From an optimization exercise on the open Yosys and OpenROAD flow, aimed at small area; shortcuts taken in it are not production practice.
At most, simulation tests tie the RTL to the original design; equivalence was not proved.
The series may have gaps, and a smaller design here may also do less where the tests do not look.
Function not checked in runs 2 to 6 and 8: the RTL went through the layout flow alone.
The flow treats the clock pin as an ideal source, which a real chip does not have.
Power is estimated from default activity; no workload was simulated.

==> design/flow/config.mk <==
export PLATFORM = sky130hd
export DESIGN_NAME = timer_mary89
export DESIGN_NICKNAME = timer_mary89
export VERILOG_FILES = /design/flow/design.v
export SDC_FILE = /design/flow/constraint.sdc
export NUM_CORES = 4
export LEC_CHECK = 0
export CAP_MARGIN = 20
export CORE_MARGIN = 2
export CORE_UTILIZATION = 40
export SLEW_MARGIN = 20
==> design/flow/constraint.sdc <==
create_clock -name core_clock -period 5.0 [get_ports {clock}]
set_input_delay 1.0000 -clock core_clock [delete_from_list [all_inputs] [get_ports {clock}]]
set_output_delay 1.0000 -clock core_clock [all_outputs]
set_load 0.01 [all_outputs]
==> design/flow/design.v <==
module timer_mary89(clock, reset,adjust, start_stop, mode, d5, d4, d3, d2, d1, d0);
	input         clock, reset, adjust, start_stop, mode;
	output reg [3:0] d5, d4, d3, d2, d1, d0;
	reg [7:0] state;
	reg [3:0] a_0, a_1, a_2, a_3, a_4, a_5;
	reg [3:0] c_0, c_1, c_2, c_3, c_4, c_5, h_0, s_0, s_1;
	reg [3:0] alarm_0, alarm_1, alarm_2, alarm_3, alarm_4, alarm_5, temp_0, temp_1, temp_2;
	reg [3:0] clock_0, clock_1, clock_2, clock_3, clock_4, clock_5;
   reg [5:0] tick;
   reg [4:0] flash;
	wire click, for_flash;
	reg snap;
	parameter s0=0, s1=1, s2=2, s3=3, s4=4, s5=5, s6=6, s7=7, s8=8, s9=9;
   parameter s10=10, s11=11, s12=12, s13=13, s14=14, s15=15, s16=16, s17=17, s18=18, s19=19, s20=20;
	always @(posedge clock or negedge reset)begin
		if(!reset)
			tick <=0;
		else if(tick == 6'd50)
			tick <= 0;
		else
			tick <= tick + 1;
	end
	always @(posedge clock or negedge reset)begin 
		if(!reset)
			flash <=0;
		else if(flash == 5'd25)
			flash <= 0;
		else
			flash <= flash + 1;
	end 
	assign click = ((tick == 6'd50)?1'b1:1'b0);
	assign for_flash = ((flash == 5'd25)?1'b1:1'b0);
	always @(posedge clock or negedge reset) begin
	   if(!reset)begin							 
		  state <= s0;								 
		end
		else begin
			case(state)
				s0:state <= s1;					 
				s1:begin
					if(mode)  						 
						state <= s2;  				 
					else 
						state <= s1;				 
					end 
				s2:begin     						 
					if(start_stop) 				 
						state <= s3;				 
					else if(mode)					 
						state <= s1;				 
					else if(adjust)				 
						state <= s2;				 
					else 
						state <= s2;				 
					end 
				s3: begin							 
					 if(adjust)   					 
						state <= s8;				 
					 else if(start_stop)			 
						state <= s10;				 
					 else if(mode)					 
						state <= s9;				 
					 else 
						state <= s3;
					 end
				s4: begin 							 
					 if(mode)						 
				   	state <= s5; 				 
					 else if(start_stop)			 
						state <= s6;             
					 else 
						state <= s4;				 
					 end 
				s5: begin
					 if(mode)						 
						state <=s4;					 
					 else if(start_stop)			 
						state <= s7;				 
					 else 
						state <= s5;				 
					 end 
				s6: begin							 
					 if(adjust)						 
						state <= s8;				 
					 else 
						state <= s6;
					 end 
			   s7: begin							 
						if(adjust)					 
							state <= s8;			 
						else
							state <= s7;			
					 end 
			   s8: begin								 
					  if(adjust)						 
					     state <= s4;					 
					  else if(start_stop)			 
						  state <= s18;
					  else 
						  state <=s8;				    
					  end 
			   s9: begin								 
				    if(mode)							 
						state <= s3;					
					 else if(adjust)					 
					   state <= s11;					 
					 else 
						state <= s9;					 
				    end 
				s10:begin								 
					 if(start_stop)					 
						state <= s3;					 
					 else if(adjust)					 
						state <= s8;					 
					 else 
						state <= s10;					 
					 end 
				s11:begin
				    if(start_stop)				 
					   state <= s12;				 
					 else 
					   state <= s11;				 
					 end
				s12:begin
					 if(mode)						 
						state <= s13;				 
					 else 
					   state <= s12;				 
				    end
				s13:begin
					  if(start_stop)				 
					    state <= s14;				  
					  else
						 state <= s13;				  
					 end
				s14:begin
					  if(mode)
						 state <= s15;			     
					  else 
						 state <= s14;				  
					 end 
			   s15:begin							 
					  if(start_stop)
						 state <= s16;				
					  else 
						 state <= s15;
					 end
				s16:begin
					  if(adjust)
						  state <= s17;
					  else 
						  state <= s16;
					 end 
				s17:begin
					 if(mode)
						state <= s3;
					 else 
						state <= s17;
					 end
				s18:begin
					 if(mode)
						state <= s9;
					 else if(start_stop)
					   state <= s19;
					 else 
						state <= s18;
					 end 
				s19:begin
					 if(start_stop)
					   state <= s18;
					 else 
						state <= s19;
					 end
				s20:begin
				     state <= s20;
					 end
			endcase 
	   end
	end
	always @(posedge clock)begin
		case(state)
			s0: begin 
				alarm_0 <= 4'd0; alarm_1 <= 4'd0; alarm_2 <= 4'd1;
				alarm_3 <= 4'd0; alarm_4 <= 4'd0; alarm_5 <= 4'ha;	
		   end
			s4:begin
			   if(for_flash)begin  
					if(alarm_4 == a_4)
				      alarm_4 <= 4'hb;
			      else 
				      alarm_4 <= a_4;
	       	   end
				end 
			s6: begin
				 if(start_stop)begin
					if(alarm_4 == 4'd0)begin
						alarm_4 <= 4'd9;
					end
					else begin
					  alarm_4 <= alarm_4 + 4'd1;
					end 
				 end 
				 end 
			s7: begin
				 if(start_stop)begin
					if(alarm_2 == 4'd0)begin
						alarm_2 <= 4'd9;
					end
					else begin
						alarm_2 <= alarm_2 + 4'd1;
					end 
				 end
				 end
			s18:begin
				 if(alarm_0 == 4'd0 && alarm_1 == 4'd0 && alarm_2 == 4'd0)begin
					 alarm_0 <= h_0; alarm_1 <= h_0; alarm_2 <= h_0;
				 end 
				 else begin
				 if(click)begin
				   if(alarm_0 == 4'd0)begin
							alarm_0 <= 4'd9;
							if(alarm_1 == 4'd0)begin
							   alarm_1 <= 4'd5;
								if(alarm_2 == 4'd0)begin
								 alarm_2 <= 4'd9;
								end 
								else begin
								 alarm_2 <= alarm_2 - 4'd1;
								end 
							 end
							 else begin
							   alarm_1 <= alarm_1-4'd1;
							 end 
						end
    					else begin
							alarm_0 <= alarm_0 - 4'd1;
						end
			     end 
				 end
			  end 	 
		endcase 
	end 
	always @(posedge clock or negedge reset)begin
	  if(!reset)begin
	    clock_0 <= 4'd0; clock_1 <= 4'd0; clock_2 <= 4'd0;
		 clock_3 <= 4'd0; clock_4 <= 4'd2; clock_5 <= 4'd1;
	  end
	  else begin
		 case(state)
			s14:begin
				  if(start_stop)begin
					  if(clock_2== 4'd9)begin
					     clock_2 <= 4'd0;
						  if(clock_3 == 4'd5)begin
						    clock_3 <= 4'd0;
						  end 
						  else begin
							 clock_3 <= clock_3 + 4'd1;
						  end 
					  end
					  else begin
						  clock_2 <= clock_2 + 4'd1;
					  end  
				  end 
				 end 
			  s16:begin
					if(start_stop)begin
						if(clock_4==4'd2)begin
						   clock_4 <= 4'd0;
							if(clock_5 == 4'd1)begin
								clock_5 <= 4'd0;
							end 
							else begin
								clock_5 <= clock_5 + 4'd1;
						   end 						
						end
						else begin
							clock_4 <= clock_4 + 4'd1;
						end 
					end 
				   end
			  s17:begin
						if(click)begin	
							if(clock_0 == 4'd9)begin
								clock_0 <= 4'd0;
								if(clock_1 == 4'd5)begin
									clock_1 <= 4'd0;
									if(clock_2 == 4'd9)begin
										clock_2 <= 4'd0;
										if(clock_3 == 4'd5)begin
											clock_3 <= 4'd0;
											if(clock_4 == 4'd2)begin
												clock_4 <= 4'd0;
												if(clock_5 == 4'd1)begin
													clock_5 <= 4'd0;
												end 
												else begin
													clock_5 <= clock_5 + 4'd1;
												end
											end
											else begin
												clock_4 <= clock_4 + 4'd1;
											end 
										end 
										else begin
											clock_3 <= clock_3 + 4'd1;
										end
									end
									else begin
										clock_2 <= clock_2 + 4'd1;
									end
								 end 
								 else begin
									 clock_1 <= clock_1 + 4'd1;
								 end 
							end
							else begin
								clock_0 <= clock_0 + 4'd1;
						   end			  
					 end
			      end
		 endcase 
		end 
	end 
	always @(posedge clock or negedge reset) begin	
	  if(!reset)begin
			a_0 <= 4'd0; a_1 <= 4'd0; a_2 <= 4'd1; a_3 <= 4'd0;
			a_4 <= 4'd0; a_5 <= 4'd0;
	  end
	  else begin
	    case(state)
			s3:begin
				if(click)begin
					if(a_2== 4'd1)begin
					   a_2 <= 4'd0;
					end 
					if(a_0 == 4'd0)begin
							a_0 <= 4'd9;
							if(a_1 == 4'd0)begin
							   a_1 <= 4'd5;
							 end 
							 else begin
							   a_1 <= a_1-4'd1;
							 end 
						end
    					else begin
							a_0 <= a_0 - 4'd1;
						end
			     end 
			 end
		  endcase 
		end
	 end
	 always @(posedge clock or negedge reset) begin
	  if(!reset)begin
			c_0 <= 4'd0; c_1 <= 4'd0; c_2 <= 4'd0; c_3 <= 4'd0;
			c_4 <= 4'd2; c_5 <= 4'd1;
	  end
	  else begin
		 if(click)begin	
			if(c_0 == 4'd9)begin
				c_0 <= 4'd0;
				if(c_1 == 4'd5)begin
					c_1 <= 4'd0;
					if(c_2 == 4'd9)begin
					   c_2 <= 4'd0;
						if(c_3 == 4'd5)begin
							c_3 <= 4'd0;
							if(c_4 == 4'd2)begin
							   c_4 <= 4'd0;
								if(c_5 == 4'd1)begin
									c_5 <= 4'd0;
								end 
								else begin
								   c_5 <= c_5 + 4'd1;
								end
							end
							else begin
							   c_4 <= c_4 + 4'd1;
							end 
						end 
						else begin
						   c_3 <= c_3 + 4'd1;
						end
					end
					else begin
					   c_2 <= c_2 + 4'd1;
					end
				 end 
				 else begin
					 c_1 <= c_1 + 4'd1;
				 end 
			end
			else begin
				c_0 <= c_0 + 4'd1;
			end			  
		 end
	  end
	 end 
	always @(posedge clock or negedge reset) begin
	   if(!reset)
		   h_0 <= 4'd0;
	   else if(for_flash)begin  
		   if(h_0 == 4'd0)
				  h_0 <= 4'hb;
			 else 
				  h_0 <= 4'd0;
		end
	end
	always @(*)begin
		d0 = 4'd0; d1 = 4'd0; d2 = 4'd0;
		d3 = 4'd0; d4 = 4'd0; d5 = 4'd0;
		case(state)
			s0:begin  
			   d0 = 4'h8; d1 = 4'h8;
				d2 = 4'h8; d3 = 4'h3;
				d4 = 4'hb; d5 = 4'hb;
			end
			s1:begin  
				d0 = clock_0; d1 = clock_1;
				d2 = clock_2; d3 = clock_3;
				d4 = clock_4; d5 = clock_5;
			end 
			s2:begin   
				d0 = 4'd0; d1 = 4'd0;
			   d2 = 4'd1; d3 = 4'd0;
			   d4 = 4'd0; d5 = alarm_5;
			end
			s3:begin   
				d0 = a_0;  d1 = a_1;
				d2 = a_2;  d3 = a_3;
				d4 = a_4;  d5 = alarm_5;
			end
			s4:begin 			 
				d0 = alarm_0; d1 = alarm_1;
				d2 = alarm_2; d3 = alarm_3;
				d4 = h_0;     d5 = alarm_5;
			end
			s5:begin 			 
				d0 = alarm_0;  d1 = alarm_1;
				d2 = h_0;      d3 = h_0;
				d4 = a_4;  d5 = alarm_5;
			end 
			s6:begin				 
				d0 = alarm_0;  d1 = alarm_1;
				d2 = alarm_2;  d3 = alarm_3;
				d4 = alarm_4;  d5 = alarm_5;	
			end 
			s7:begin				 
				d0 = alarm_0;  d1 = alarm_1;
				d2 = alarm_2;  d3 = alarm_3;
				d4 = a_4;  d5 = alarm_5;
			   end 
			s8:begin
				d0 = alarm_0; d1 = alarm_1;
			   d2 = alarm_2; d3 = alarm_3;
			   d4 = a_4; d5 = alarm_5;
				end 
			s9:begin
				d0 = c_0;     d1 = c_1;
			   d2 = c_2; 	  d3 = c_3;
			   d4 = c_4;     d5 = c_5;
				end 
			s10:begin  
				d0 = a_0;  d1 = a_1;
				d2 = a_2;  d3 = a_3;
				d4 = a_4;  d5 = alarm_5;
			end
			s11:begin  
				d0 = h_0; d1 = h_0;
				d2 = c_2; d3 = c_3;
				d4 = c_4; d5 = c_5;
				end
			s12:begin  
				 d0 = clock_0; d1 = clock_1;
				 d2 = c_2; d3 = c_3;
				 d4 = c_4; d5 = c_5;
				 end
			s13:begin
			    d0 = c_0; d1 = c_1;
				 d2 = h_0; d3 = h_0;
				 d4 = c_4; d5 = c_5;
				 end
			s14:begin
			    d0 = c_0; d1 = c_1;
				 d2 = clock_2; d3 = clock_3;
				 d4 = c_4; d5 = c_5;	 
				 end
			s15:begin
				 d0 = c_0; d1 = c_1;
				 d2 = c_2; d3 = c_3;
				 d4 = h_0; d5 = h_0;			
				 end	
         s16:begin
				 d0 = c_0; d1 = c_1;
				 d2 = c_2; d3 = c_3;
				 d4 = c_4; d5 = c_5;	
				 end
			s17:begin
			    d0 = clock_0; d1 = clock_1;
				 d2 = clock_2; d3 = clock_3;
				 d4 = clock_4; d5 = clock_5;	
				 end
			s18:begin
				 d0 = alarm_0; d1 = alarm_1;
				 d2 = alarm_2; d3 = alarm_3;
				 d4 = a_4;     d5 = alarm_5;
				 end 
			s19:begin  
				 d0 = alarm_0; d1 = alarm_1;
				 d2 = alarm_2; d3 = alarm_3;
				 d4 = a_4;     d5 = alarm_5;
				 end
		   s20:begin
			    d0 = h_0; d1 = h_0;
				 d2 = h_0; d3 = h_0;
				 d4 = h_0; d5 = alarm_5;
				 end
		endcase 		
	end 	
endmodule
==> design/flow/run.sh <==
#!/bin/bash
# synth_recipe.tcl (not shown) runs the flow's synth.tcl, then flattens the netlist and writes it again
# the make line also repeats each setting of config.mk as NAME=value (left out here)
make -C /OpenROAD-flow-scripts/flow DESIGN_CONFIG=/design/flow/config.mk WORK_HOME=/design/flow/orfs CLKGATE_MAP_FILE= SYNTH_SCRIPT=/design/flow/synth_recipe.tcl finish
Run 1, signal wires on met1:
Scale: 3 px per um. Supply wires on this layer in gray.
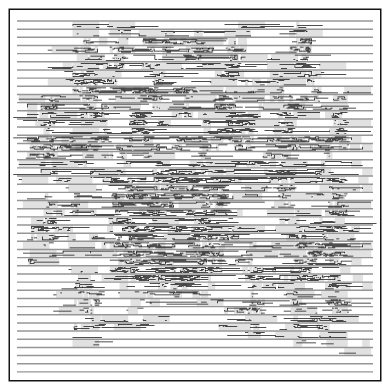
share of all routed wire = 46%
wire length on this layer = 6890 um

Run 1, metal 2:
Scale: 4 px per um.
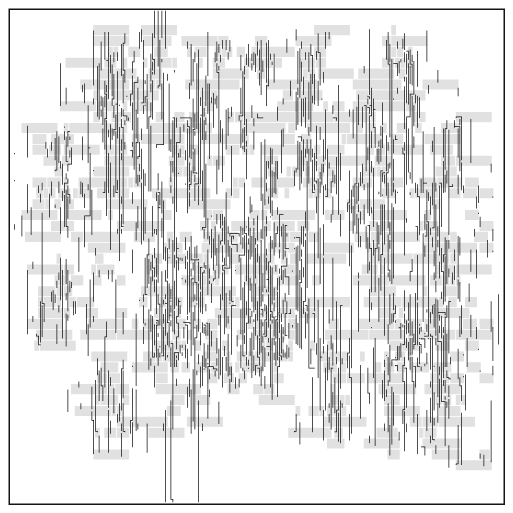
main direction = vertical
share of all routed wire = 47%

Run 1, metal 3:
Scale: 3 px per um.
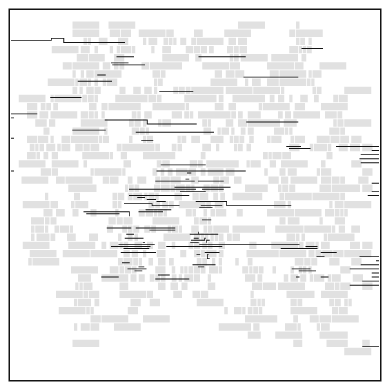
nets with wire on the layer = 80
wire length on this layer = 836 um
main direction = horizontal
share of all routed wire = 5.6%
longest straight run = 33.1 um
via count: 5042
detailed-route wire length: 14900 um
M3 GR Usage: 3.51%

==> run notes, run 1 <==
The flow ran to the end and the layout has no timing, DRC or antenna violations. In this run the most critical hold path is launched from flash[0]$_DFF_PN0_. Setup repair after global routing left no endpoint under its margin. The die extent in x was 123 um; the first-pass GRT wire length was 24700 um.

The tools report the worst-case clock skew as 0.0131 ns. For this design the ratio of total power to cell area is 490 nW/um^2. The data arrival time of the critical path is 3.17 ns, and the post-synthesis cell area is 5700 um^2. From synthesis to final layout, the design area changed by 12.5%.

For the initial core utilization, the log shows 41.0%. After detailed routing, the number of remaining DRC violations is 0. The longest clock path from root to sink contains 2 buffers. The tool flagged a number of max-cap violations equal to 0. The run gives 3 as the total number of H-tree levels. The site row count came out at 43. The register with the most flip-flops in the final layout is tick. Clock-pin slew was measured on the worst setup and hold paths at 0.06 ns. The tools report the final max-slew violation count as 0. The first-pass iteration count of the detailed router was 6; the die height was 123 um.

In this run the remaining antenna-violating nets after routing total 0. Yosys mapped a number of flops with a built-in enable equal to 16. The cell chosen for the clock root is sky130_fd_sc_hd__clkbuf_16. The share of cells above drive strength 1 came out at 7.75%. Derived from the worst setup path, the maximum achievable clock frequency is 240 MHz. The number of I/O pins is 29, and the register bit total from synthesis is 90. Number of flip-flops under the largest register name: 6.

The largest fanout on the critical path works out to 19. The worst path meets setup with 0.834 ns of slack. The initial antenna violation count was 0; the number of resized instances in the post-cts repair step was 0. The footprint of the multi-input gates is 3150 um^2, and the count of routing violations after the opening detailed-route iteration is 563.

The tools report the critical path data required time as 4.00 ns. In the synthesized netlist the dominant register cell turns out to be sky130_fd_sc_hd__dfrtp_1. Worst slack at placement: 1.24 ns. The worst setup path is captured at an output pin. The critical path starts at state[0]$_DFFE_PN0P_. Counting flops with an async set or reset pin after synthesis yields a share of 82.2%.

The sink count of the clock tree came out at 90. The number of hold-slack violations in the final timing report was 0; the part of the cycle the worst path needs was 83.3%. The logs give 634 for the number of cells produced by synthesis and 0.944 for the final weighted congestion of routability-driven global placement. The maximum vdd ir drop was 0.201 mV; the per-cell routed wire length was 17.7 um.

Summed over all nets, the half-perimeter wirelength after detailed placement is 10600 um. For this run the aggregate overflow at the end of global routing stands at 0. The sequential-to-total area share from yosys stat came out at 41.0%. The die covers 15200 um^2.

The synthesized netlist net count is 647. Reg-to-reg critical path startpoint: state[2]$_DFFE_PN0P_. Fill cells in the final layout number 1323. The measured slew at the worst slew-check pin came out at 0.888 ns. STA classifies the critical path startpoint as a flip-flop. A synthesized cell averages 8.99 um^2.

In the final layout, the registers with the most flip-flops are tick x6, flash x5, state x5. The total inserted antenna cells was 0; the pin count of the biggest net entering global routing was 75. The analysis attributes to cell leakage a power of 2.55 nW. Setup violations remaining at the end of the flow were counted as 0. The tools report the register cell area after layout as 2340 um^2. The later pin in the worst-skew pair is clocked with a latency of 0.36 ns. Hold repair after CTS inserted 0 buffers.
run 1: critical path, stage by stage, from the launching register on:
cell	delay [ns]
sky130_fd_sc_hd__dfrtp_1	0.58
sky130_fd_sc_hd__buf_4	0.31
sky130_fd_sc_hd__nor2_1	0.43
sky130_fd_sc_hd__nand3_1	0.18
sky130_fd_sc_hd__o21ai_1	0.40
sky130_fd_sc_hd__a22oi_1	0.18
sky130_fd_sc_hd__nand4_1	0.18
sky130_fd_sc_hd__clkdlybuf4s50_1	0.55
run 1: report_power, final:
part / total [W] / switching, W / internal (W)
logic: 0.00147 / 0.000834 / 0.000635
registers: 0.00104 / 0.000202 / 0.000838
clock network: 0.000627 / 0.000290 / 0.000337
run 1: logic make-up after synthesis:
group                      Yosys count  synth area share, %
xor gates and xnor gates            39                 5.99
DFF                                 90                 41.0
and+or+nand+nor                    272                 25.5
adders and majority gates            8                 1.76
muxes                               14                 2.66
AOI/OAI and AO/OA                  160                 19.3
buffers and inverters               51                 3.71
run 1: per-layer routing:
layer	up-vias	global-route usage, %	share of wire (%)
met4	0	6.46	1.4
met5	-	0	0
li1	2366	-	-
met3	15	3.51	5.6
met1	2487	28.8	46
met2	174	32.2	47
run 1: layout make-up:
class                      count  share of cell area, %
clock buffer                  13                   3.75
clock inverter                 3                  0.293
inverter                      23                   1.35
multi-input combinational    493                   49.1
sequential                    90                   36.5
tap                          180                   3.51
timing repair buffer          36                   5.47
run 1: Yosys cell counts (5+ instances only):
library cell	number	area share, %
sky130_fd_sc_hd__a21o_1	5	0.66
sky130_fd_sc_hd__a21oi_1	35	3.1
sky130_fd_sc_hd__a221o_1	9	1.6
sky130_fd_sc_hd__a22o_1	6	0.92
sky130_fd_sc_hd__a22oi_1	12	1.6
sky130_fd_sc_hd__a31oi_1	7	0.77
sky130_fd_sc_hd__and2_1	6	0.66
sky130_fd_sc_hd__buf_2	10	0.88
sky130_fd_sc_hd__clkbuf_1	15	0.99
sky130_fd_sc_hd__dfrtp_1	69	30
sky130_fd_sc_hd__dfstp_2	5	2.3
sky130_fd_sc_hd__edfxtp_1	16	8.4
sky130_fd_sc_hd__ha_1	8	1.8
sky130_fd_sc_hd__inv_1	22	1.4
sky130_fd_sc_hd__mux2_2	7	1.4
sky130_fd_sc_hd__mux2i_1	5	0.88
sky130_fd_sc_hd__nand2_1	75	4.9
sky130_fd_sc_hd__nand2b_1	18	2.0
sky130_fd_sc_hd__nand3_1	29	2.5
sky130_fd_sc_hd__nand4_1	16	1.8
sky130_fd_sc_hd__nor2_1	47	3.1
sky130_fd_sc_hd__nor2b_1	12	1.3
sky130_fd_sc_hd__nor3_1	17	1.5
sky130_fd_sc_hd__nor3b_1	6	0.79
sky130_fd_sc_hd__o21ai_0	41	3.6
sky130_fd_sc_hd__or3_1	7	0.77
sky130_fd_sc_hd__xnor2_1	28	4.3
sky130_fd_sc_hd__xor2_1	11	1.7
run 1: final timing paths:
check,slack (ns),cells past startpoint,end
setup reg to reg,1.99,5,alarm_1[2]$_SDFFCE_PP0P_
max in group asynchronous,3.73,2,a_2$_DFFE_PN1P_
hold / removal,0.49,1,flash[0]$_DFF_PN0_
setup / recovery,0.83,7,d1[1]
min in group asynchronous,0.61,1,clock_5[2]$_DFFE_PN0P_
hold reg to reg,0.49,1,flash[0]$_DFF_PN0_
run 1: cell usage in the layout (no fill, tap or decap), types with 17 or more instances in the layout:
| master | n |
|---|---|
| sky130_fd_sc_hd__dfrtp_1 | 69 |
| sky130_fd_sc_hd__a21oi_1 | 35 |
| sky130_fd_sc_hd__o21ai_0 | 41 |
| sky130_fd_sc_hd__nand2b_1 | 18 |
| sky130_fd_sc_hd__xnor2_1 | 28 |
| sky130_fd_sc_hd__nor3_1 | 17 |
| sky130_fd_sc_hd__nand2_1 | 75 |
| sky130_fd_sc_hd__nor2_1 | 47 |
| sky130_fd_sc_hd__clkdlybuf4s50_1 | 27 |
| sky130_fd_sc_hd__inv_1 | 22 |
| sky130_fd_sc_hd__nand3_1 | 29 |
run 1: stage by stage:
stage	area (um^2)	total power, W	hold WS, ns	utilization, %	instances
6_report	6410	0.00314	0.495	46.2	838
5_1_grt	6410	0.00334	0.512	46.2	838
3_5_place_dp	6130	0.00249	0.489	44.2	821
2_1_floorplan	5700	0.00193	0.456	-	634
3_3_place_gp	6130	0.00247	0.476	44.2	821
4_1_cts	6390	0.00313	0.497	46.0	837
Run 1, the worst timing path:
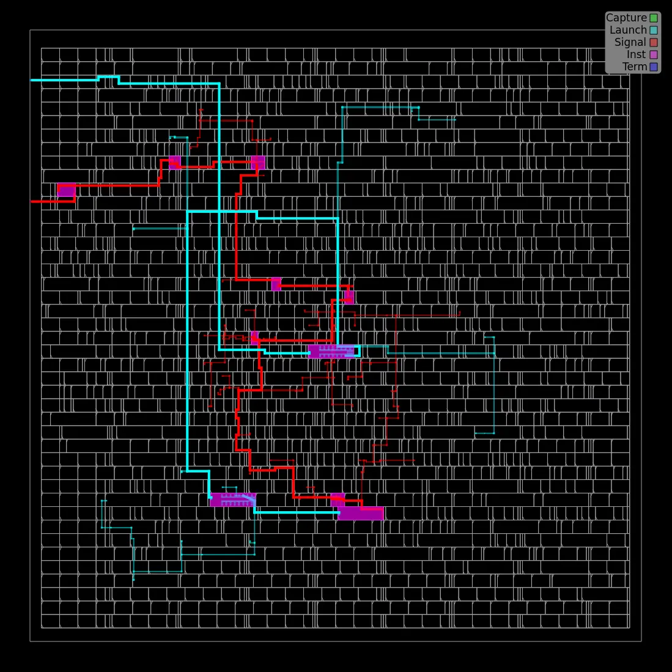

--- run 2 (changed files replaced; the others as in run 1) ---
==> design/flow/design.v <==
module timer_mary89(clock, reset, adjust, start_stop, mode, d5, d4, d3, d2, d1, d0);
	input            clock, reset, adjust, start_stop, mode;
	output reg [3:0] d5, d4, d3, d2, d1, d0;
	localparam [4:0] s0=5'd0, s1=5'd1, s2=5'd2, s3=5'd3, s4=5'd4, s5=5'd5, s6=5'd6,
	                 s7=5'd7, s8=5'd8, s9=5'd9, s10=5'd10, s11=5'd11, s12=5'd12,
	                 s13=5'd13, s14=5'd14, s15=5'd15, s16=5'd16, s17=5'd17, s18=5'd18,
	                 s19=5'd19;
	reg [4:0] state;
	reg [5:0] tick;      
	reg [4:0] flash;     
	reg       h;         
	reg [3:0] c0; reg [2:0] c1; reg [3:0] c2; reg [2:0] c3; reg [1:0] c4; reg c5;
	reg [3:0] k0; reg [2:0] k1; reg [3:0] k2; reg [2:0] k3; reg [1:0] k4; reg k5;
	reg [3:0] a0; reg [2:0] a1; reg a2;
	reg [3:0] al0, al1, al2; reg [2:0] al4;
	wire click = (tick[4] & ~tick[2] & ~tick[1] & ~tick[0]);
	wire tfb = tick[5] ^ tick[4];
	always @(posedge clock or negedge reset)
		if (!reset) tick <= 6'd49;
		else tick <= {tick[4:0], tfb ^ click};
	wire fl = (~flash[3] & ~flash[1] & ~flash[0]);
	wire ffb = flash[4] ^ flash[2];
	always @(posedge clock or negedge reset)
		if (!reset) flash <= 5'd9;
		else flash <= {flash[3:0], ffb ^ fl};
	wire [3:0] hv = {h, 1'b0, h, h};
	wire st0 = (state == s0);
	always @(posedge clock)
		if (st0) h <= 1'b0;
		else if (fl) h <= ~h;
	always @(posedge clock or negedge reset) begin
		if (!reset) state <= s0;
		else case (state)
			s0:  state <= s1;
			s1:  if (mode) state <= s2;
			s2:  if (start_stop) state <= s3; else if (mode) state <= s1;
			s3:  if (adjust) state <= s8; else if (start_stop) state <= s10; else if (mode) state <= s9;
			s4:  if (mode) state <= s5; else if (start_stop) state <= s6;
			s5:  if (mode) state <= s4; else if (start_stop) state <= s7;
			s6:  if (adjust) state <= s8;
			s7:  if (adjust) state <= s8;
			s8:  if (adjust) state <= s4; else if (start_stop) state <= s18;
			s9:  if (mode) state <= s3; else if (adjust) state <= s11;
			s10: if (start_stop) state <= s3; else if (adjust) state <= s8;
			s11: if (start_stop) state <= s12;
			s12: if (mode) state <= s13;
			s13: if (start_stop) state <= s14;
			s14: if (mode) state <= s15;
			s15: if (start_stop) state <= s16;
			s16: if (adjust) state <= s17;
			s17: if (mode) state <= s3;
			s18: if (mode) state <= s9; else if (start_stop) state <= s19;
			s19: if (start_stop) state <= s18;
			default: state <= state;
		endcase
	end
	wire c0w = (c0 == 4'd9), c1w = (c1 == 3'd5), c2w = (c2 == 4'd9), c3w = (c3 == 3'd5), c4w = (c4 == 2'd2);
	always @(posedge clock) begin
		if (st0) begin
			c0 <= 4'd0; c1 <= 3'd0; c2 <= 4'd0; c3 <= 3'd0; c4 <= 2'd2; c5 <= 1'b1;
		end else if (click) begin
			c0 <= c0w ? 4'd0 : c0 + 4'd1;
			if (c0w) begin
				c1 <= c1w ? 3'd0 : c1 + 3'd1;
				if (c1w) begin
					c2 <= c2w ? 4'd0 : c2 + 4'd1;
					if (c2w) begin
						c3 <= c3w ? 3'd0 : c3 + 3'd1;
						if (c3w) begin
							c4 <= c4w ? 2'd0 : c4 + 2'd1;
							if (c4w) c5 <= ~c5;
						end
					end
				end
			end
		end
	end
	wire k0w = (k0 == 4'd9), k1w = (k1 == 3'd5), k2w = (k2 == 4'd9), k3w = (k3 == 3'd5), k4w = (k4 == 2'd2);
	wire run  = (state == s17) && click;
	wire setm = (state == s14) && start_stop;
	wire seth = (state == s16) && start_stop;
	wire inc2 = setm || (run && k0w && k1w);
	wire inc4 = seth || (run && k0w && k1w && k2w && k3w);
	always @(posedge clock) begin
		if (st0) begin
			k0 <= 4'd0; k1 <= 3'd0; k2 <= 4'd0; k3 <= 3'd0; k4 <= 2'd2; k5 <= 1'b1;
		end else begin
			if (run) k0 <= k0w ? 4'd0 : k0 + 4'd1;
			if (run && k0w) k1 <= k1w ? 3'd0 : k1 + 3'd1;
			if (inc2) k2 <= k2w ? 4'd0 : k2 + 4'd1;
			if (inc2 && k2w) k3 <= k3w ? 3'd0 : k3 + 3'd1;
			if (inc4) k4 <= k4w ? 2'd0 : k4 + 2'd1;
			if (inc4 && k4w) k5 <= ~k5;
		end
	end
	always @(posedge clock) begin
		if (st0) begin
			a0 <= 4'd0; a1 <= 3'd0; a2 <= 1'b1;
		end else if (state == s3 && click) begin
			a2 <= 1'b0;
			a0 <= (a0 == 4'd0) ? 4'd9 : a0 - 4'd1;
			if (a0 == 4'd0) a1 <= (a1 == 3'd0) ? 3'd5 : a1 - 3'd1;
		end
	end
	wire al0z = (al0 == 4'd0), al1z = (al1 == 4'd0), al2z = (al2 == 4'd0);
	always @(posedge clock) begin
		case (state)
			s0: begin
				al0 <= 4'd0; al1 <= 4'd0; al2 <= 4'd1; al4 <= 3'd0;
			end
			s4: if (fl) al4 <= (al4 == 3'd0) ? 3'd3 : 3'd0;
			s6: if (start_stop) al4 <= al4 + 3'd1;
			s7: if (start_stop) al2 <= al2z ? 4'd9 : al2 + 4'd1;
			s18: begin
				if (al0z && al1z && al2z) begin
					al0 <= hv; al1 <= hv; al2 <= hv;
				end else if (click) begin
					al0 <= al0z ? 4'd9 : al0 - 4'd1;
					if (al0z) begin
						al1 <= al1z ? 4'd5 : al1 - 4'd1;
						if (al1z) al2 <= al2z ? 4'd9 : al2 - 4'd1;
					end
				end
			end
			default: ;
		endcase
	end
	wire [3:0] al4v = {|al4, al4};
	always @(*) begin
		d0 = 4'd0; d1 = 4'd0; d2 = 4'd0; d3 = 4'd0; d4 = 4'd0; d5 = 4'd0;
		case (state)
			s0:  begin d0 = 4'h8; d1 = 4'h8; d2 = 4'h8; d3 = 4'h3; d4 = 4'hb; d5 = 4'hb; end
			s1, s17: begin d0 = k0; d1 = k1; d2 = k2; d3 = k3; d4 = k4; d5 = k5; end
			s2:  begin d2 = 4'd1; d5 = 4'ha; end
			s3, s10: begin d0 = a0; d1 = a1; d2 = a2; d5 = 4'ha; end
			s4:  begin d0 = al0; d1 = al1; d2 = al2; d4 = hv; d5 = 4'ha; end
			s5:  begin d0 = al0; d1 = al1; d2 = hv; d3 = hv; d5 = 4'ha; end
			s6:  begin d0 = al0; d1 = al1; d2 = al2; d4 = al4v; d5 = 4'ha; end
			s7, s8, s18, s19: begin d0 = al0; d1 = al1; d2 = al2; d5 = 4'ha; end
			s9, s16: begin d0 = c0; d1 = c1; d2 = c2; d3 = c3; d4 = c4; d5 = c5; end
			s11: begin d0 = hv; d1 = hv; d2 = c2; d3 = c3; d4 = c4; d5 = c5; end
			s12: begin d0 = k0; d1 = k1; d2 = c2; d3 = c3; d4 = c4; d5 = c5; end
			s13: begin d0 = c0; d1 = c1; d2 = hv; d3 = hv; d4 = c4; d5 = c5; end
			s14: begin d0 = c0; d1 = c1; d2 = k2; d3 = k3; d4 = c4; d5 = c5; end
			s15: begin d0 = c0; d1 = c1; d2 = c2; d3 = c3; d4 = hv; d5 = hv; end
			default: ;
		endcase
	end
endmodule
Run 2, the worst timing path:
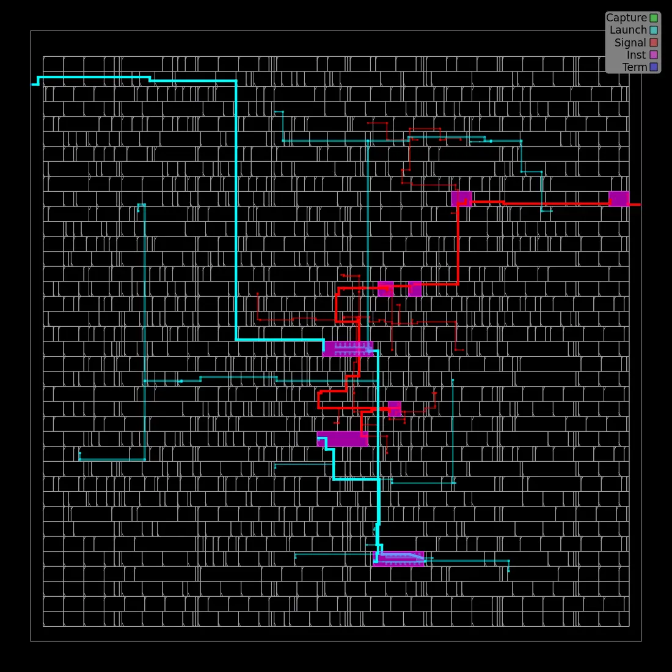
setup TNS: 0 ns
final core utilization: 47.8%

Run 2, clock tree branches:
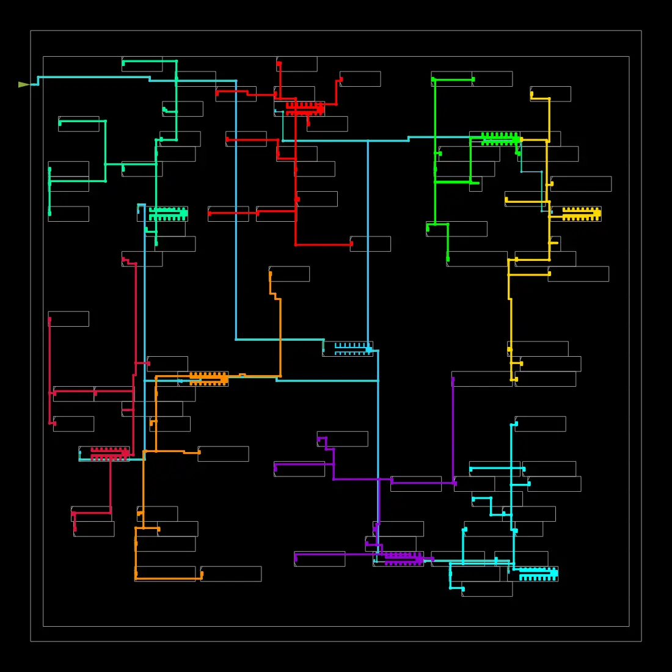
root buffer selected by CTS: sky130_fd_sc_hd__clkbuf_16
CTS sink cnt: 74

==> run 2 against run 1 <==
Net effect: still clean; clock power up 15%; flip-flop and latch count down 16; wire length down 18%; non-clock buffer count unchanged; first-iteration DRC count down 17%; synthesized area down 20%; sequential share of layout area down 3.8 points; highest routed layer unchanged.
==> run notes, run 2 <==
The run finished with no timing, DRC or antenna violations. In this run the critical register-to-register path is launched from al0[0]$_SDFFCE_PP0P_. Setup violations remaining at the end of the flow were counted as 0.

The largest family of logic cells by synthesized area was simple AND/OR/NAND/NOR gates. The analysis attributes to net switching a power of 0.00122 W. Register share of total power: 29.6%.

The synthesized-area fraction occupied by ao, oa, aoi and oai cells came out at 23.0%. Once the floorplan was initialized, standard cells occupied 41.5% of the core. Clock-pin slew was measured on the worst setup and hold paths at 0.06 ns.

The initial antenna violation count was 0; the relative area change from synthesis to final layout was 15.1%. The tools report the first-pass GRT wire length as 20300 um. The largest registers in the layout are tick x6, flash x5, state x5.

The total number of H-tree levels is 3, and the data arrival time of the critical path is 3.34 ns. At the pin with the least slew margin, the transition time is 1.03 ns. For this run, the detailed router's first-pass iteration total came to 5.

After synthesis the netlist holds a flip-flop and latch count of 74. After clock tree synthesis, the repair step resized 0 gates. The synthesized area per cell was 8.46 um^2; the share of cells above drive strength 1 was 7.71%. The critical path data required time was 4.00 ns. The commonest cells after synthesis are sky130_fd_sc_hd__nor2_1, sky130_fd_sc_hd__nand2_1, sky130_fd_sc_hd__dfxtp_1, sky130_fd_sc_hd__a21oi_1, sky130_fd_sc_hd__o21ai_0.

Of the available clock period, the critical path in the final layout requires 86.8%. The buffers plus inverters on the worst setup path is 1. The commonest non-fill, non-tap cell in the layout is sky130_fd_sc_hd__nor2_1. Entering global routing, the biggest net connects 42 pins. The die covers 12300 um^2.

The stage delay of the slowest cell on the critical path came out at 0.70 ns. The per-cell routed wire length was 17.4 um; the cts-stage hold buffer count was 0. Static timing analysis puts the maximum clock frequency at 230 MHz. The remaining routing DRC violations is 0.

STA classifies the critical path startpoint as a flip-flop. The portion of total power attributed to the clock network came out at 24.1%. STA classifies the critical path endpoint as an output pin. The insertion delay of the later-clocked pin in the worst-skew pair is 0.35 ns, and the placed wire-length estimate is 8500 um. The mux cell area share after synthesis was 2.03%.

For this design the ratio of total power to cell area is 569 nW/um^2. Along the worst path, the maximum fanout reaches 17. For this run, the register share of the synthesized area comes to 37.7%.

The number of filler cells placed in the layout was 1066.
Run 2, metal 3:
Scale: 3 px per um.
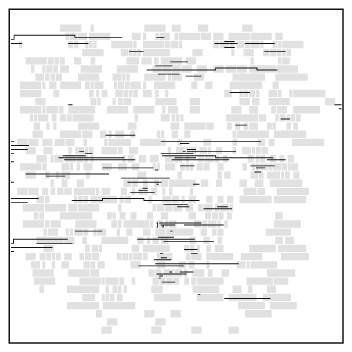
nets with wire on the layer = 65
longest straight run = 33.1 um
M3 GR Usage: 4.87%
via count: 4226

==> run 2: changes by cell type in the layout (fill, tap and decap cells not counted), sizes merged, moves of 15 or more <==
| cell | delta |
|---|---|
| xnor2 | -15 |
| dfxtp | +43 |
| nand3 | -16 |
| o21ai | -15 |
| nand2 | -30 |
| dfrtp | -58 |
==> run 2: worst max path at each step <==
stage                              start    end  slack, ns  cells past startpoint
CTS                 state[3]$_DFFE_PN0P_  d0[1]       0.75                      5
finish              state[3]$_DFFE_PN0P_  d0[1]       0.66                      5
global placement    state[3]$_DFFE_PN0P_  d0[0]       1.20                      5
floorplan           state[3]$_DFFE_PN0P_  d2[2]       2.11                      7
detailed placement  state[3]$_DFFE_PN0P_  d0[1]       1.15                      5
global route        state[3]$_DFFE_PN0P_  d0[2]       0.51                      5
==> run 2: per-layer routing <==
layer  GRT usage [%]  routed length, um
met1            28.4               5640
met3            4.87                796
met4            6.92                212
met5               0                  0
met2            31.4               5500
==> run 2: layout make-up <==
| cell class | instances | area [um^2] | share of cell area, % |
|---|---|---|---|
| Clock buffer | 12 | 289 | 5.50 |
| Tap cell | 140 | 175 | 3.34 |
| Clock inverter | 3 | 41.3 | 0.786 |
| Timing Repair Buffer | 36 | 338 | 6.43 |
| Sequential cell | 74 | 1720 | 32.7 |
| Multi-Input combinational cell | 411 | 2610 | 49.7 |
| Inverter | 22 | 82.6 | 1.57 |
==> run 2: cells by family after synthesis <==
group / Yosys count
and+or+nand+nor: 225
adders and majority gates: 5
buffers and inverters: 54
xor gates and xnor gates: 19
AOI/OAI and AO/OA: 152
muxes: 9
other: 1
DFF: 74
==> run 2: metrics by stage <==
| stage | worst slack, ns | utilization, % | instances | instance area (um^2) | hold WS [ns] |
|---|---|---|---|---|---|
| 2_1_floorplan | 2.11 | - | 539 | 4560 | 0.333 |
| 3_3_place_gp | 1.20 | 44.8 | 683 | 4920 | 0.337 |
| 3_5_place_dp | 1.15 | 44.8 | 683 | 4920 | 0.343 |
| 4_1_cts | 0.750 | 47.8 | 698 | 5250 | 0.353 |
| 5_1_grt | 0.506 | 47.8 | 698 | 5250 | 0.357 |
| 6_report | 0.660 | 47.8 | 698 | 5250 | 0.350 |
==> run 2: power by group through the flow <==
stage          sequential (W)  clock, W  combinational [W]
2_1_floorplan        0.000776         0           0.000973
3_3_place_gp         0.000888         0            0.00136
3_5_place_dp         0.000888         0            0.00136
4_1_cts              0.000877  0.000731            0.00137
5_1_grt              0.000903  0.000756            0.00151
6_report             0.000884  0.000720            0.00138
Run 2, signal wires on met1:
Scale: 3 px per um. Supply wires on this layer in gray.
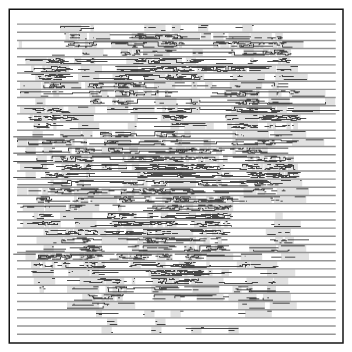

==> inputs of run 3 (changes only) <==
--- a/design/flow/config.mk
+++ b/design/flow/config.mk
@@ -9,3 +9,4 @@
 export CORE_MARGIN = 2
 export CORE_UTILIZATION = 40
+export GPL_TIMING_DRIVEN = 0
 export SLEW_MARGIN = 20
Run 3, signal wires on met1:
Scale: 3 px per um. Supply wires on this layer in gray.
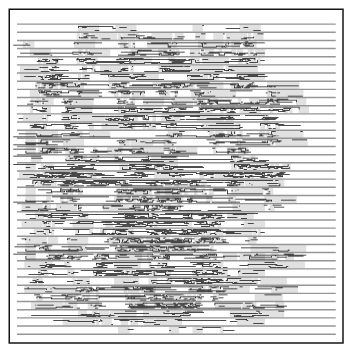
detailed-route wire length: 13100 um
met1 Track Usage GR: 29.4%

Run 3, clock tree branches:
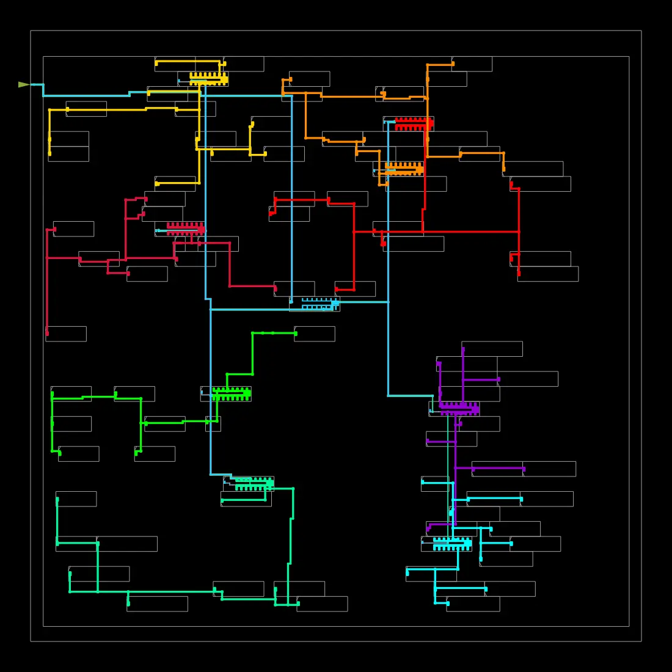
sequential cell count: 74
number of clock buffers inserted by TritonCTS: 9
deepest level of the CTS H-tree: 3

==> run 3 against run 2 <==
Net effect: via count rose by 2.2%; combinational power rose by 12%; die area did not move; fmax fell by 2.4%.
==> run notes, run 3 <==
The final total negative setup slack is 0 ns, and the die extent in x is 111 um. The tools report the kind of start point of the critical path as a flip-flop. Data arrives at the worst endpoint at 3.45 ns. Clock-pin slew was measured on the worst setup and hold paths at 0.05 ns.

Setup repair after global routing left no endpoint under its margin. Before CTS, the worst setup slack after placement is 1.03 ns. After synthesis, the mean cell area works out to 8.46 um^2. The later pin in the worst-skew pair is clocked with a latency of 0.34 ns. The min-delay analysis places its worst path in the category flip-flop to flip-flop. At the worst endpoint, the required time is 4.00 ns. The tools report the number of hold-slack violations in the final timing report as 0.

For this run, design rule violations remaining after detail routing come to 0. Measured slew at the worst slew-check pin: 0.955 ns. The kind of capture point of the worst setup path was an output pin.

The buffers plus inverters on the worst setup path is 4. The die is 111 um tall. The wire-length estimate of the detail-placed layout is 9570 um. Dividing total power by cell area gives a power density of 572 nW/um^2. The final weighted congestion of routability-driven global placement came out at 0.912. The logs give 38 for the site row count and 485 for the count of routing violations after the opening detailed-route iteration.

Across the run, the number of max-cap violations was 0. The flow ran to the end and the layout has no timing, DRC or antenna violations. The first global-routing pass estimated 21600 um of wire. Total congestion overflow: 0. The relative area change from synthesis to final layout is 16.8%.

Walking the worst path, the cells encountered are buf_2, nor2b_1, clkbuf_1, mux2i_1, o32ai_1, a222oi_1, inv_1, clkdlybuf4s50_1. Once the floorplan was initialized, standard cells occupied 41.5% of the core. The maximum buffer depth of the clock tree was 2. After filler insertion, the fill cell instance count of the layout stands at 1063. In the final layout, the share of cells above drive strength 1 is 7.06%.

The register with the most flip-flops in the layout has 6 of them. Sequential cells were found to cover 37.7% of the synthesized design area. The number of buffers added on ports is 26, and the synthesized netlist net count is 549. The initial antenna violation count came out at 0. Counting flops and latches in the post-synthesis netlist gives 74. For the number of I/O pins, the log shows 29. Before antenna repair, the detailed router went through 7 iterations. Sorting the synthesized cells by how often they occur yields sky130_fd_sc_hd__nor2_1, sky130_fd_sc_hd__nand2_1, sky130_fd_sc_hd__dfxtp_1, sky130_fd_sc_hd__a21oi_1, sky130_fd_sc_hd__o21ai_0. Setup violations remaining at the end of the flow were counted as 0. The die covers 12300 um^2.

Once routing completed, OpenROAD measured the worst setup slack at 0.551 ns. On the worst path, the slowest cell contributes a delay of 0.81 ns. In the layout the commonest cells are sky130_fd_sc_hd__nor2_1, sky130_fd_sc_hd__nand2_1, sky130_fd_sc_hd__dfxtp_1, sky130_fd_sc_hd__a21oi_1.

Counting tap cells, the placed design contains a total of 705 instances. The detail route stage leaves a number of antenna-violating nets equal to 0. The tools report the number of non-filler instances in the completed layout as 721. Power comes to 0.00304 W.

Number of enable flip-flop cells after synthesis: 15. In the post-synthesis netlist, the biggest area contributors are sky130_fd_sc_hd__dfxtp_1, sky130_fd_sc_hd__edfxtp_1, sky130_fd_sc_hd__dfrtp_1. On the critical path the largest part of the delay comes from buffers and inverters. Peak clock frequency supported by timing: 225 MHz. Of all nets on the critical path, the largest fanout is 10. The worst-case clock skew was 0.00853 ns. The biggest area contributor in the post-synthesis netlist is sky130_fd_sc_hd__dfxtp_1.

Synthesis warning total: 1. The tools report the cell chosen for the clock root as sky130_fd_sc_hd__clkbuf_16. In the final layout, the registers with the most flip-flops are tick x6, flash x5, state x5. The most critical setup path has its startpoint at state[3]$_DFFE_PN0P_.

The run gives 4560 um^2 as the post-synthesis cell area. The register with the most flip-flops in the final layout is tick. Counting every instance in the synthesized netlist gives 539.

The launch point of the worst hold path is tick[3]$_DFF_PN0_. Reg-to-reg critical path startpoint: al0[0]$_SDFFCE_PP0P_. The post-route standard cell area excluding fillers is 5330 um^2, and the total inserted antenna cells is 0.

The tree built by TritonCTS fans out to 74 sinks. The run gives 0 as the cts-stage hold buffer count. Once placement finished, the instance area stood at 5000 um^2. Entering global routing, the biggest net connects 17 pins.

The part of the cycle the worst path needs was 89.0%; the final max-slew violation count was 0.
Run 3, metal 2:
Scale: 4 px per um.
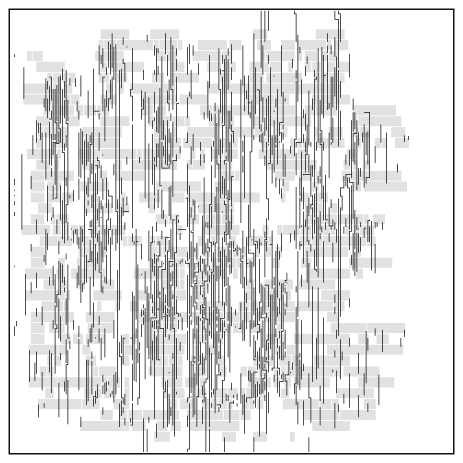
via count: 4319
M2 GR Usage: 33.4%

-- run 3: kinds of logic after synthesis --
logic type / synth area share, %
simple gates: 27.1
compound gates: 23.0
other cells: 0.0822
mux: 2.03
buf+inv: 5.16
flops: 37.7
fa+ha+maj: 1.37
xor+xnor: 3.65
-- run 3: metrics by stage --
stage	hold slack, ns	utilization, %
floorplan	0.333	-
global placement	0.335	45.5
detailed placement	0.343	45.5
CTS	0.356	48.5
global route	0.366	48.5
finish	0.354	48.5
-- run 3: metal layers --
metal	global-route usage [%]	share of wire (%)	vias to the layer above
met4	9.67	2.6	0
li1	-	-	2081
met1	29.4	46	2051
met2	33.4	46	158
met3	3.99	6.1	29
met5	0	0	-
-- run 3: worst paths after layout --
path | end | slack [ns] | cells after the start
max in group asynchronous | tick[1]$_DFF_PN0_ | 3.48 | 1
hold reg to reg | tick[4]$_DFF_PN1_ | 0.35 | 0
setup reg to reg | al1[2]$_SDFFCE_PP0P_ | 2.20 | 5
hold / removal | tick[4]$_DFF_PN1_ | 0.35 | 0
setup / recovery | d2[2] | 0.55 | 8
min in group asynchronous | state[2]$_DFFE_PN0P_ | 1.07 | 1
-- run 3: final cells by class --
type / count / area [um^2] / area share (%)
plain buffers: 32 / 153 / 2.87
clock inverters: 2 / 12.5 / 0.235
flip-flops and latches: 74 / 1720 / 32.3
clock buffers: 14 / 318 / 5.97
multi-input cells: 411 / 2610 / 49.0
repair buffers: 26 / 260 / 4.89
inverters: 22 / 82.6 / 1.55
well taps: 140 / 175 / 3.29
-- run 3: power breakdown --
| part | leakage [nW] | switching (W) | internal (W) |
|---|---|---|---|
| logic | 1.10 | 0.000932 | 0.000620 |
| clock network | 0.160 | 0.000256 | 0.000440 |
| registers | 0.687 | 0.0000895 | 0.000708 |
Run 3, the worst timing path:
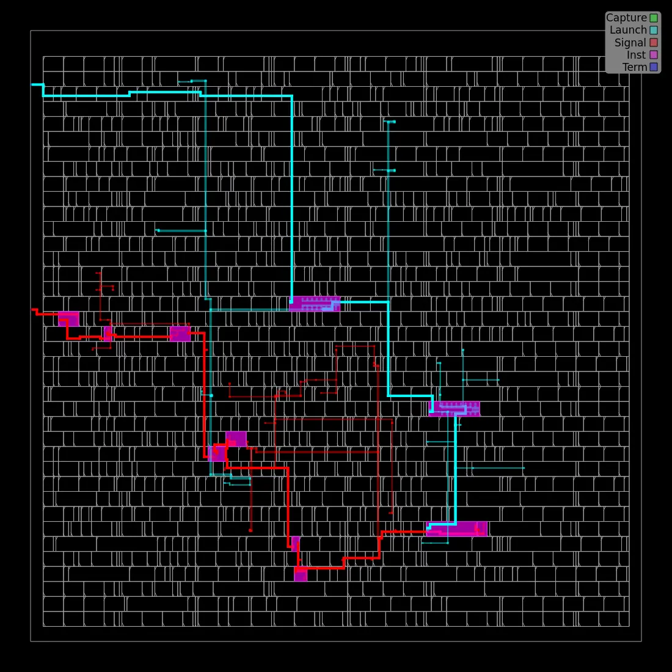

==> inputs of run 4 (changes only) <==
==> design/flow/flow/run.sh (new file) <==
#!/bin/bash
# Own layout flow: the standard ORFS flow (standard synthesis unchanged), with
# smaller port buffers and a clock tree built from small buffers without dummy loads.
set -euo pipefail
CTS="-sink_clustering_enable -repair_clock_nets -dont_use_dummy_load -buf_list sky130_fd_sc_hd__clkbuf_4 -sink_clustering_size 30 -sink_clustering_max_diameter 100"
bash standard.sh "CTS_ARGS=$CTS" "BUFFER_PORTS_ARGS=-buffer_cell sky130_fd_sc_hd__buf_1" finish > flow_orfs.log 2>&1
==> design/flow/standard.sh (new file) <==
#!/bin/bash
# synth_recipe.tcl (not shown) runs the flow's synth.tcl, then flattens the netlist and writes it again
# the make line also repeats each setting of config.mk as NAME=value (left out here)
make -C /OpenROAD-flow-scripts/flow DESIGN_CONFIG=/design/flow/config.mk WORK_HOME=/design/flow/orfs CLKGATE_MAP_FILE= SYNTH_SCRIPT=/design/flow/synth_recipe.tcl "${@:-finish}"
--- a/design/flow/config.mk
+++ b/design/flow/config.mk
@@ -9,4 +9,3 @@
 export CORE_MARGIN = 2
 export CORE_UTILIZATION = 40
-export GPL_TIMING_DRIVEN = 0
 export SLEW_MARGIN = 20
removed: design/flow/run.sh
Run 4, the worst timing path:
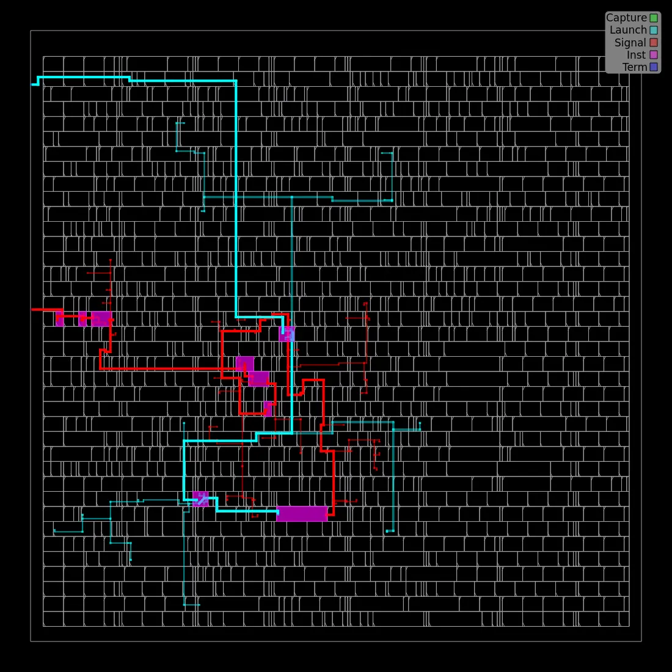
final cell count without fillers: 690
crit path setup slack, layout: 0.841 ns
minimum clock period: 4.16 ns
final core utilization: 43.7%

Run 4, clock tree branches:
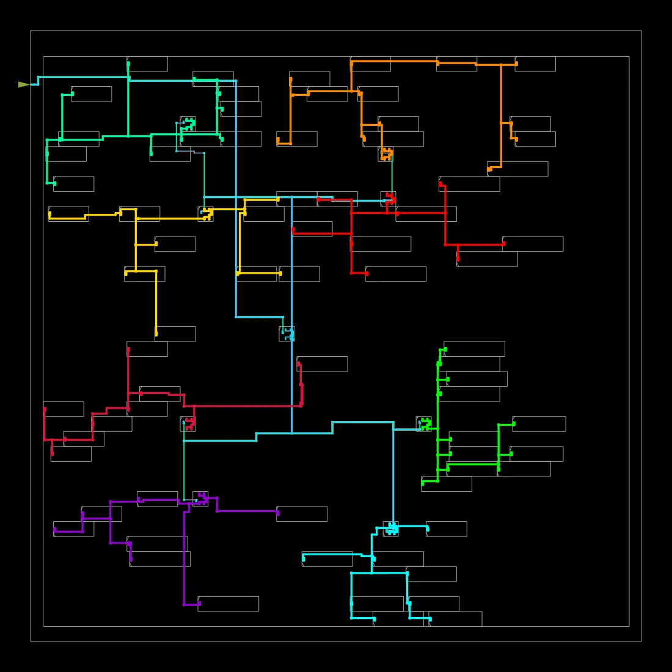
root buffer selected by CTS: sky130_fd_sc_hd__clkbuf_4

==> run 4 against run 3 <==
Net effect: setup slack improved by 0.29 ns; synthesized area did not move; die area did not move; global-route usage fell by 2.3 points; synthesized cell count did not move; wire length fell by 9.8%; register-to-register slack barely moved; flip-flop and latch count did not move; sequential share of layout area rose by 3.5 points; first-iteration DRC count fell by 20%; sequential power rose by 9.3%; non-clock buffer count fell by 24.
==> run notes, run 4 <==
The run finished with no timing, DRC or antenna violations. The worst-case clock skew is 0.0303 ns. Of the available clock period, the critical path in the final layout requires 83.2%. The share of cells above drive strength 1 is 6.36%. The tools report the design internal power as 0.00122 W. Once layout is done, the placed cells without fillers occupy 4800 um^2. The share of total power dissipated in combinational logic is 51.7%. Count of routing violations after the opening detailed-route iteration: 387. For the final max-slew violation count, the log shows 0. Global routing finished with a remaining overflow of 0.

Leaving out fill and tap cells, the most frequent cells in the layout are sky130_fd_sc_hd__nor2_1, sky130_fd_sc_hd__nand2_1, sky130_fd_sc_hd__dfxtp_1, sky130_fd_sc_hd__a21oi_1, sky130_fd_sc_hd__buf_1. The per-cell routed wire length was 17.1 um; the first-pass GRT wire length was 19400 um. The min-delay analysis places its worst path in the category flip-flop to flip-flop. The most common cell in the netlist was sky130_fd_sc_hd__nor2_1. The total inserted antenna cells is 0.

The worst setup path is captured at an output pin. Static timing analysis puts the maximum clock frequency at 240 MHz. Summing all placed instances gives a cell area of 4740 um^2. For this run, the leading register cell type out of synthesis is sky130_fd_sc_hd__dfxtp_1. The logs give 0 for the number of hold-slack violations in the final timing report and 3 for the total number of H-tree levels. Counting every instance in the synthesized netlist gives 539. The number of gates resized after CTS was 0. The placed wire-length estimate was 8500 um; the register bit total from synthesis was 74.

In this run the critical register-to-register path is launched from al0[2]$_SDFFCE_PP0P_. The site row count is 38, and the overall routing resource usage is 19.3%. Setup repair after global routing left no endpoint under its margin. Data on the critical path is required at its endpoint by 4.00 ns. The first-pass iteration count of the detailed router was 8; the number of enable flip-flop cells after synthesis was 15. Launch point of the worst hold path: tick[3]$_DFF_PN0_. The library cell used most frequently in the layout, excluding fill and tap cells, is sky130_fd_sc_hd__nor2_1.

For this design the static power due to leakage is 1.73 nW. When the netlist entered floorplanning its net count stood at 549. For the die outline area, the log shows 12300 um^2.

The synthesis warning total came out at 1. The count of nets left with antenna violations once routing finished came out at 0. The biggest area contributor in the post-synthesis netlist is sky130_fd_sc_hd__dfxtp_1. Entering global routing, the biggest net connects 42 pins. In this run the vertical extent of the chip is 111 um.

The remaining routing DRC violations is 0, and the cts-stage hold buffer count is 0. The die is 111 um wide. The top cell type's share of synthesized area was 18.9%. The post-synthesis cell area was 4560 um^2; the synthesized area per cell was 8.46 um^2.

For the pin with the worst max-slew slack, the measured transition is 1.02 ns. The run gives 0 as the count of maximum capacitance violations. The total power divided by cell area is 491 nW/um^2. Yosys attributes the largest share of cell area to sky130_fd_sc_hd__dfxtp_1, sky130_fd_sc_hd__edfxtp_1, sky130_fd_sc_hd__dfrtp_1. In this run the power spent charging and discharging nets is 0.00114 W. For this block, the routed nets add up to 11800 um of wire. The clock reaches the later pin of the worst-skew pair after 0.43 ns. Relative to the synthesized area, the layout overhead comes to 5.35%.

Pin placement for this block handled 29 I/O pins. The logs give 2 for the maximum buffer depth of the clock tree and 41.5% for the initial core utilization. Adding up every negative setup slack in the final design gives 0 ns. The register with the most flip-flops in the final layout is tick. The run gives 74 as the sink count of the clock tree.

Along the worst path, the maximum fanout reaches 32. The initial antenna violation count was 0; the setup-violating endpoint count in the final report was 0. The tools report the register share of total power as 36.9%.

The critical path starts at state[2]$_DFFE_PN0P_. The switching share of total power was 48.1%. The final weighted congestion of routability-driven global placement is 0.893.
Run 4, signal wires on met1:
Scale: 3 px per um. Supply wires on this layer in gray.
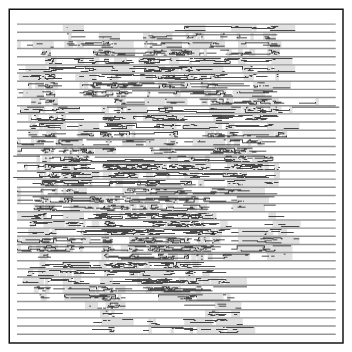
met1 Track Usage GR: 27.4%
via count: 4199

[run 4: cell counts after synthesis]
No cell type changed its count.
[run 4: path summary, 6_finish.rpt]
check | slack, ns | end | cells after the start
hold / removal | 0.36 | tick[4]$_DFF_PN1_ | 0
max in group asynchronous | 3.76 | state[3]$_DFFE_PN0P_ | 1
hold reg to reg | 0.36 | tick[4]$_DFF_PN1_ | 0
setup reg to reg | 2.19 | al1[2]$_SDFFCE_PP0P_ | 5
setup / recovery | 0.84 | d2[2] | 6
min in group asynchronous | 0.68 | state[0]$_DFFE_PN0P_ | 1
[run 4: power by group through the flow]
stage          registers, W  logic [W]  clock network (W)
3_3_place_gp       0.000876    0.00119                  0
2_1_floorplan      0.000776   0.000973                  0
6_report           0.000871    0.00122           0.000270
5_1_grt            0.000884    0.00134           0.000301
3_5_place_dp       0.000877    0.00120                  0
4_1_cts            0.000863    0.00121           0.000282
[run 4: layer usage]
layer	track usage, %	wire [um]	up-vias
met3	3.12	660	13
li1	-	-	2007
met1	27.4	5490	2038
met2	29.7	5530	141
met5	0	0	-
met4	7.08	150	0
[run 4: logic make-up after synthesis]
group | share of synthesized area [%]
buf+inv | 5.16
simple gates | 27.1
fa+ha+maj | 1.37
flops | 37.7
xor+xnor | 3.65
compound gates | 23.0
mux | 2.03
other cells | 0.0822
[run 4: stage by stage]
| step | hold slack, ns | util (%) | worst slack [ns] | cells | power [W] |
|---|---|---|---|---|---|
| after CTS | 0.361 | 43.7 | 0.903 | 690 | 0.00235 |
| after global placement | 0.336 | 43.1 | 1.40 | 681 | 0.00207 |
| after floorplan | 0.333 | - | 2.11 | 539 | 0.00175 |
| final | 0.361 | 43.7 | 0.841 | 690 | 0.00236 |
| after detailed placement | 0.337 | 43.1 | 1.35 | 681 | 0.00208 |
| after global routing | 0.365 | 43.7 | 0.539 | 690 | 0.00253 |
[run 4: critical path, stage by stage (launching register included)]
cell                       delay, ns
sky130_fd_sc_hd__dfrtp_1        1.02
sky130_fd_sc_hd__inv_1          0.28
sky130_fd_sc_hd__mux2i_1        0.18
sky130_fd_sc_hd__o32ai_1        0.77
sky130_fd_sc_hd__a222oi_1       0.25
sky130_fd_sc_hd__inv_1          0.09
sky130_fd_sc_hd__buf_1          0.15
[run 4: cell type report]
class | count | area, um^2
tap | 140 | 175
fill | 1103 | 6180
sequential | 74 | 1720
inverter | 22 | 82.6
multi-input combinational | 411 | 2610
timing repair buffer | 34 | 154
clock buffer | 9 | 67.6
Run 4, metal 2:
Scale: 4 px per um.
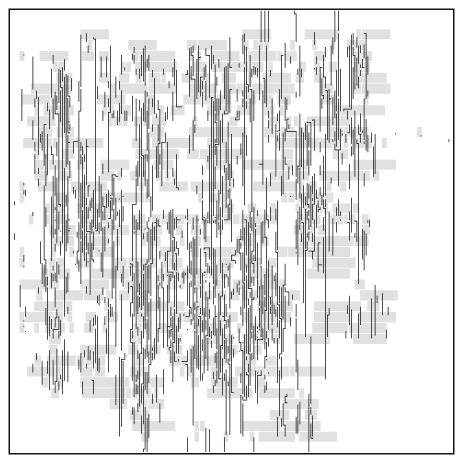

==> inputs of run 5 (changes only) <==
==> design/flow/flow/run.sh (replaced) <==
#!/bin/bash
# Own layout flow: the standard ORFS flow (standard synthesis unchanged), with
# buf_1 port buffers and a clock tree of small buffers without dummy loads.
set -euo pipefail
CTS="-sink_clustering_enable -repair_clock_nets -dont_use_dummy_load -buf_list sky130_fd_sc_hd__clkbuf_4 -sink_clustering_size 15 -sink_clustering_max_diameter 60"
bash standard.sh "CTS_ARGS=$CTS" "BUFFER_PORTS_ARGS=-buffer_cell sky130_fd_sc_hd__buf_1" GPL_KEEP_OVERFLOW=0 finish > flow_orfs.log 2>&1
Run 5, metal 2:
Scale: 4 px per um.
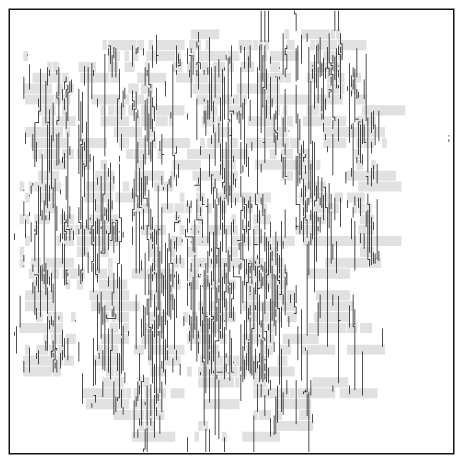
longest straight run = 45.2 um
wire length on this layer = 5300 um
nets with wire on the layer = 450

Run 5, metal 3:
Scale: 3 px per um.
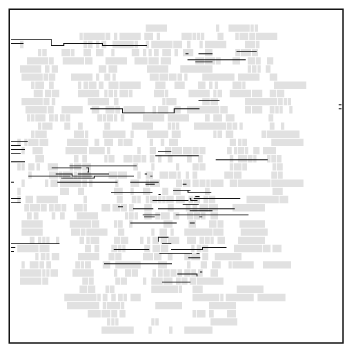
via count: 4096
M3 GR Usage: 3.61%

Run 5, signal wires on met1:
Scale: 3 px per um. Supply wires on this layer in gray.
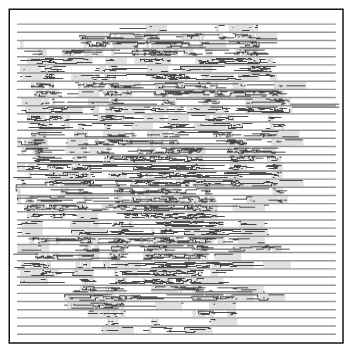
nets with wire on the layer = 523
main direction = horizontal
share of all routed wire = 48%
longest straight run = 38.6 um
wire length on this layer = 5570 um
met1 Track Usage GR: 26.6%
detailed-route wire length: 11600 um

==> run 5 against run 4 <==
Net effect: core utilization fell by 0.27 points; synthesized area unchanged; die area is the same; final area fell by 0.63%; non-clock buffer count is 6 lower; critical path type unchanged; critical endpoint unchanged.
==> run notes, run 5 <==
The flow ran to the end and the layout has no timing, DRC or antenna violations. For the critical path data required time, the log shows 4.00 ns. After the last flow step, the layout net total stands at 556. Dividing the detail-routed via count by the number of cells gives 5.99.

The register share of total power came out at 40.6%. The tools report the kind of capture point of the worst setup path as an output pin. Total congestion overflow: 0. The congestion estimate from routability-driven global placement came to 0.891.

The logs give 3872 for the number of global-route vias before repair and 0 for the setup-violating endpoint count in the final report. Pin count of the biggest net entering global routing: 40. The logs give 37.7% for the sequential-to-total area share from yosys stat and 0 for the post-CTS repair timing setup buffer count. The worst hold path class was flip-flop to flip-flop.

The die extent in x is 111 um, and the maximum vdd ir drop is 0.241 mV. Pin placement for this block handled 29 I/O pins. The clock reaches the later pin of the worst-skew pair after 0.44 ns.

In this run the vertical extent of the chip is 111 um. The placeable core region was 11000 um^2. The run gives 5 as the first-pass iteration count of the detailed router. The first global-routing pass estimated 19500 um of wire. Register bit total from synthesis: 74. Clock tree synthesis selected as its root buffer the cell sky130_fd_sc_hd__clkbuf_4. Along the worst path, the maximum fanout reaches 28. Summed over all nets, the half-perimeter wirelength after detailed placement is 8380 um.

Summed over all cells, the static leakage comes to 1.70 nW. The synthesized area per cell is 8.46 um^2, and the overall routing resource usage is 19.1%. The post-route netlist has 5.70% of its cells at a drive strength greater than 1. Adding up every negative setup slack in the final design gives 0 ns. After synthesis the cells add up to 4560 um^2. The tools report the instance count after placement with tap cells included as 675. The tools report the data arrival time of the critical path as 3.53 ns.

The remaining routing DRC violations was 0. The cts-stage hold buffer count is 0. The largest registers in the layout are tick x6, flash x5, state x5.

The clock net in this run drives a total of 74 sinks. The top cell type's share of synthesized area is 18.9%, and the number of cells produced by synthesis is 539. Initial core utilization: 41.5%. Predominant post-synthesis flop cell: sky130_fd_sc_hd__dfxtp_1.

The logs give 0 for the initial antenna violation count and 47.6% for the part of the power in combinational logic. The total number of H-tree levels came out at 3. The number of buffers added on ports came out at 27. The tools report the maximum buffer depth of the clock tree as 2. TritonCTS built the clock tree. By area the synthesized netlist is led by sky130_fd_sc_hd__dfxtp_1, sky130_fd_sc_hd__edfxtp_1, sky130_fd_sc_hd__dfrtp_1.

The final critical path time including I/O delays and setup was 4.53 ns. The worst slack at placement is 1.03 ns. The per-cell routed wire length is 17.0 um. The number of nets in the synthesized netlist is 549. Setup repair after global routing left no endpoint under its margin. The count of nets left with antenna violations once routing finished came out at 0. The number of flip-flops under the largest register name came out at 6. Measured against its own limit, the worst slew margin works out to 29.9%. TritonCTS created 9 clock buffers. The most common cell in the synthesized netlist is sky130_fd_sc_hd__nor2_1. The die outline area was 12300 um^2; the count of routing violations after the opening detailed-route iteration was 363. Leaving out filler cells and counting taps, the final layout contains 684.

The commonest cells after synthesis are sky130_fd_sc_hd__nor2_1, sky130_fd_sc_hd__nand2_1, sky130_fd_sc_hd__dfxtp_1, sky130_fd_sc_hd__a21oi_1, sky130_fd_sc_hd__o21ai_0. Cells fill 43.5% of the core in the end. The number of resized instances in the post-cts repair step is 0, and the clock-pin slew on the worst setup and hold paths is 0.12 ns. The part of the cycle the worst path needs works out to 90.5%. The worst-case clock skew is 0.0225 ns. The worst setup path is of the flip-flop to output pin kind. Setup slack on the critical path of the routed design comes to 0.473 ns. The kind of start point of the critical path was a flip-flop. The tools report the final max-slew violation count as 0.

The commonest non-fill, non-tap cell in the layout was sky130_fd_sc_hd__nor2_1. Row generation in the floorplan step produced 38 rows. The tool flagged a number of max-cap violations equal to 0. The relative area change from synthesis to final layout is 4.69%, and the total inserted antenna cells is 0. The number of hold-slack violations in the final timing report is 0, and the switching power is 0.00113 W. In the layout the commonest cells are sky130_fd_sc_hd__nor2_1, sky130_fd_sc_hd__nand2_1, sky130_fd_sc_hd__dfxtp_1, sky130_fd_sc_hd__a21oi_1, sky130_fd_sc_hd__buf_1. The clock network is responsible for 11.8% of the overall power. For the peak clock frequency supported by timing, the log shows 221 MHz. Of the total power, the share spent switching nets is 48.1%. Counting the fill cells in the layout gives 1114. For the pin with the worst max-slew slack, the measured transition is 1.05 ns. Yosys mapped a number of flops with a built-in enable equal to 15. The share of synthesized flip-flops with an asynchronous set or reset was 21.6%; the design internal power was 0.00121 W. The synthesis warning total is 1.

The biggest area contributor in the post-synthesis netlist is sky130_fd_sc_hd__dfxtp_1. The count of cell types in the netlist is 75. The total power divided by cell area was 491 nW/um^2. The most flop-heavy register is tick.
==> run 5: final timing paths <==
check,cells past startpoint,endpoint,slack (ns),from
min in group asynchronous,1,state[2]$_DFFE_PN0P_,0.64,reset
max,6,d2[2],0.47,state[3]$_DFFE_PN0P_
max in group asynchronous,1,state[4]$_DFFE_PN0P_,3.75,reset
min,0,tick[4]$_DFF_PN1_,0.37,tick[3]$_DFF_PN0_
max reg2reg,5,c4[0]$_SDFFE_PP0P_,1.75,tick[4]$_DFF_PN1_
min reg2reg,0,tick[4]$_DFF_PN1_,0.37,tick[3]$_DFF_PN0_
==> run 5: worst max-delay path, cell delays in order (launching register included) <==
cell                       delay (ns)
sky130_fd_sc_hd__dfrtp_1         1.00
sky130_fd_sc_hd__nor2b_1         0.65
sky130_fd_sc_hd__mux2i_1         0.16
sky130_fd_sc_hd__o32ai_1         0.79
sky130_fd_sc_hd__a222oi_1        0.27
sky130_fd_sc_hd__inv_1           0.09
sky130_fd_sc_hd__buf_1           0.15
==> run 5: area by class of cell <==
cell class / count / area (um^2) / area share (%)
clock buffers: 9 / 67.6 / 1.42
inverters: 22 / 82.6 / 1.73
multi-input cells: 411 / 2610 / 54.6
flip-flops and latches: 74 / 1720 / 36.0
well taps: 140 / 175 / 3.67
repair buffers: 28 / 121 / 2.54
==> run 5: routing by layer <==
metal	global-route usage (%)	vias to the layer above	part of all wire [%]	routed length (um)
met5	0	-	0	0
met2	29.9	113	46	5300
met4	6.50	0	1.6	188
met1	26.6	1958	48	5570
met3	3.61	19	5.0	588
li1	-	2006	-	-
==> run 5: cells by family (layout without fill, tap and decap cells) <==
group,Yosys count,in the layout,synth area share (%)
AND/OR/NAND/NOR,225,225,27.1
AO/OA/AOI/OAI,152,152,23.0
flip-flops,74,74,37.7
buffers and inverters,54,59,5.16
XOR/XNOR,19,19,3.65
multiplexers,9,9,2.03
adder cells (fa/ha/maj),5,5,1.37
other,1,1,0.0822
==> run 5: power by group through the flow <==
stage / Sequential, W / Clock (W) / Combinational [W]
final: 0.000951 / 0.000277 / 0.00111
after global routing: 0.000977 / 0.000306 / 0.00125
after CTS: 0.000943 / 0.000285 / 0.00111
after global placement: 0.000955 / 0 / 0.00108
after floorplan: 0.000776 / 0 / 0.000973
after detailed placement: 0.000957 / 0 / 0.00110
==> run 5: stage by stage <==
step	hold slack, ns	area [um^2]	total power (W)
floorplan	0.333	4560	0.00175
global placement	0.336	4680	0.00203
detailed placement	0.338	4710	0.00206
CTS	0.367	4770	0.00234
global route	0.376	4770	0.00253
finish	0.365	4770	0.00234
Run 5, the worst timing path:
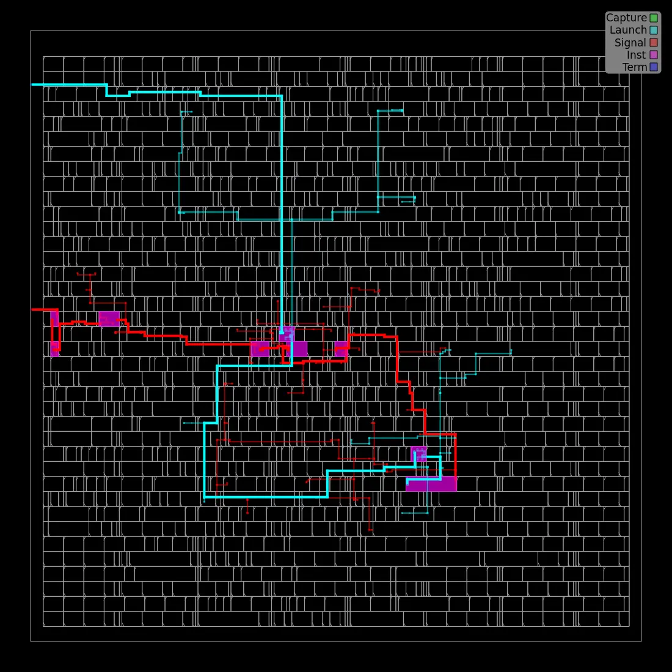

==> inputs of run 6 (changes only) <==
==> design/flow/flow/run.sh (replaced) <==
#!/bin/bash
# Own layout flow: the standard ORFS flow (standard synthesis unchanged), with
# buf_1 port buffers and a clock tree of small buffers without dummy loads.
set -euo pipefail
CTS="-sink_clustering_enable -repair_clock_nets -dont_use_dummy_load -buf_list sky130_fd_sc_hd__clkbuf_8 -sink_clustering_size 30 -sink_clustering_max_diameter 100"
bash standard.sh "CTS_ARGS=$CTS" "BUFFER_PORTS_ARGS=-buffer_cell sky130_fd_sc_hd__buf_1"  finish > flow_orfs.log 2>&1
Run 6, the worst timing path:
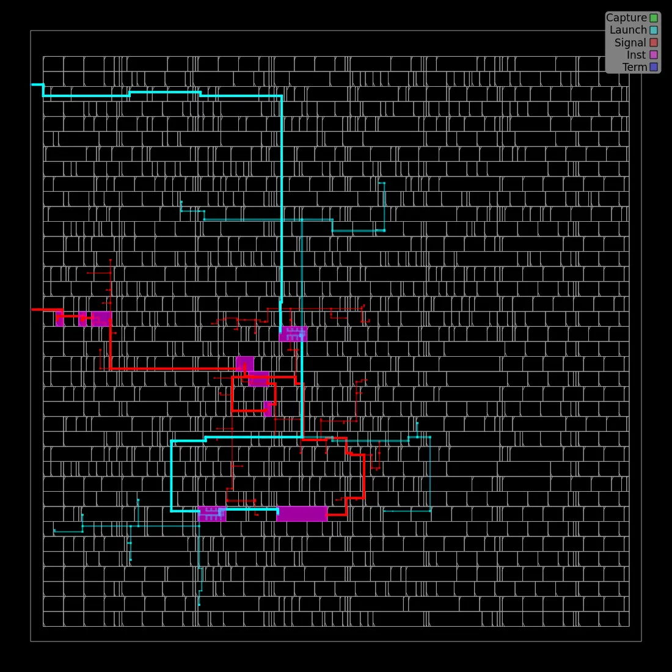
crit path setup slack, layout: 0.929 ns
minimum clock period: 4.07 ns

Run 6, signal wires on met1:
Scale: 3 px per um. Supply wires on this layer in gray.
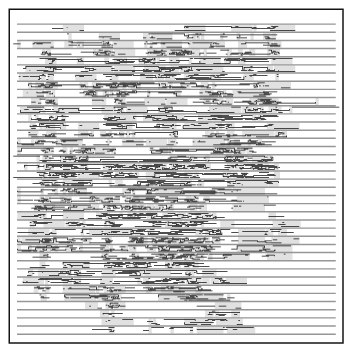
via count: 4190
met1 Track Usage GR: 27.3%
detailed-route wire length: 11800 um

==> run 6 against run 5 <==
Net effect: global-route usage up 0.21 points; hold slack lost 0.012 ns; highest routed layer unchanged; critical path type unchanged; synthesized cell count did not move; critical path depth stayed put; flip-flop and latch count did not move; register-to-register slack improved by 0.46 ns; fmax is 11% higher; clock skew down 0.0020 ns; first-iteration DRC count fell by 10%.
==> run notes, run 6 <==
The first routing iteration left 325 violations. In the synthesized netlist the dominant register cell turns out to be sky130_fd_sc_hd__dfxtp_1. In this run the critical register-to-register path is captured at al1[3]$_SDFFCE_PP0P_. The core region is 11000 um^2. After clock tree synthesis, the setup repair step added 0 buffers. In this run, synthesis inferred 15 flip-flops with an integrated enable. The worst hold path stage count was 0. The clock passes through at most 2 buffers. The count of maximum capacitance violations came out at 0.

The initialized floorplan defines 38 standard-cell rows. The commonest non-fill, non-tap cell in the layout was sky130_fd_sc_hd__nor2_1. The number of cell instances on the worst register-to-register path works out to 5. For the final max-slew violation count, the log shows 0. The instance count after placement with tap cells included came out at 681. The initial antenna violation count is 0, and the share of synthesized flip-flops with an asynchronous set or reset is 21.6%. Counting flops and latches in the post-synthesis netlist gives 74. The first detailed-routing pass took 5 iterations.

The register with the most flip-flops in the layout has 6 of them. The worst register-to-register path begins at al0[2]$_SDFFCE_PP0P_. Summing all flip-flop and latch instances after layout gives 1720 um^2.

The run gives 9 as the total clock buffers created by CTS. When the netlist entered floorplanning its net count stood at 549. The pin count of the biggest net entering global routing was 42. TritonCTS built the clock tree. The clock-pin slew on the worst setup and hold paths is 0.07 ns. Synthesized area per cell: 8.46 um^2. Once layout is complete, the cells apart from fillers number 690.

In the final layout, the registers with the most flip-flops are tick x6, flash x5, state x5. The worst setup path is captured at an output pin. The per-cell routed wire length was 17.1 um; the post-synthesis cell area was 4560 um^2. Total congestion overflow: 0.

The run finished with no timing, DRC or antenna violations. Summed over all failing endpoints, the final setup total negative slack is 0 ns. The total inserted antenna cells is 0, and the first-pass GRT wire length is 19500 um.

The clock arrives with 0.0205 ns of skew. For the post-route standard cell area excluding fillers, the log shows 4860 um^2. Summing all multi-input logic gate instances after layout gives 2610 um^2.

The most common cell in the netlist was sky130_fd_sc_hd__nor2_1. The largest fanout on the critical path was 32. For the number of I/O pins, the log shows 29. The data arrival time of the critical path came out at 3.07 ns. The type of the worst setup path is flip-flop to output pin.

The placed wire-length estimate was 8500 um. The logs give 1.75 nW for the leakage power total and 0 for the number of hold-slack violations in the final timing report. The register-to-register path setup slack was 2.21 ns. The die outline area is 12300 um^2. Setup repair after global routing left no endpoint under its margin. At the end of routability-driven placement, the weighted congestion stood at 0.893. The number of filler cells placed in the layout was 1098.

Number of global-route vias before repair: 3807. The final critical path takes up 81.4% of the cycle. The average vias per placed instance came out at 6.07. The remaining routing DRC violations is 0, and the count of nets left with antenna violations after detail routing is 0. The worst setup path is launched from a flip-flop.

The share of cells above drive strength 1 came out at 6.36%. Global routing used 19.4% of the available tracks. In this run, post-CTS hold repair placed 0 buffers. The tools report the sink count of the clock tree as 74.

Synthesis produced a netlist whose cell count is 539. The placed instances occupy a cell area of 4740 um^2. The die is 111 um tall.

From left edge to right edge, the die measures 111 um. The sequential-to-total area share from yosys stat was 37.7%; the top cell type's share of synthesized area was 18.9%. The run gives 1 as the synthesis warning total. The register with the most flip-flops in the final layout is tick.
Run 6, clock tree branches:
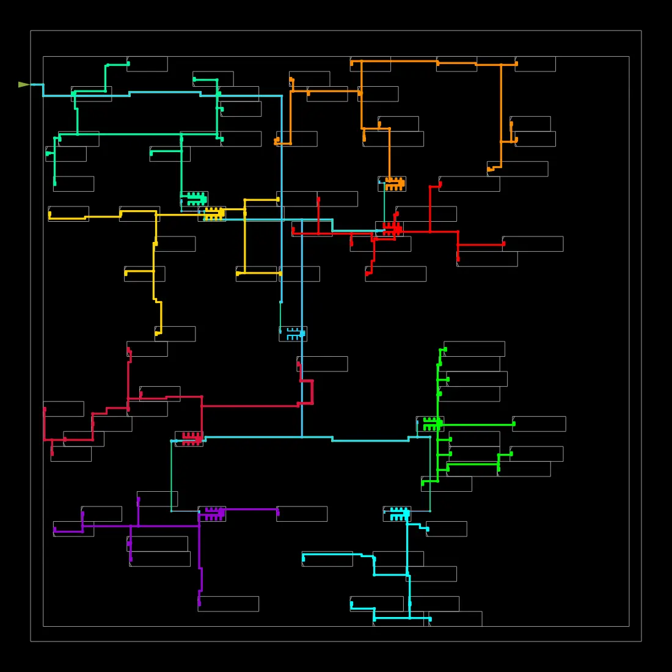
root buffer selected by CTS: sky130_fd_sc_hd__clkbuf_8

==> run 6: cell counts after synthesis <==
No cell type changed its count.
==> run 6: per-layer routing <==
metal | up-vias | wire length [um] | part of all wire [%] | track usage, %
met3 | 19 | 676 | 5.7 | 3.44
met2 | 150 | 5420 | 46 | 29.9
met4 | 0 | 201 | 1.7 | 6.67
met1 | 2009 | 5500 | 47 | 27.3
met5 | - | 0 | 0 | 0
li1 | 2012 | - | - | -
==> run 6: cell type report <==
class,instances,share of cell area (%)
Tap cell,140,3.60
Sequential cell,74,35.3
Multi-Input combinational cell,411,53.6
Clock buffer,9,2.55
Timing Repair Buffer,34,3.17
Inverter,22,1.70
==> run 6: worst min path at each step <==
stage,from,to,slack [ns]
after floorplan,tick[3]$_DFF_PN0_,tick[4]$_DFF_PN1_,0.33
after global placement,tick[3]$_DFF_PN0_,tick[4]$_DFF_PN1_,0.34
after detailed placement,tick[3]$_DFF_PN0_,tick[4]$_DFF_PN1_,0.34
after CTS,tick[3]$_DFF_PN0_,tick[4]$_DFF_PN1_,0.35
after global routing,tick[3]$_DFF_PN0_,tick[4]$_DFF_PN1_,0.35
final,tick[3]$_DFF_PN0_,tick[4]$_DFF_PN1_,0.35
==> run 6: critical path, stage by stage (launching register included) <==
cell and delay (ns):
sky130_fd_sc_hd__dfrtp_1 1.02, sky130_fd_sc_hd__inv_1 0.28, sky130_fd_sc_hd__mux2i_1 0.18, sky130_fd_sc_hd__o32ai_1 0.77
sky130_fd_sc_hd__a222oi_1 0.25, sky130_fd_sc_hd__inv_1 0.09, sky130_fd_sc_hd__buf_1 0.15
==> run 6: stage by stage <==
step | setup slack, ns | hold slack [ns] | util (%) | power [W]
after detailed placement | 1.35 | 0.337 | 43.1 | 0.00208
after global routing | 0.625 | 0.355 | 44.3 | 0.00262
after CTS | 0.997 | 0.352 | 44.3 | 0.00244
final | 0.929 | 0.353 | 44.3 | 0.00245
after floorplan | 2.11 | 0.333 | - | 0.00175
after global placement | 1.40 | 0.336 | 43.1 | 0.00207
==> run 6: kinds of logic (layout without fill, tap and decap cells) <==
logic type / count (synthesis) / count (layout) / share of synthesized area, %
adders and majority gates: 5 / 5 / 1.37
other: 1 / 1 / 0.0822
xor gates and xnor gates: 19 / 19 / 3.65
muxes: 9 / 9 / 2.03
DFF: 74 / 74 / 37.7
and+or+nand+nor: 225 / 225 / 27.1
AOI/OAI and AO/OA: 152 / 152 / 23.0
buffers and inverters: 54 / 65 / 5.16
==> run 6: power breakdown <==
group          internal, W  switching [W]  total, W  leakage (nW)
Combinational     0.000435       0.000782   0.00122          1.00
Sequential        0.000706       0.000166  0.000872         0.687
Clock             0.000161       0.000197  0.000358        0.0647
Total              0.00130        0.00114   0.00245          1.75
Run 6, met4 routing:
Scale: 4 px per um. Supply wires on this layer in gray.
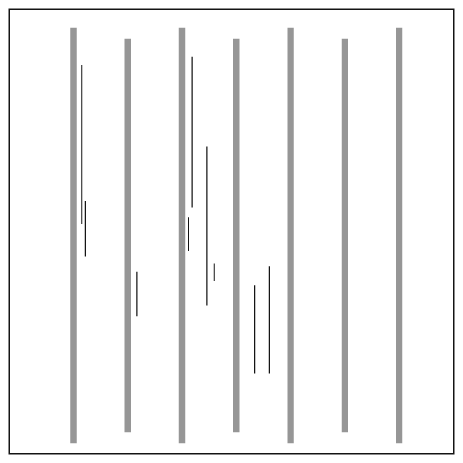

==> run 7: a larger rewrite; changed files in full <==
==> design/flow/design.v <==
module timer_mary89(clock, reset, adjust, start_stop, mode, d5, d4, d3, d2, d1, d0);
	input        clock, reset, adjust, start_stop, mode;
	output [3:0] d5, d4, d3, d2, d1, d0;
	reg [4:0] state;
	reg [5:0] tick;      
	reg [4:0] flash;     
	reg       h;         
	reg [3:0] c0; reg [2:0] c1; reg [3:0] c2; reg [2:0] c3; reg [1:0] c4; reg c5;
	reg [3:0] k0; reg [2:0] k1; reg [3:0] k2; reg [2:0] k3; reg [1:0] k4; reg k5;
	reg [3:0] a0; reg [2:0] a1; reg a2;
	reg [3:0] al0, al1, al2; reg [2:0] al4;
	wire click = tick[4] & ~tick[2] & ~tick[1] & ~tick[0];
	always @(posedge clock or negedge reset)
		if (!reset) tick <= 6'd49;
		else tick <= {tick[4:0], tick[5] ^ tick[4] ^ click};
	wire fl = ~flash[3] & ~flash[1] & ~flash[0];
	always @(posedge clock or negedge reset)
		if (!reset) flash <= 5'd9;
		else flash <= {flash[3:0], flash[4] ^ flash[2] ^ fl};
	wire st0  = (~state[0] & ~state[1] & ~state[2] & ~state[3] & ~state[4]);
	wire st3  = (state[0] & state[1] & ~state[2] & ~state[3] & ~state[4]);
	wire st4  = (~state[0] & ~state[1] & state[2] & ~state[3]);
	wire st6  = (~state[0] & state[1] & state[2] & ~state[3]);
	wire st7  = (state[0] & state[1] & state[2] & ~state[3]);
	wire st14 = (~state[0] & state[1] & state[2] & state[3]);
	wire st16 = (~state[0] & ~state[1] & state[4]);
	wire st17 = (state[0] & ~state[1] & state[4]);
	wire st18 = (~state[0] & state[1] & state[4]);
	always @(posedge clock or negedge reset)
		if (!reset) state <= 5'd0;
		else begin
			state[0] <= (state[0] & state[3] & ~start_stop) | (state[0] & state[4] & ~start_stop) | (state[0] & state[1] & state[2] & ~state[3] & ~adjust) | (~state[0] & state[1] & ~state[2] & start_stop) | (state[0] & ~state[1] & ~state[2] & state[3]) | (state[0] & ~state[1] & state[4]) | (state[0] & ~state[1] & ~state[3] & ~mode) | (~state[0] & ~state[1] & state[2] & mode) | (~state[0] & ~state[1] & ~state[2] & ~state[3] & ~state[4]) | (~state[1] & state[4] & adjust) | (~state[0] & state[2] & state[3] & mode) | (~state[0] & state[1] & ~state[2] & ~state[3] & mode) | (state[0] & state[1] & ~adjust & ~start_stop);
			state[1] <= (~state[0] & state[1] & ~state[2] & ~state[3] & ~mode) | (state[0] & ~state[1] & ~state[2] & mode) | (~state[0] & ~state[2] & state[3] & ~adjust & start_stop) | (~state[0] & state[1] & ~state[2] & ~state[4] & start_stop) | (~state[1] & state[2] & ~state[3] & start_stop & ~mode) | (state[0] & state[1] & state[4]) | (state[0] & state[1] & state[3] & ~start_stop) | (~state[0] & state[1] & state[2] & state[3]) | (state[1] & state[2] & ~state[3] & ~adjust) | (state[0] & ~state[1] & state[2] & state[3] & start_stop) | (state[1] & state[3] & ~adjust & ~start_stop) | (state[1] & ~state[3] & ~adjust & ~mode) | (state[0] & ~state[1] & ~state[2] & state[3] & adjust) | (state[1] & ~state[3] & ~state[4] & ~adjust & start_stop);
			state[2] <= (~state[1] & state[2]) | (~state[0] & ~state[1] & state[3] & adjust) | (state[2] & state[3] & ~start_stop) | (state[2] & ~state[3] & ~adjust) | (state[0] & state[1] & ~state[2] & state[3] & start_stop) | (~state[0] & state[2] & state[3]);
			state[3] <= (state[1] & state[3] & ~start_stop) | (state[0] & state[1] & ~state[2] & ~state[4] & mode) | (~state[0] & state[3] & ~adjust & ~start_stop) | (~state[0] & state[1] & state[4] & mode) | (state[0] & state[1] & ~state[2] & ~state[4] & start_stop) | (~state[0] & state[2] & state[3]) | (~state[1] & state[2] & state[3]) | (state[1] & state[2] & ~state[3] & adjust) | (state[0] & ~state[1] & state[3] & ~mode) | (state[0] & state[1] & ~state[3] & ~state[4] & adjust);
			state[4] <= (~state[0] & ~state[1] & ~state[2] & state[3] & ~adjust & start_stop) | (state[4] & ~mode) | (state[0] & state[1] & state[2] & state[3] & start_stop) | (~state[0] & ~state[1] & state[4]) | (state[0] & state[1] & state[4]);
		end
	always @(posedge clock)
		if (st0) h <= 1'b0;
		else if (fl) h <= ~h;
	wire [3:0] hv = {h, 1'b0, h, h};
	wire c0w = (c0 == 4'd9), c1w = (c1 == 3'd5), c2w = (c2 == 4'd9), c3w = (c3 == 3'd5), c4w = (c4 == 2'd2);
	always @(posedge clock) begin
		if (st0) begin
			c0 <= 4'd0; c1 <= 3'd0; c2 <= 4'd0; c3 <= 3'd0; c4 <= 2'd2; c5 <= 1'b1;
		end else if (click) begin
			c0 <= c0w ? 4'd0 : c0 + 4'd1;
			if (c0w) begin
				c1 <= c1w ? 3'd0 : c1 + 3'd1;
				if (c1w) begin
					c2 <= c2w ? 4'd0 : c2 + 4'd1;
					if (c2w) begin
						c3 <= c3w ? 3'd0 : c3 + 3'd1;
						if (c3w) begin
							c4 <= c4w ? 2'd0 : c4 + 2'd1;
							if (c4w) c5 <= ~c5;
						end
					end
				end
			end
		end
	end
	wire k0w = (k0 == 4'd9), k1w = (k1 == 3'd5), k2w = (k2 == 4'd9), k3w = (k3 == 3'd5), k4w = (k4 == 2'd2);
	wire run  = st17 & click;
	wire inc2 = (st14 & start_stop) | (run & k0w & k1w);
	wire inc4 = (st16 & start_stop) | (run & k0w & k1w & k2w & k3w);
	always @(posedge clock) begin
		if (st0) begin
			k0 <= 4'd0; k1 <= 3'd0; k2 <= 4'd0; k3 <= 3'd0; k4 <= 2'd2; k5 <= 1'b1;
		end else begin
			if (run) k0 <= k0w ? 4'd0 : k0 + 4'd1;
			if (run & k0w) k1 <= k1w ? 3'd0 : k1 + 3'd1;
			if (inc2) k2 <= k2w ? 4'd0 : k2 + 4'd1;
			if (inc2 & k2w) k3 <= k3w ? 3'd0 : k3 + 3'd1;
			if (inc4) k4 <= k4w ? 2'd0 : k4 + 2'd1;
			if (inc4 & k4w) k5 <= ~k5;
		end
	end
	always @(posedge clock) begin
		if (st0) begin
			a0 <= 4'd0; a1 <= 3'd0; a2 <= 1'b1;
		end else if (st3 & click) begin
			a2 <= 1'b0;
			a0 <= (a0 == 4'd0) ? 4'd9 : a0 - 4'd1;
			if (a0 == 4'd0) a1 <= (a1 == 3'd0) ? 3'd5 : a1 - 3'd1;
		end
	end
	wire al0z = (al0 == 4'd0), al1z = (al1 == 4'd0), al2z = (al2 == 4'd0);
	always @(posedge clock) begin
		if (st0) begin
			al0 <= 4'd0; al1 <= 4'd0; al2 <= 4'd1; al4 <= 3'd0;
		end else begin
			if (st4 & fl) al4 <= (al4 == 3'd0) ? 3'd3 : 3'd0;
			if (st6 & start_stop) al4 <= al4 + 3'd1;
			if (st7 & start_stop) al2 <= al2z ? 4'd9 : al2 + 4'd1;
			if (st18) begin
				if (al0z & al1z & al2z) begin
					al0 <= hv; al1 <= hv; al2 <= hv;
				end else if (click) begin
					al0 <= al0z ? 4'd9 : al0 - 4'd1;
					if (al0z) begin
						al1 <= al1z ? 4'd5 : al1 - 4'd1;
						if (al1z) al2 <= al2z ? 4'd9 : al2 - 4'd1;
					end
				end
			end
		end
	end
	assign d0[0] = (k0[0] & ((state[0] & ~state[1] & ~state[2] & ~state[3]) | (~state[0] & ~state[1] & state[2] & state[3]))) | (a0[0] & ((~state[0] & state[1] & ~state[2] & state[3]) | (state[0] & state[1] & ~state[2] & ~state[3] & ~state[4]))) | (al0[0] & ((state[1] & state[4]) | (state[2] & ~state[3]) | (~state[0] & ~state[1] & ~state[2] & state[3]))) | (c0[0] & ((~state[0] & ~state[1] & state[4]) | (state[0] & ~state[1] & state[3]) | (state[1] & state[2] & state[3]))) | (h & ((state[0] & state[1] & ~state[2] & state[3])));
	assign d0[1] = (k0[1] & ((state[0] & ~state[1] & ~state[2] & ~state[3]) | (~state[0] & ~state[1] & state[2] & state[3]))) | (a0[1] & ((~state[0] & state[1] & ~state[2] & state[3]) | (state[0] & state[1] & ~state[2] & ~state[3] & ~state[4]))) | (al0[1] & ((state[1] & state[4]) | (state[2] & ~state[3]) | (~state[0] & ~state[1] & ~state[2] & state[3]))) | (c0[1] & ((~state[0] & ~state[1] & state[4]) | (state[0] & ~state[1] & state[3]) | (state[1] & state[2] & state[3]))) | (h & ((state[0] & state[1] & ~state[2] & state[3])));
	assign d0[2] = (k0[2] & ((state[0] & ~state[1] & ~state[2] & ~state[3]) | (~state[0] & ~state[1] & state[2] & state[3]))) | (a0[2] & ((~state[0] & state[1] & ~state[2] & state[3]) | (state[0] & state[1] & ~state[2] & ~state[3] & ~state[4]))) | (al0[2] & ((state[1] & state[4]) | (state[2] & ~state[3]) | (~state[0] & ~state[1] & ~state[2] & state[3]))) | (c0[2] & ((~state[0] & ~state[1] & state[4]) | (state[0] & ~state[1] & state[3]) | (state[1] & state[2] & state[3])));
	assign d0[3] = ((~state[0] & ~state[1] & ~state[2] & ~state[3] & ~state[4])) | (k0[3] & ((state[0] & ~state[1] & ~state[2] & ~state[3]) | (~state[0] & ~state[1] & state[2] & state[3]))) | (a0[3] & ((~state[0] & state[1] & ~state[2] & state[3]) | (state[0] & state[1] & ~state[2] & ~state[3] & ~state[4]))) | (al0[3] & ((state[1] & state[4]) | (state[2] & ~state[3]) | (~state[0] & ~state[1] & ~state[2] & state[3]))) | (c0[3] & ((~state[0] & ~state[1] & state[4]) | (state[0] & ~state[1] & state[3]) | (state[1] & state[2] & state[3]))) | (h & ((state[0] & state[1] & ~state[2] & state[3])));
	assign d1[0] = (k1[0] & ((state[0] & ~state[1] & ~state[2] & ~state[3]) | (~state[0] & ~state[1] & state[2] & state[3]))) | (a1[0] & ((~state[0] & state[1] & ~state[2] & state[3]) | (state[0] & state[1] & ~state[2] & ~state[3] & ~state[4]))) | (al1[0] & ((state[1] & state[4]) | (state[2] & ~state[3]) | (~state[0] & ~state[1] & ~state[2] & state[3]))) | (c1[0] & ((~state[0] & ~state[1] & state[4]) | (state[0] & ~state[1] & state[3]) | (state[1] & state[2] & state[3]))) | (h & ((state[0] & state[1] & ~state[2] & state[3])));
	assign d1[1] = (k1[1] & ((state[0] & ~state[1] & ~state[2] & ~state[3]) | (~state[0] & ~state[1] & state[2] & state[3]))) | (a1[1] & ((~state[0] & state[1] & ~state[2] & state[3]) | (state[0] & state[1] & ~state[2] & ~state[3] & ~state[4]))) | (al1[1] & ((state[1] & state[4]) | (state[2] & ~state[3]) | (~state[0] & ~state[1] & ~state[2] & state[3]))) | (c1[1] & ((~state[0] & ~state[1] & state[4]) | (state[0] & ~state[1] & state[3]) | (state[1] & state[2] & state[3]))) | (h & ((state[0] & state[1] & ~state[2] & state[3])));
	assign d1[2] = (k1[2] & ((state[0] & ~state[1] & ~state[2] & ~state[3]) | (~state[0] & ~state[1] & state[2] & state[3]))) | (a1[2] & ((~state[0] & state[1] & ~state[2] & state[3]) | (state[0] & state[1] & ~state[2] & ~state[3] & ~state[4]))) | (al1[2] & ((state[1] & state[4]) | (state[2] & ~state[3]) | (~state[0] & ~state[1] & ~state[2] & state[3]))) | (c1[2] & ((~state[0] & ~state[1] & state[4]) | (state[0] & ~state[1] & state[3]) | (state[1] & state[2] & state[3])));
	assign d1[3] = ((~state[0] & ~state[1] & ~state[2] & ~state[3] & ~state[4])) | (al1[3] & ((state[1] & state[4]) | (state[2] & ~state[3]) | (~state[0] & ~state[1] & ~state[2] & state[3]))) | (h & ((state[0] & state[1] & ~state[2] & state[3])));
	assign d2[0] = (k2[0] & ((state[0] & ~state[1] & ~state[2] & ~state[3]) | (~state[0] & state[1] & state[2] & state[3]))) | ((~state[0] & state[1] & ~state[2] & ~state[3] & ~state[4])) | (a2 & ((~state[0] & state[1] & ~state[2] & state[3]) | (state[0] & state[1] & ~state[2] & ~state[3] & ~state[4]))) | (al2[0] & ((state[1] & state[4]) | (~state[0] & ~state[1] & ~state[2] & state[3]) | (~state[0] & state[2] & ~state[3]) | (state[1] & state[2] & ~state[3]))) | (h & ((state[0] & ~state[1] & state[2]))) | (c2[0] & ((~state[0] & ~state[1] & state[4]) | (state[0] & ~state[2] & state[3]) | (~state[0] & ~state[1] & state[2] & state[3]) | (state[0] & state[1] & state[3])));
	assign d2[1] = (k2[1] & ((state[0] & ~state[1] & ~state[2] & ~state[3]) | (~state[0] & state[1] & state[2] & state[3]))) | (al2[1] & ((state[1] & state[4]) | (~state[0] & ~state[1] & ~state[2] & state[3]) | (~state[0] & state[2] & ~state[3]) | (state[1] & state[2] & ~state[3]))) | (h & ((state[0] & ~state[1] & state[2]))) | (c2[1] & ((~state[0] & ~state[1] & state[4]) | (state[0] & ~state[2] & state[3]) | (~state[0] & ~state[1] & state[2] & state[3]) | (state[0] & state[1] & state[3])));
	assign d2[2] = (k2[2] & ((state[0] & ~state[1] & ~state[2] & ~state[3]) | (~state[0] & state[1] & state[2] & state[3]))) | (al2[2] & ((state[1] & state[4]) | (~state[0] & ~state[1] & ~state[2] & state[3]) | (~state[0] & state[2] & ~state[3]) | (state[1] & state[2] & ~state[3]))) | (c2[2] & ((~state[0] & ~state[1] & state[4]) | (state[0] & ~state[2] & state[3]) | (~state[0] & ~state[1] & state[2] & state[3]) | (state[0] & state[1] & state[3])));
	assign d2[3] = ((~state[0] & ~state[1] & ~state[2] & ~state[3] & ~state[4])) | (k2[3] & ((state[0] & ~state[1] & ~state[2] & ~state[3]) | (~state[0] & state[1] & state[2] & state[3]))) | (al2[3] & ((state[1] & state[4]) | (~state[0] & ~state[1] & ~state[2] & state[3]) | (~state[0] & state[2] & ~state[3]) | (state[1] & state[2] & ~state[3]))) | (h & ((state[0] & ~state[1] & state[2]))) | (c2[3] & ((~state[0] & ~state[1] & state[4]) | (state[0] & ~state[2] & state[3]) | (~state[0] & ~state[1] & state[2] & state[3]) | (state[0] & state[1] & state[3])));
	assign d3[0] = ((~state[0] & ~state[1] & ~state[2] & ~state[3] & ~state[4])) | (k3[0] & ((state[0] & ~state[1] & ~state[2] & ~state[3]) | (~state[0] & state[1] & state[2] & state[3]))) | (h & ((state[0] & ~state[1] & state[2]))) | (c3[0] & ((~state[0] & ~state[1] & state[4]) | (state[0] & ~state[2] & state[3]) | (~state[0] & ~state[1] & state[2] & state[3]) | (state[0] & state[1] & state[3])));
	assign d3[1] = ((~state[0] & ~state[1] & ~state[2] & ~state[3] & ~state[4])) | (k3[1] & ((state[0] & ~state[1] & ~state[2] & ~state[3]) | (~state[0] & state[1] & state[2] & state[3]))) | (h & ((state[0] & ~state[1] & state[2]))) | (c3[1] & ((~state[0] & ~state[1] & state[4]) | (state[0] & ~state[2] & state[3]) | (~state[0] & ~state[1] & state[2] & state[3]) | (state[0] & state[1] & state[3])));
	assign d3[2] = (k3[2] & ((state[0] & ~state[1] & ~state[2] & ~state[3]) | (~state[0] & state[1] & state[2] & state[3]))) | (c3[2] & ((~state[0] & ~state[1] & state[4]) | (state[0] & ~state[2] & state[3]) | (~state[0] & ~state[1] & state[2] & state[3]) | (state[0] & state[1] & state[3])));
	assign d3[3] = (h & ((state[0] & ~state[1] & state[2])));
	assign d4[0] = ((~state[0] & ~state[1] & ~state[2] & ~state[3] & ~state[4])) | (k4[0] & ((state[0] & ~state[1] & ~state[2] & ~state[3]))) | (h & ((~state[0] & ~state[1] & state[2] & ~state[3]) | (state[0] & state[1] & state[2] & state[3]))) | (al4[0] & ((~state[0] & state[1] & state[2] & ~state[3]))) | (c4[0] & ((~state[0] & ~state[1] & state[4]) | (state[0] & ~state[2] & state[3]) | (~state[0] & state[2] & state[3]) | (~state[1] & state[2] & state[3])));
	assign d4[1] = ((~state[0] & ~state[1] & ~state[2] & ~state[3] & ~state[4])) | (k4[1] & ((state[0] & ~state[1] & ~state[2] & ~state[3]))) | (h & ((~state[0] & ~state[1] & state[2] & ~state[3]) | (state[0] & state[1] & state[2] & state[3]))) | (al4[1] & ((~state[0] & state[1] & state[2] & ~state[3]))) | (c4[1] & ((~state[0] & ~state[1] & state[4]) | (state[0] & ~state[2] & state[3]) | (~state[0] & state[2] & state[3]) | (~state[1] & state[2] & state[3])));
	assign d4[2] = (al4[2] & ((~state[0] & state[1] & state[2] & ~state[3])));
	assign d4[3] = ((~state[0] & ~state[1] & ~state[2] & ~state[3] & ~state[4])) | (h & ((~state[0] & ~state[1] & state[2] & ~state[3]) | (state[0] & state[1] & state[2] & state[3]))) | ((|al4) & ((~state[0] & state[1] & state[2] & ~state[3])));
	assign d5[0] = ((~state[0] & ~state[1] & ~state[2] & ~state[3] & ~state[4])) | (k5 & ((state[0] & ~state[1] & ~state[2] & ~state[3]))) | (c5 & ((~state[0] & ~state[1] & state[4]) | (state[0] & ~state[2] & state[3]) | (~state[0] & state[2] & state[3]) | (~state[1] & state[2] & state[3]))) | (h & ((state[0] & state[1] & state[2] & state[3])));
	assign d5[1] = ((state[1] & ~state[3]) | (state[2] & ~state[3]) | (~state[0] & ~state[2] & ~state[4])) | (h & ((state[0] & state[1] & state[2] & state[3])));
	assign d5[2] = 1'b0;
	assign d5[3] = ((state[1] & ~state[3]) | (state[2] & ~state[3]) | (~state[0] & ~state[2] & ~state[4])) | (h & ((state[0] & state[1] & state[2] & state[3])));
endmodule
==> design/flow/flow/run.sh <==
#!/bin/bash
# Own layout flow: the standard ORFS flow with the standard synthesis unchanged, and:
# * port buffers of the smallest buffer (buf_1) instead of the resizer's default choice;
# * timing-driven placement keeps no resizer buffers (GPL_KEEP_OVERFLOW=0);
# * a clock tree of clkbuf_4/clkbuf_8 cells without dummy loads.
# Each step's full output goes to the ORFS logs (orfs/logs/...) and to flow_orfs.log here.
set -euo pipefail
CTS="-sink_clustering_enable -repair_clock_nets -dont_use_dummy_load -root_buf sky130_fd_sc_hd__clkbuf_8 -buf_list sky130_fd_sc_hd__clkbuf_4"
bash standard.sh "CTS_ARGS=$CTS" "BUFFER_PORTS_ARGS=-buffer_cell sky130_fd_sc_hd__buf_1" GPL_KEEP_OVERFLOW=0 finish > flow_orfs.log 2>&1
Run 7, met4 routing:
Scale: 4 px per um. Supply wires on this layer in gray.
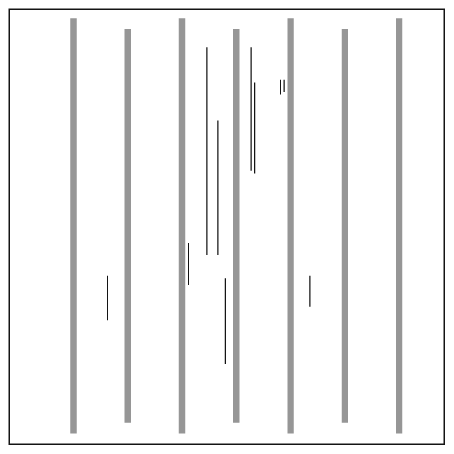
nets with wire on the layer = 8
main direction = vertical
via count: 4068
detailed-route wire length: 11200 um

Run 7, signal wires on met1:
Scale: 3 px per um. Supply wires on this layer in gray.
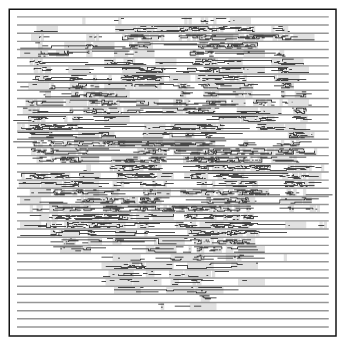
met1 Track Usage GR: 28.0%

Run 7, clock tree branches:
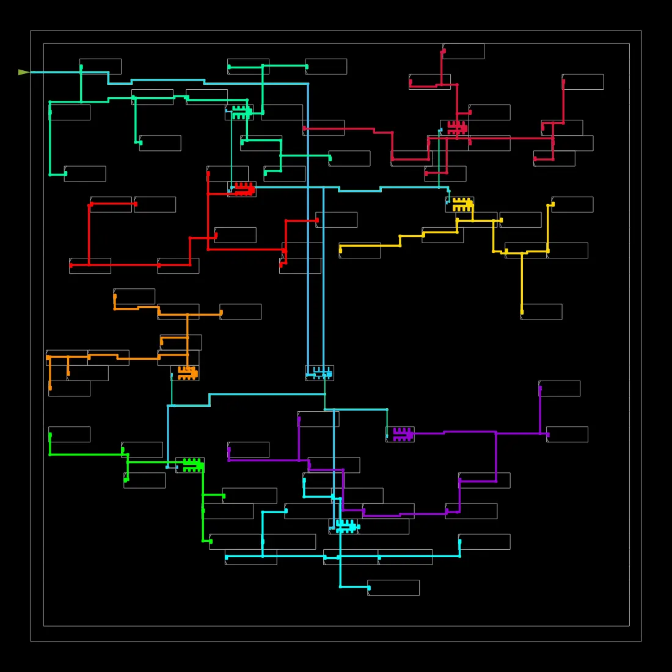

==> run 7 against run 6 <==
Net effect: sequential power barely moved; combinational power fell by 24%; highest routed layer unchanged; wire length fell by 5.3%; largest cell class unchanged; clock-buffer cell count did not move; final area fell by 4.5%; synthesized cell count rose by 2.6%; core utilization fell by 1.1 points.
==> run notes, run 7 <==
The run finished with no timing, DRC or antenna violations. Derived from the worst setup path, the maximum achievable clock frequency is 246 MHz. The number of enable flip-flop cells after synthesis works out to 0.

The leakage power total was 1.72 nW. Cell type of the slowest stage on the worst timing path: sky130_fd_sc_hd__dfrtp_1. No sink is reached through more buffers than the 2 on the longest clock path. The clock-pin slew on the worst setup and hold paths works out to 0.07 ns. Of all flip-flops after synthesis, the portion carrying an async set or reset was 21.6%. The startpoint identified for the worst hold timing path is tick[3]$_DFF_PN0_.

Total power for the finished layout comes to 0.00216 W. In the final layout, the multi-input gates occupy 2580 um^2. The later pin in the worst-skew pair is clocked with a latency of 0.36 ns. The site row count is 38, and the number of non-filler instances in the completed layout is 693. Counting the buffers created by CTS gives 9. The initial antenna violation count is 0.

The average vias per placed instance is 5.87. The most used flip-flop cell after synthesis is sky130_fd_sc_hd__dfxtp_1. The most common cell in the netlist is sky130_fd_sc_hd__nor2_1.

Setup repair after global routing left no endpoint under its margin. The largest registers in the layout are tick x6, flash x5, state x5. The final setup slack of the worst path was 0.935 ns; the part of the cycle the worst path needs was 81.3%. The clock period could shrink to 4.06 ns. The critical path is of the flip-flop to output pin type. In this run the horizontal extent of the chip is 108 um. In this run, synthesis produced a sequential element count of 74.

The detailed router finished its first iteration with 435 violations. The cell chosen for the clock root is sky130_fd_sc_hd__clkbuf_8. The worst-case hold slack was 0.360 ns; the largest fanout on the critical path was 34. For this run, the slowest stage of the critical path takes 1.00 ns.

The detail route stage leaves a number of antenna-violating nets equal to 0. The number of resized instances in the post-cts repair step is 0, and the number of hold-slack violations in the final timing report is 0. TritonCTS built the clock tree. The worst setup path is captured at an output pin. Detailed placement finished with a half-perimeter wire length of 7850 um. Synthesis produced a netlist with a net count of 563. The pin count of the biggest net entering global routing is 35. Compared with the post-synthesis result, the final layout area differs by 6.52%. Synthesis warning total: 1. The sequential-to-total area share from yosys stat is 36.0%, and the total number of H-tree levels is 3. Sorting the synthesized cells by how often they occur yields sky130_fd_sc_hd__nor2_1, sky130_fd_sc_hd__nand2_1, sky130_fd_sc_hd__dfxtp_1, sky130_fd_sc_hd__a21oi_1, sky130_fd_sc_hd__o21ai_0.

The min-delay analysis places its worst path in the category flip-flop to flip-flop. The measured slew at the worst slew-check pin is 0.994 ns. The final max-slew violation count was 0; the cts-stage hold buffer count was 0.

The first-pass GRT wire length came out at 18700 um. During I/O placement, the number of pins put on the boundary was 29. In this run the critical register-to-register path is launched from tick[4]$_DFF_PN1_. The layout has 1100 filler cells.

The logs give 1570 um^2 for the register cell area after layout and 0 ns for the final total negative setup slack. The signal on the critical path passes through nor2_1, a221o_1, a21boi_0, a221oi_1, nand2_1, buf_1. By area the synthesized netlist is led by sky130_fd_sc_hd__dfxtp_1, sky130_fd_sc_hd__dfrtp_1, sky130_fd_sc_hd__nor2_1.

The critical path data required time is 4.00 ns, and the total inserted antenna cells is 0. The number of buffers added on ports works out to 27. Commonest non-fill, non-tap cell in the layout: sky130_fd_sc_hd__nor2_1. The worst-case clock skew is 0.0279 ns, and the setup-violating endpoint count in the final report is 0. Routability-driven placement finished with a final weighted congestion of 0.901.

In this run, placement finished with an instance count of 684. The die covers 11700 um^2. The total power divided by cell area was 466 nW/um^2. The most flop-heavy register is tick. The tools report the post-CTS repair timing setup buffer count as 0.

For this design, the sink count on the clock tree is 74. Before antenna repair, the detailed router went through 7 iterations. In this run the worst setup path begins at state[1]$_DFF_PN0_. The die is 108 um tall. Headroom to the max-slew limit came out at 33.7%. Kind of start point of the critical path: a flip-flop. In the layout the commonest cells are sky130_fd_sc_hd__nor2_1, sky130_fd_sc_hd__nand2_1, sky130_fd_sc_hd__dfxtp_1, sky130_fd_sc_hd__a21oi_1, sky130_fd_sc_hd__o21ai_0. The cell type with the highest aggregate area in the netlist is sky130_fd_sc_hd__dfxtp_1. The tools report the count of maximum capacitance violations as 0. For this run, design rule violations remaining after detail routing come to 0.

A synthesized cell averages 7.88 um^2. The floorplan step defined a core boundary enclosing 10700 um^2. Total congestion overflow: 0. The number of different library cells used by synthesis comes to 67. Data arrives at the worst endpoint at 3.06 ns. For the maximum vdd ir drop, the log shows 0.222 mV.

The share of cells above drive strength 1 was 4.70%; the worst slack at placement was 1.41 ns. The post-synthesis cell area came out at 4360 um^2. The tools report the number of global-route vias before repair as 3792. The overall routing resource usage is 20.1%, and the top cell type's share of synthesized area is 26.6%. For this configuration, the core starts out at a cell density of 40.6%.

The run gives 565 as the final layout net count. The register with the most flip-flops in the layout has 6 of them. The per-cell routed wire length was 16.1 um; the number of cells produced by synthesis was 553.
## run 7: worst paths after layout
check,endpoint,slack (ns),cells past startpoint
max in group asynchronous,tick[2]$_DFF_PN0_,3.77,1
worst min register to register,tick[4]$_DFF_PN1_,0.36,0
worst min-delay path,tick[4]$_DFF_PN1_,0.36,0
worst max-delay path,d2[0],0.94,6
min in group asynchronous,state[4]$_DFF_PN0_,0.72,1
worst max register to register,c5$_SDFFE_PP1P_,1.55,5
## run 7: logic make-up (layout without fill, tap and decap cells)
family          Yosys count  in the layout  share of synthesized area, %
xor+xnor                 17             17                          3.42
mux                       7              7                          1.61
simple gates            238            238                          28.8
compound gates          157            157                          23.8
other cells               1              1                        0.0861
buf+inv                  54             54                          4.94
fa+ha+maj                 5              5                          1.44
flops                    74             74                          36.0
## run 7: area by class of cell
cell class,count,share of cell area (%)
repair buffers,28,2.78
clock buffers,9,2.67
inverters,17,1.37
flip-flops and latches,74,33.8
well taps,140,3.77
multi-input cells,425,55.6
## run 7: worst max-delay path, delay by kind of cell (launching register included)
kind | cells | cell delay [ns]
AOI/OAI and AO/OA | 3 | 1.24
buffers and inverters | 1 | 0.14
DFF | 1 | 1.00
and+or+nand+nor | 2 | 0.33
## run 7: power by group
group / leakage, nW / switching [W] / total [W] / internal (W)
combinational: 0.991 / 0.000576 / 0.000929 / 0.000353
sequential: 0.667 / 0.000218 / 0.000873 / 0.000655
clock: 0.0647 / 0.000201 / 0.000362 / 0.000161
total: 1.72 / 0.000995 / 0.00216 / 0.00117
## run 7: per-layer routing
metal	vias to the layer above	global-route usage [%]	share of wire, %
met4	0	7.97	1.7
met2	125	30.7	46
met3	20	3.62	4.8
met1	1917	28.0	48
li1	2006	-	-
met5	-	0	0
## run 7: stage by stage
stage                     utilization (%)  instance area, um^2
after floorplan                         -                 4360
after global placement               41.7                 4480
after detailed placement             42.0                 4520
after CTS                            43.2                 4640
after global routing                 43.2                 4640
final                                43.2                 4640
Run 7, the worst timing path:
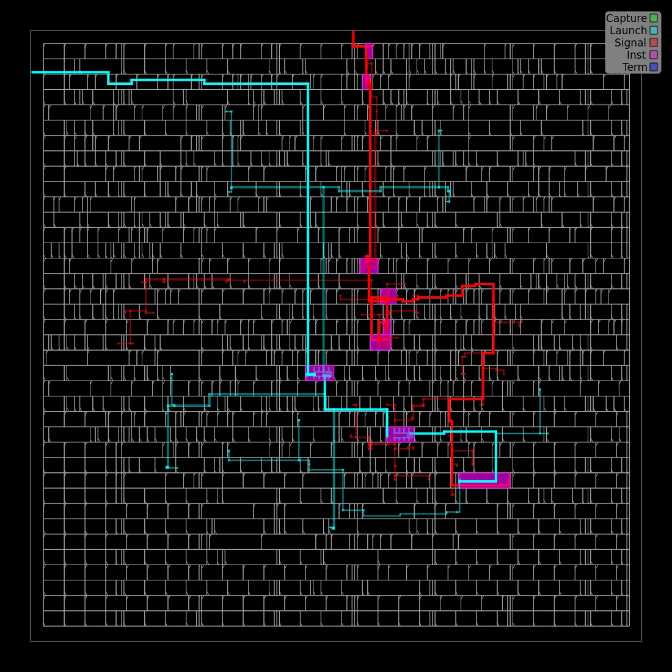

==> run 8: too many edits to list; what changed since run 7 <==
design/flow/design.v: 133 -> 231 lines; modules unchanged: 0
  timer_mary89: edited, 133 -> 231 lines
==> design/flow/flow/run.sh (replaced) <==
#!/bin/bash
# Own layout flow: the standard ORFS flow with the standard synthesis unchanged, and:
# * port buffers of the smallest buffer (buf_1) instead of the resizer's default choice;
# * timing-driven placement keeps no resizer buffers (GPL_KEEP_OVERFLOW=0);
# * the clock tree built by hand before CTS (flow/man_cts.tcl): the flip-flops split by
#   position into 3 clusters, each driven by one clkbuf_8 fed from the clock port;
#   TritonCTS skips those nets. Every register gets the same one-buffer clock path.
# Each step's full output goes to the ORFS logs (orfs/logs/...) and to flow_orfs.log here.
set -euo pipefail
here=$(pwd)
CTS="-sink_clustering_enable -repair_clock_nets -dont_use_dummy_load -buf_list sky130_fd_sc_hd__clkbuf_8"
bash standard.sh "CTS_ARGS=$CTS" "PRE_CTS_TCL=$here/flow/man_cts.tcl" \
  "BUFFER_PORTS_ARGS=-buffer_cell sky130_fd_sc_hd__buf_1" GPL_KEEP_OVERFLOW=0 MAN_CTS_N=4 MAN_CTS_BUF=sky130_fd_sc_hd__clkbuf_8 finish > flow_orfs.log 2>&1
==> design/flow/flow/man_cts.tcl (new file) <==
# manual clock tree: cluster the flip-flops by position into N groups, one clock buffer each
proc manual_clock_tree {nclus bufcell} {
  set block [ord::get_db_block]
  set clknet [$block findNet clock]
  set sinks {}
  foreach it [$clknet getITerms] {
    set inst [$it getInst]
    lappend sinks [list $it [lindex [$inst getLocation] 0] [lindex [$inst getLocation] 1]]
  }
  # sort by x then split into columns: simple k-means on x,y
  set n [llength $sinks]
  # init centers along x-sorted order
  set sorted [lsort -integer -index 1 $sinks]
  set centers {}
  for {set c 0} {$c < $nclus} {incr c} {
    set s [lindex $sorted [expr {int(($c + 0.5) * $n / $nclus)}]]
    lappend centers [list [lindex $s 1] [lindex $s 2]]
  }
  for {set iter 0} {$iter < 20} {incr iter} {
    set assign {}
    foreach s $sinks {
      set best 0; set bd 1e18
      for {set c 0} {$c < $nclus} {incr c} {
        set dx [expr {[lindex $s 1] - [lindex [lindex $centers $c] 0]}]
        set dy [expr {[lindex $s 2] - [lindex [lindex $centers $c] 1]}]
        set d [expr {abs($dx) + abs($dy)}]
        if {$d < $bd} {set bd $d; set best $c}
      }
      lappend assign $best
    }
    set newc {}
    for {set c 0} {$c < $nclus} {incr c} {
      set sx 0; set sy 0; set k 0
      foreach s $sinks a $assign { if {$a == $c} { set sx [expr {$sx + [lindex $s 1]}]; set sy [expr {$sy + [lindex $s 2]}]; incr k } }
      if {$k > 0} { lappend newc [list [expr {$sx / $k}] [expr {$sy / $k}]] } else { lappend newc [lindex $centers $c] }
    }
    set centers $newc
  }
  set master [[ord::get_db] findMaster $bufcell]
  for {set c 0} {$c < $nclus} {incr c} {
    set inst [odb::dbInst_create $block $master "clkbuf_man_$c"]
    set net [odb::dbNet_create $block "clknet_man_$c"]
    $net setSigType CLOCK
    [$inst findITerm A] connect $clknet
    [$inst findITerm X] connect $net
    $inst setLocation [expr {int([lindex [lindex $centers $c] 0])}] [expr {int([lindex [lindex $centers $c] 1])}]
    $inst setPlacementStatus PLACED
    set k 0
    foreach s $sinks a $assign { if {$a == $c} { set it [lindex $s 0]; $it disconnect; $it connect $net; incr k } }
    puts "clock cluster $c: $k sinks"
  }
}
# Build the clock tree by hand: NCL clusters of flip-flops, one clock buffer each, driven
# straight from the clock port. TritonCTS is then told to skip these nets.
set ncl 3
set bufc sky130_fd_sc_hd__clkbuf_8
if {[info exists ::env(MAN_CTS_N)]} { set ncl $::env(MAN_CTS_N) }
if {[info exists ::env(MAN_CTS_BUF)]} { set bufc $::env(MAN_CTS_BUF) }
manual_clock_tree $ncl $bufc
set skip {clock}
for {set c 0} {$c < $ncl} {incr c} { lappend skip clknet_man_$c }
set_cts_config -skip_nets $skip
set_propagated_clock [all_clocks]
--- a/design/flow/config.mk
+++ b/design/flow/config.mk
@@ -8,4 +8,4 @@
 export CAP_MARGIN = 20
 export CORE_MARGIN = 2
-export CORE_UTILIZATION = 40
+export CORE_UTILIZATION = 65
 export SLEW_MARGIN = 20
Run 8, the worst timing path:
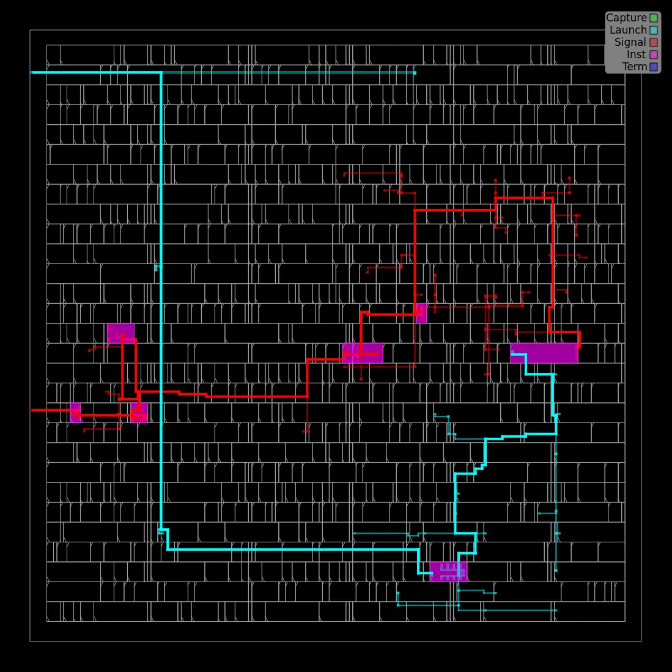
minimum clock period: 3.80 ns
final cell count without fillers: 602
crit path setup slack, layout: 1.20 ns
final core utilization: 69.1%

Run 8, signal wires on met1:
Scale: 4 px per um. Supply wires on this layer in gray.
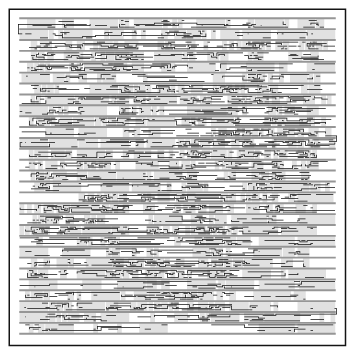
wire length on this layer = 4590 um
longest straight run = 34.5 um
main direction = horizontal
share of all routed wire = 46%
met1 Track Usage GR: 41.8%
detailed-route wire length: 9950 um
via count: 3805

==> run 8 against run 7 <==
Net effect: critical path depth stayed put; hold slack better by 0.0050 ns; clock power is 41% lower; setup slack better by 0.26 ns; combinational power is 12% higher; final area is 7.0% lower; highest routed layer unchanged; largest cell class unchanged.
==> run notes, run 8 <==
The run finished with no timing, DRC or antenna violations. The largest registers in the layout are tick x6, flash x5, state x5. STA classifies the critical path endpoint as an output pin. The site row count is 29, and the number of hold-slack violations in the final timing report is 0. The largest fanout on the critical path works out to 26.

The post-synthesis cell area was 4130 um^2. The commonest non-fill, non-tap cell in the layout was sky130_fd_sc_hd__nand2_1. Walking the worst path, the cells encountered are clkinv_1, mux2_2, nor2_1, a222oi_1, nand4_1, buf_1. The total power divided by cell area was 507 nW/um^2.

Of the cells placed in the final design, the portion with a size suffix greater than 1 is 5.71%. Counting buffers and inverters, the worst setup path is 6 cells deep. The met2 demand-to-capacity share in global routing came out at 45.2%.

For the number of cells produced by synthesis, the log shows 521. Counting flops per register, the top entry is tick. The run gives 263 MHz as the peak clock frequency supported by timing.

The synthesized area per cell was 7.92 um^2; the remaining routing DRC violations was 0. The die covers 7000 um^2. Overall routing resource usage: 28.2%. The min-delay analysis places its worst path in the category flip-flop to flip-flop.

Of all flip-flops after synthesis, the portion carrying an async set or reset was 21.6%. The logs give 598 for the instance count after placement with tap cells included and 0 for the total inserted antenna cells. 29 I/O pins were placed.

For the placed wire-length estimate, the log shows 7200 um. Worst hold path stage count: 0. The floorplan step set the die height to 83.7 um. Setup violations remaining at the end of the flow were counted as 0. Measured along the x axis, the die boundary spans 83.7 um.

In this run, distinct cell masters in the synthesized netlist total 69. In the global route stage, met3 resource usage came out at 2.37%. STA classifies the critical path startpoint as a flip-flop.

For the pin with the worst max-slew slack, the measured transition is 0.959 ns. After global routing, the most crowded layer is met2. The per-cell routed wire length was 16.5 um. The count of routing violations after the opening detailed-route iteration is 374, and the top cell type's share of synthesized area is 28.1%. Counting flops and latches in the post-synthesis netlist gives 74. The number of resized instances in the post-cts repair step is 0, and the buffers plus inverters on the worst setup path is 2.
Run 8, met4 routing:
Scale: 6 px per um. Supply wires on this layer in gray.
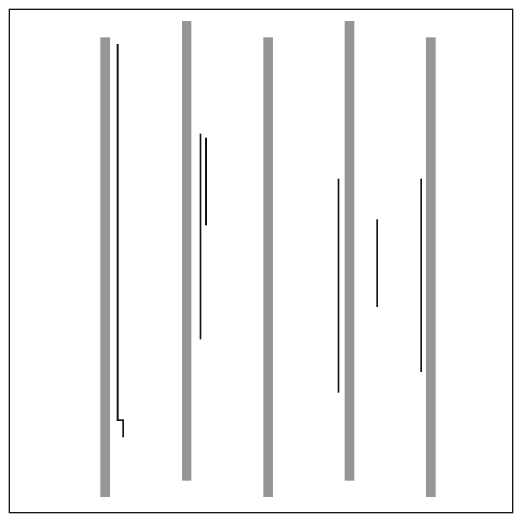
wire length on this layer = 196 um
share of all routed wire = 2.0%

[run 8: cell count changes in the layout (fill, tap and decap cells not counted), moves of 6 or more]
| cell | before | now |
|---|---|---|
| sky130_fd_sc_hd__nor3b_1 | 10 | 2 |
| sky130_fd_sc_hd__a31oi_1 | 8 | 2 |
| sky130_fd_sc_hd__nor2b_1 | 14 | 8 |
| sky130_fd_sc_hd__o21ai_0 | 35 | 28 |
| sky130_fd_sc_hd__nand3_1 | 16 | 27 |
| sky130_fd_sc_hd__nor3_1 | 11 | 18 |
| sky130_fd_sc_hd__o31ai_1 | 11 | 3 |
[run 8: logic make-up (layout without fill, tap and decap cells)]
logic type,count (synthesis),after routing,share of synthesized area (%)
compound gates,124,124,20.0
xor+xnor,22,22,4.67
fa+ha+maj,4,4,1.21
buf+inv,48,52,4.76
flops,74,74,38.0
mux,13,13,3.28
other cells,1,1,0.0909
simple gates,235,235,27.9
[run 8: cell type report]
cell class | instances | area [um^2] | area share [%]
inverter | 17 | 63.8 | 1.48
multi-input combinational | 399 | 2370 | 55.0
tap | 77 | 96.3 | 2.23
sequential | 74 | 1570 | 36.3
buffer | 4 | 55.1 | 1.28
timing repair buffer | 31 | 159 | 3.68
[run 8: worst paths after layout]
check / to / from / slack (ns)
max reg2reg: al2[2]$_SDFF_PP0_ / state[0]$_DFF_PN0_ / 2.44
max in group asynchronous: tick[1]$_DFF_PN0_ / reset / 3.66
min: tick[4]$_DFF_PN1_ / tick[3]$_DFF_PN0_ / 0.37
min reg2reg: tick[4]$_DFF_PN1_ / tick[3]$_DFF_PN0_ / 0.37
max: d0[3] / state[2]$_DFF_PN0_ / 1.20
min in group asynchronous: flash[1]$_DFF_PN0_ / reset / 0.86
[run 8: through the flow]
| step | area (um^2) | worst slack, ns | total power [W] | utilization, % |
|---|---|---|---|---|
| 3_5_place_dp | 4260 | 1.46 | 0.00196 | 68.3 |
| 6_report | 4320 | 1.20 | 0.00219 | 69.1 |
| 5_1_grt | 4320 | 1.00 | 0.00235 | 69.1 |
| 2_1_floorplan | 4130 | 2.15 | 0.00167 | - |
| 3_3_place_gp | 4190 | 0.455 | 0.00191 | 67.1 |
| 4_1_cts | 4320 | 1.24 | 0.00218 | 69.1 |
[run 8: power breakdown]
group / internal, W / switching (W) / total [W]
clock: 0.0000746 / 0.000139 / 0.000214
sequential: 0.000685 / 0.000254 / 0.000940
combinational: 0.000407 / 0.000628 / 0.00104
total: 0.00117 / 0.00102 / 0.00219
[run 8: layer usage]
metal / vias up / part of all wire (%)
li1: 1879 / -
met1: 1777 / 46
met2: 135 / 46
met3: 14 / 6.0
met4: 0 / 2.0
met5: - / 0

## Gallery

Metal 3.
image #1
Scale: 3 px per um.
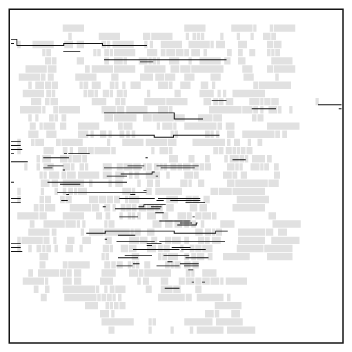
image #2
Scale: 4 px per um.
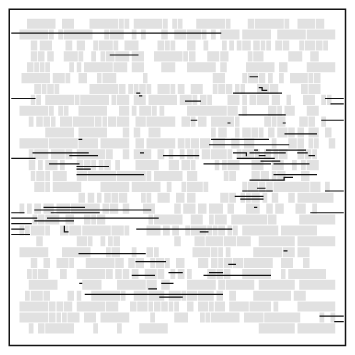
Image #2 comes from run 8.
Image #1 comes from run 6.

Key to image #2:
nets with wire on the layer = 64
share of all routed wire = 6.0%
longest straight run = 52.2 um
wire length on this layer = 593 um


==> layout pictures side by side <==
Metal 2.
picture 1
Scale: 6 px per um.
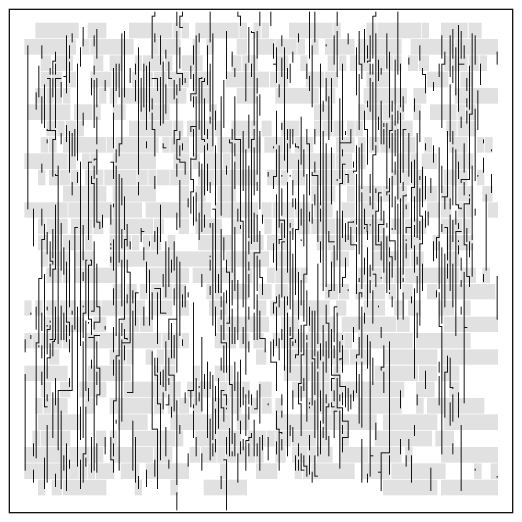
picture 2
Scale: 4 px per um.
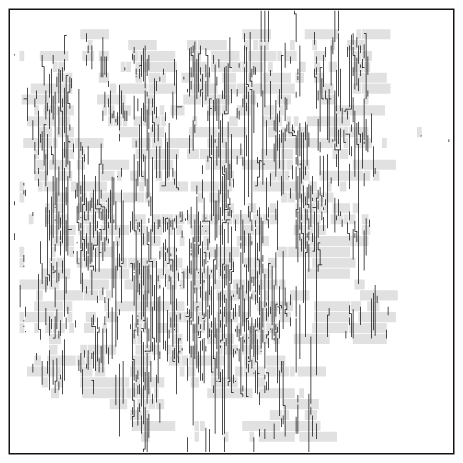
Picture 2 comes from run 6.
Picture 1 comes from run 8.
The one with the largest die is picture 2.

==> static timing again, ports no longer ideal <==
Ports are ideal in the flow. The routed layouts listed here were re-timed in OpenROAD. Step 1 (the two cells are an assumption about what drives the block):
set clk [get_ports {clock}]
set_driving_cell -lib_cell sky130_fd_sc_hd__clkbuf_16 $clk
set_driving_cell -lib_cell sky130_fd_sc_hd__buf_2 [delete_from_list [all_inputs] $clk]
Step 2 times the ports against the registers' clock, not the clock port: input delays grow and output delays shrink by t, the midpoint of the rising clock arrivals with the driver on. a / b / c = ideal / step 1 / step 2; a / b = the first two.
| run | t (ns) | setup WS [ns] | worst data-port slew with drivers (ns) |
|---|---|---|---|
| run 1 | 0.391 | 0.834 / 0.792 / 1.183 | 0.04 |
| run 2 | 0.389 | 0.660 / 0.621 / 1.010 | 0.03 |
| run 3 | 0.376 | 0.551 / 0.516 / 0.891 | 0.03 |
| run 4 | 0.449 | 0.841 / 0.810 / 1.259 | 0.03 |
| run 5 | 0.458 | 0.473 / 0.442 / 0.900 | 0.03 |
| run 6 | 0.376 | 0.929 / 0.896 / 1.272 | 0.03 |
| run 7 | 0.377 | 0.935 / 0.900 / 1.277 | 0.03 |
| run 8 | 0.214 | 1.200 / 1.138 / 1.352 | 0.03 |
After both steps every run listed still meets setup and hold.
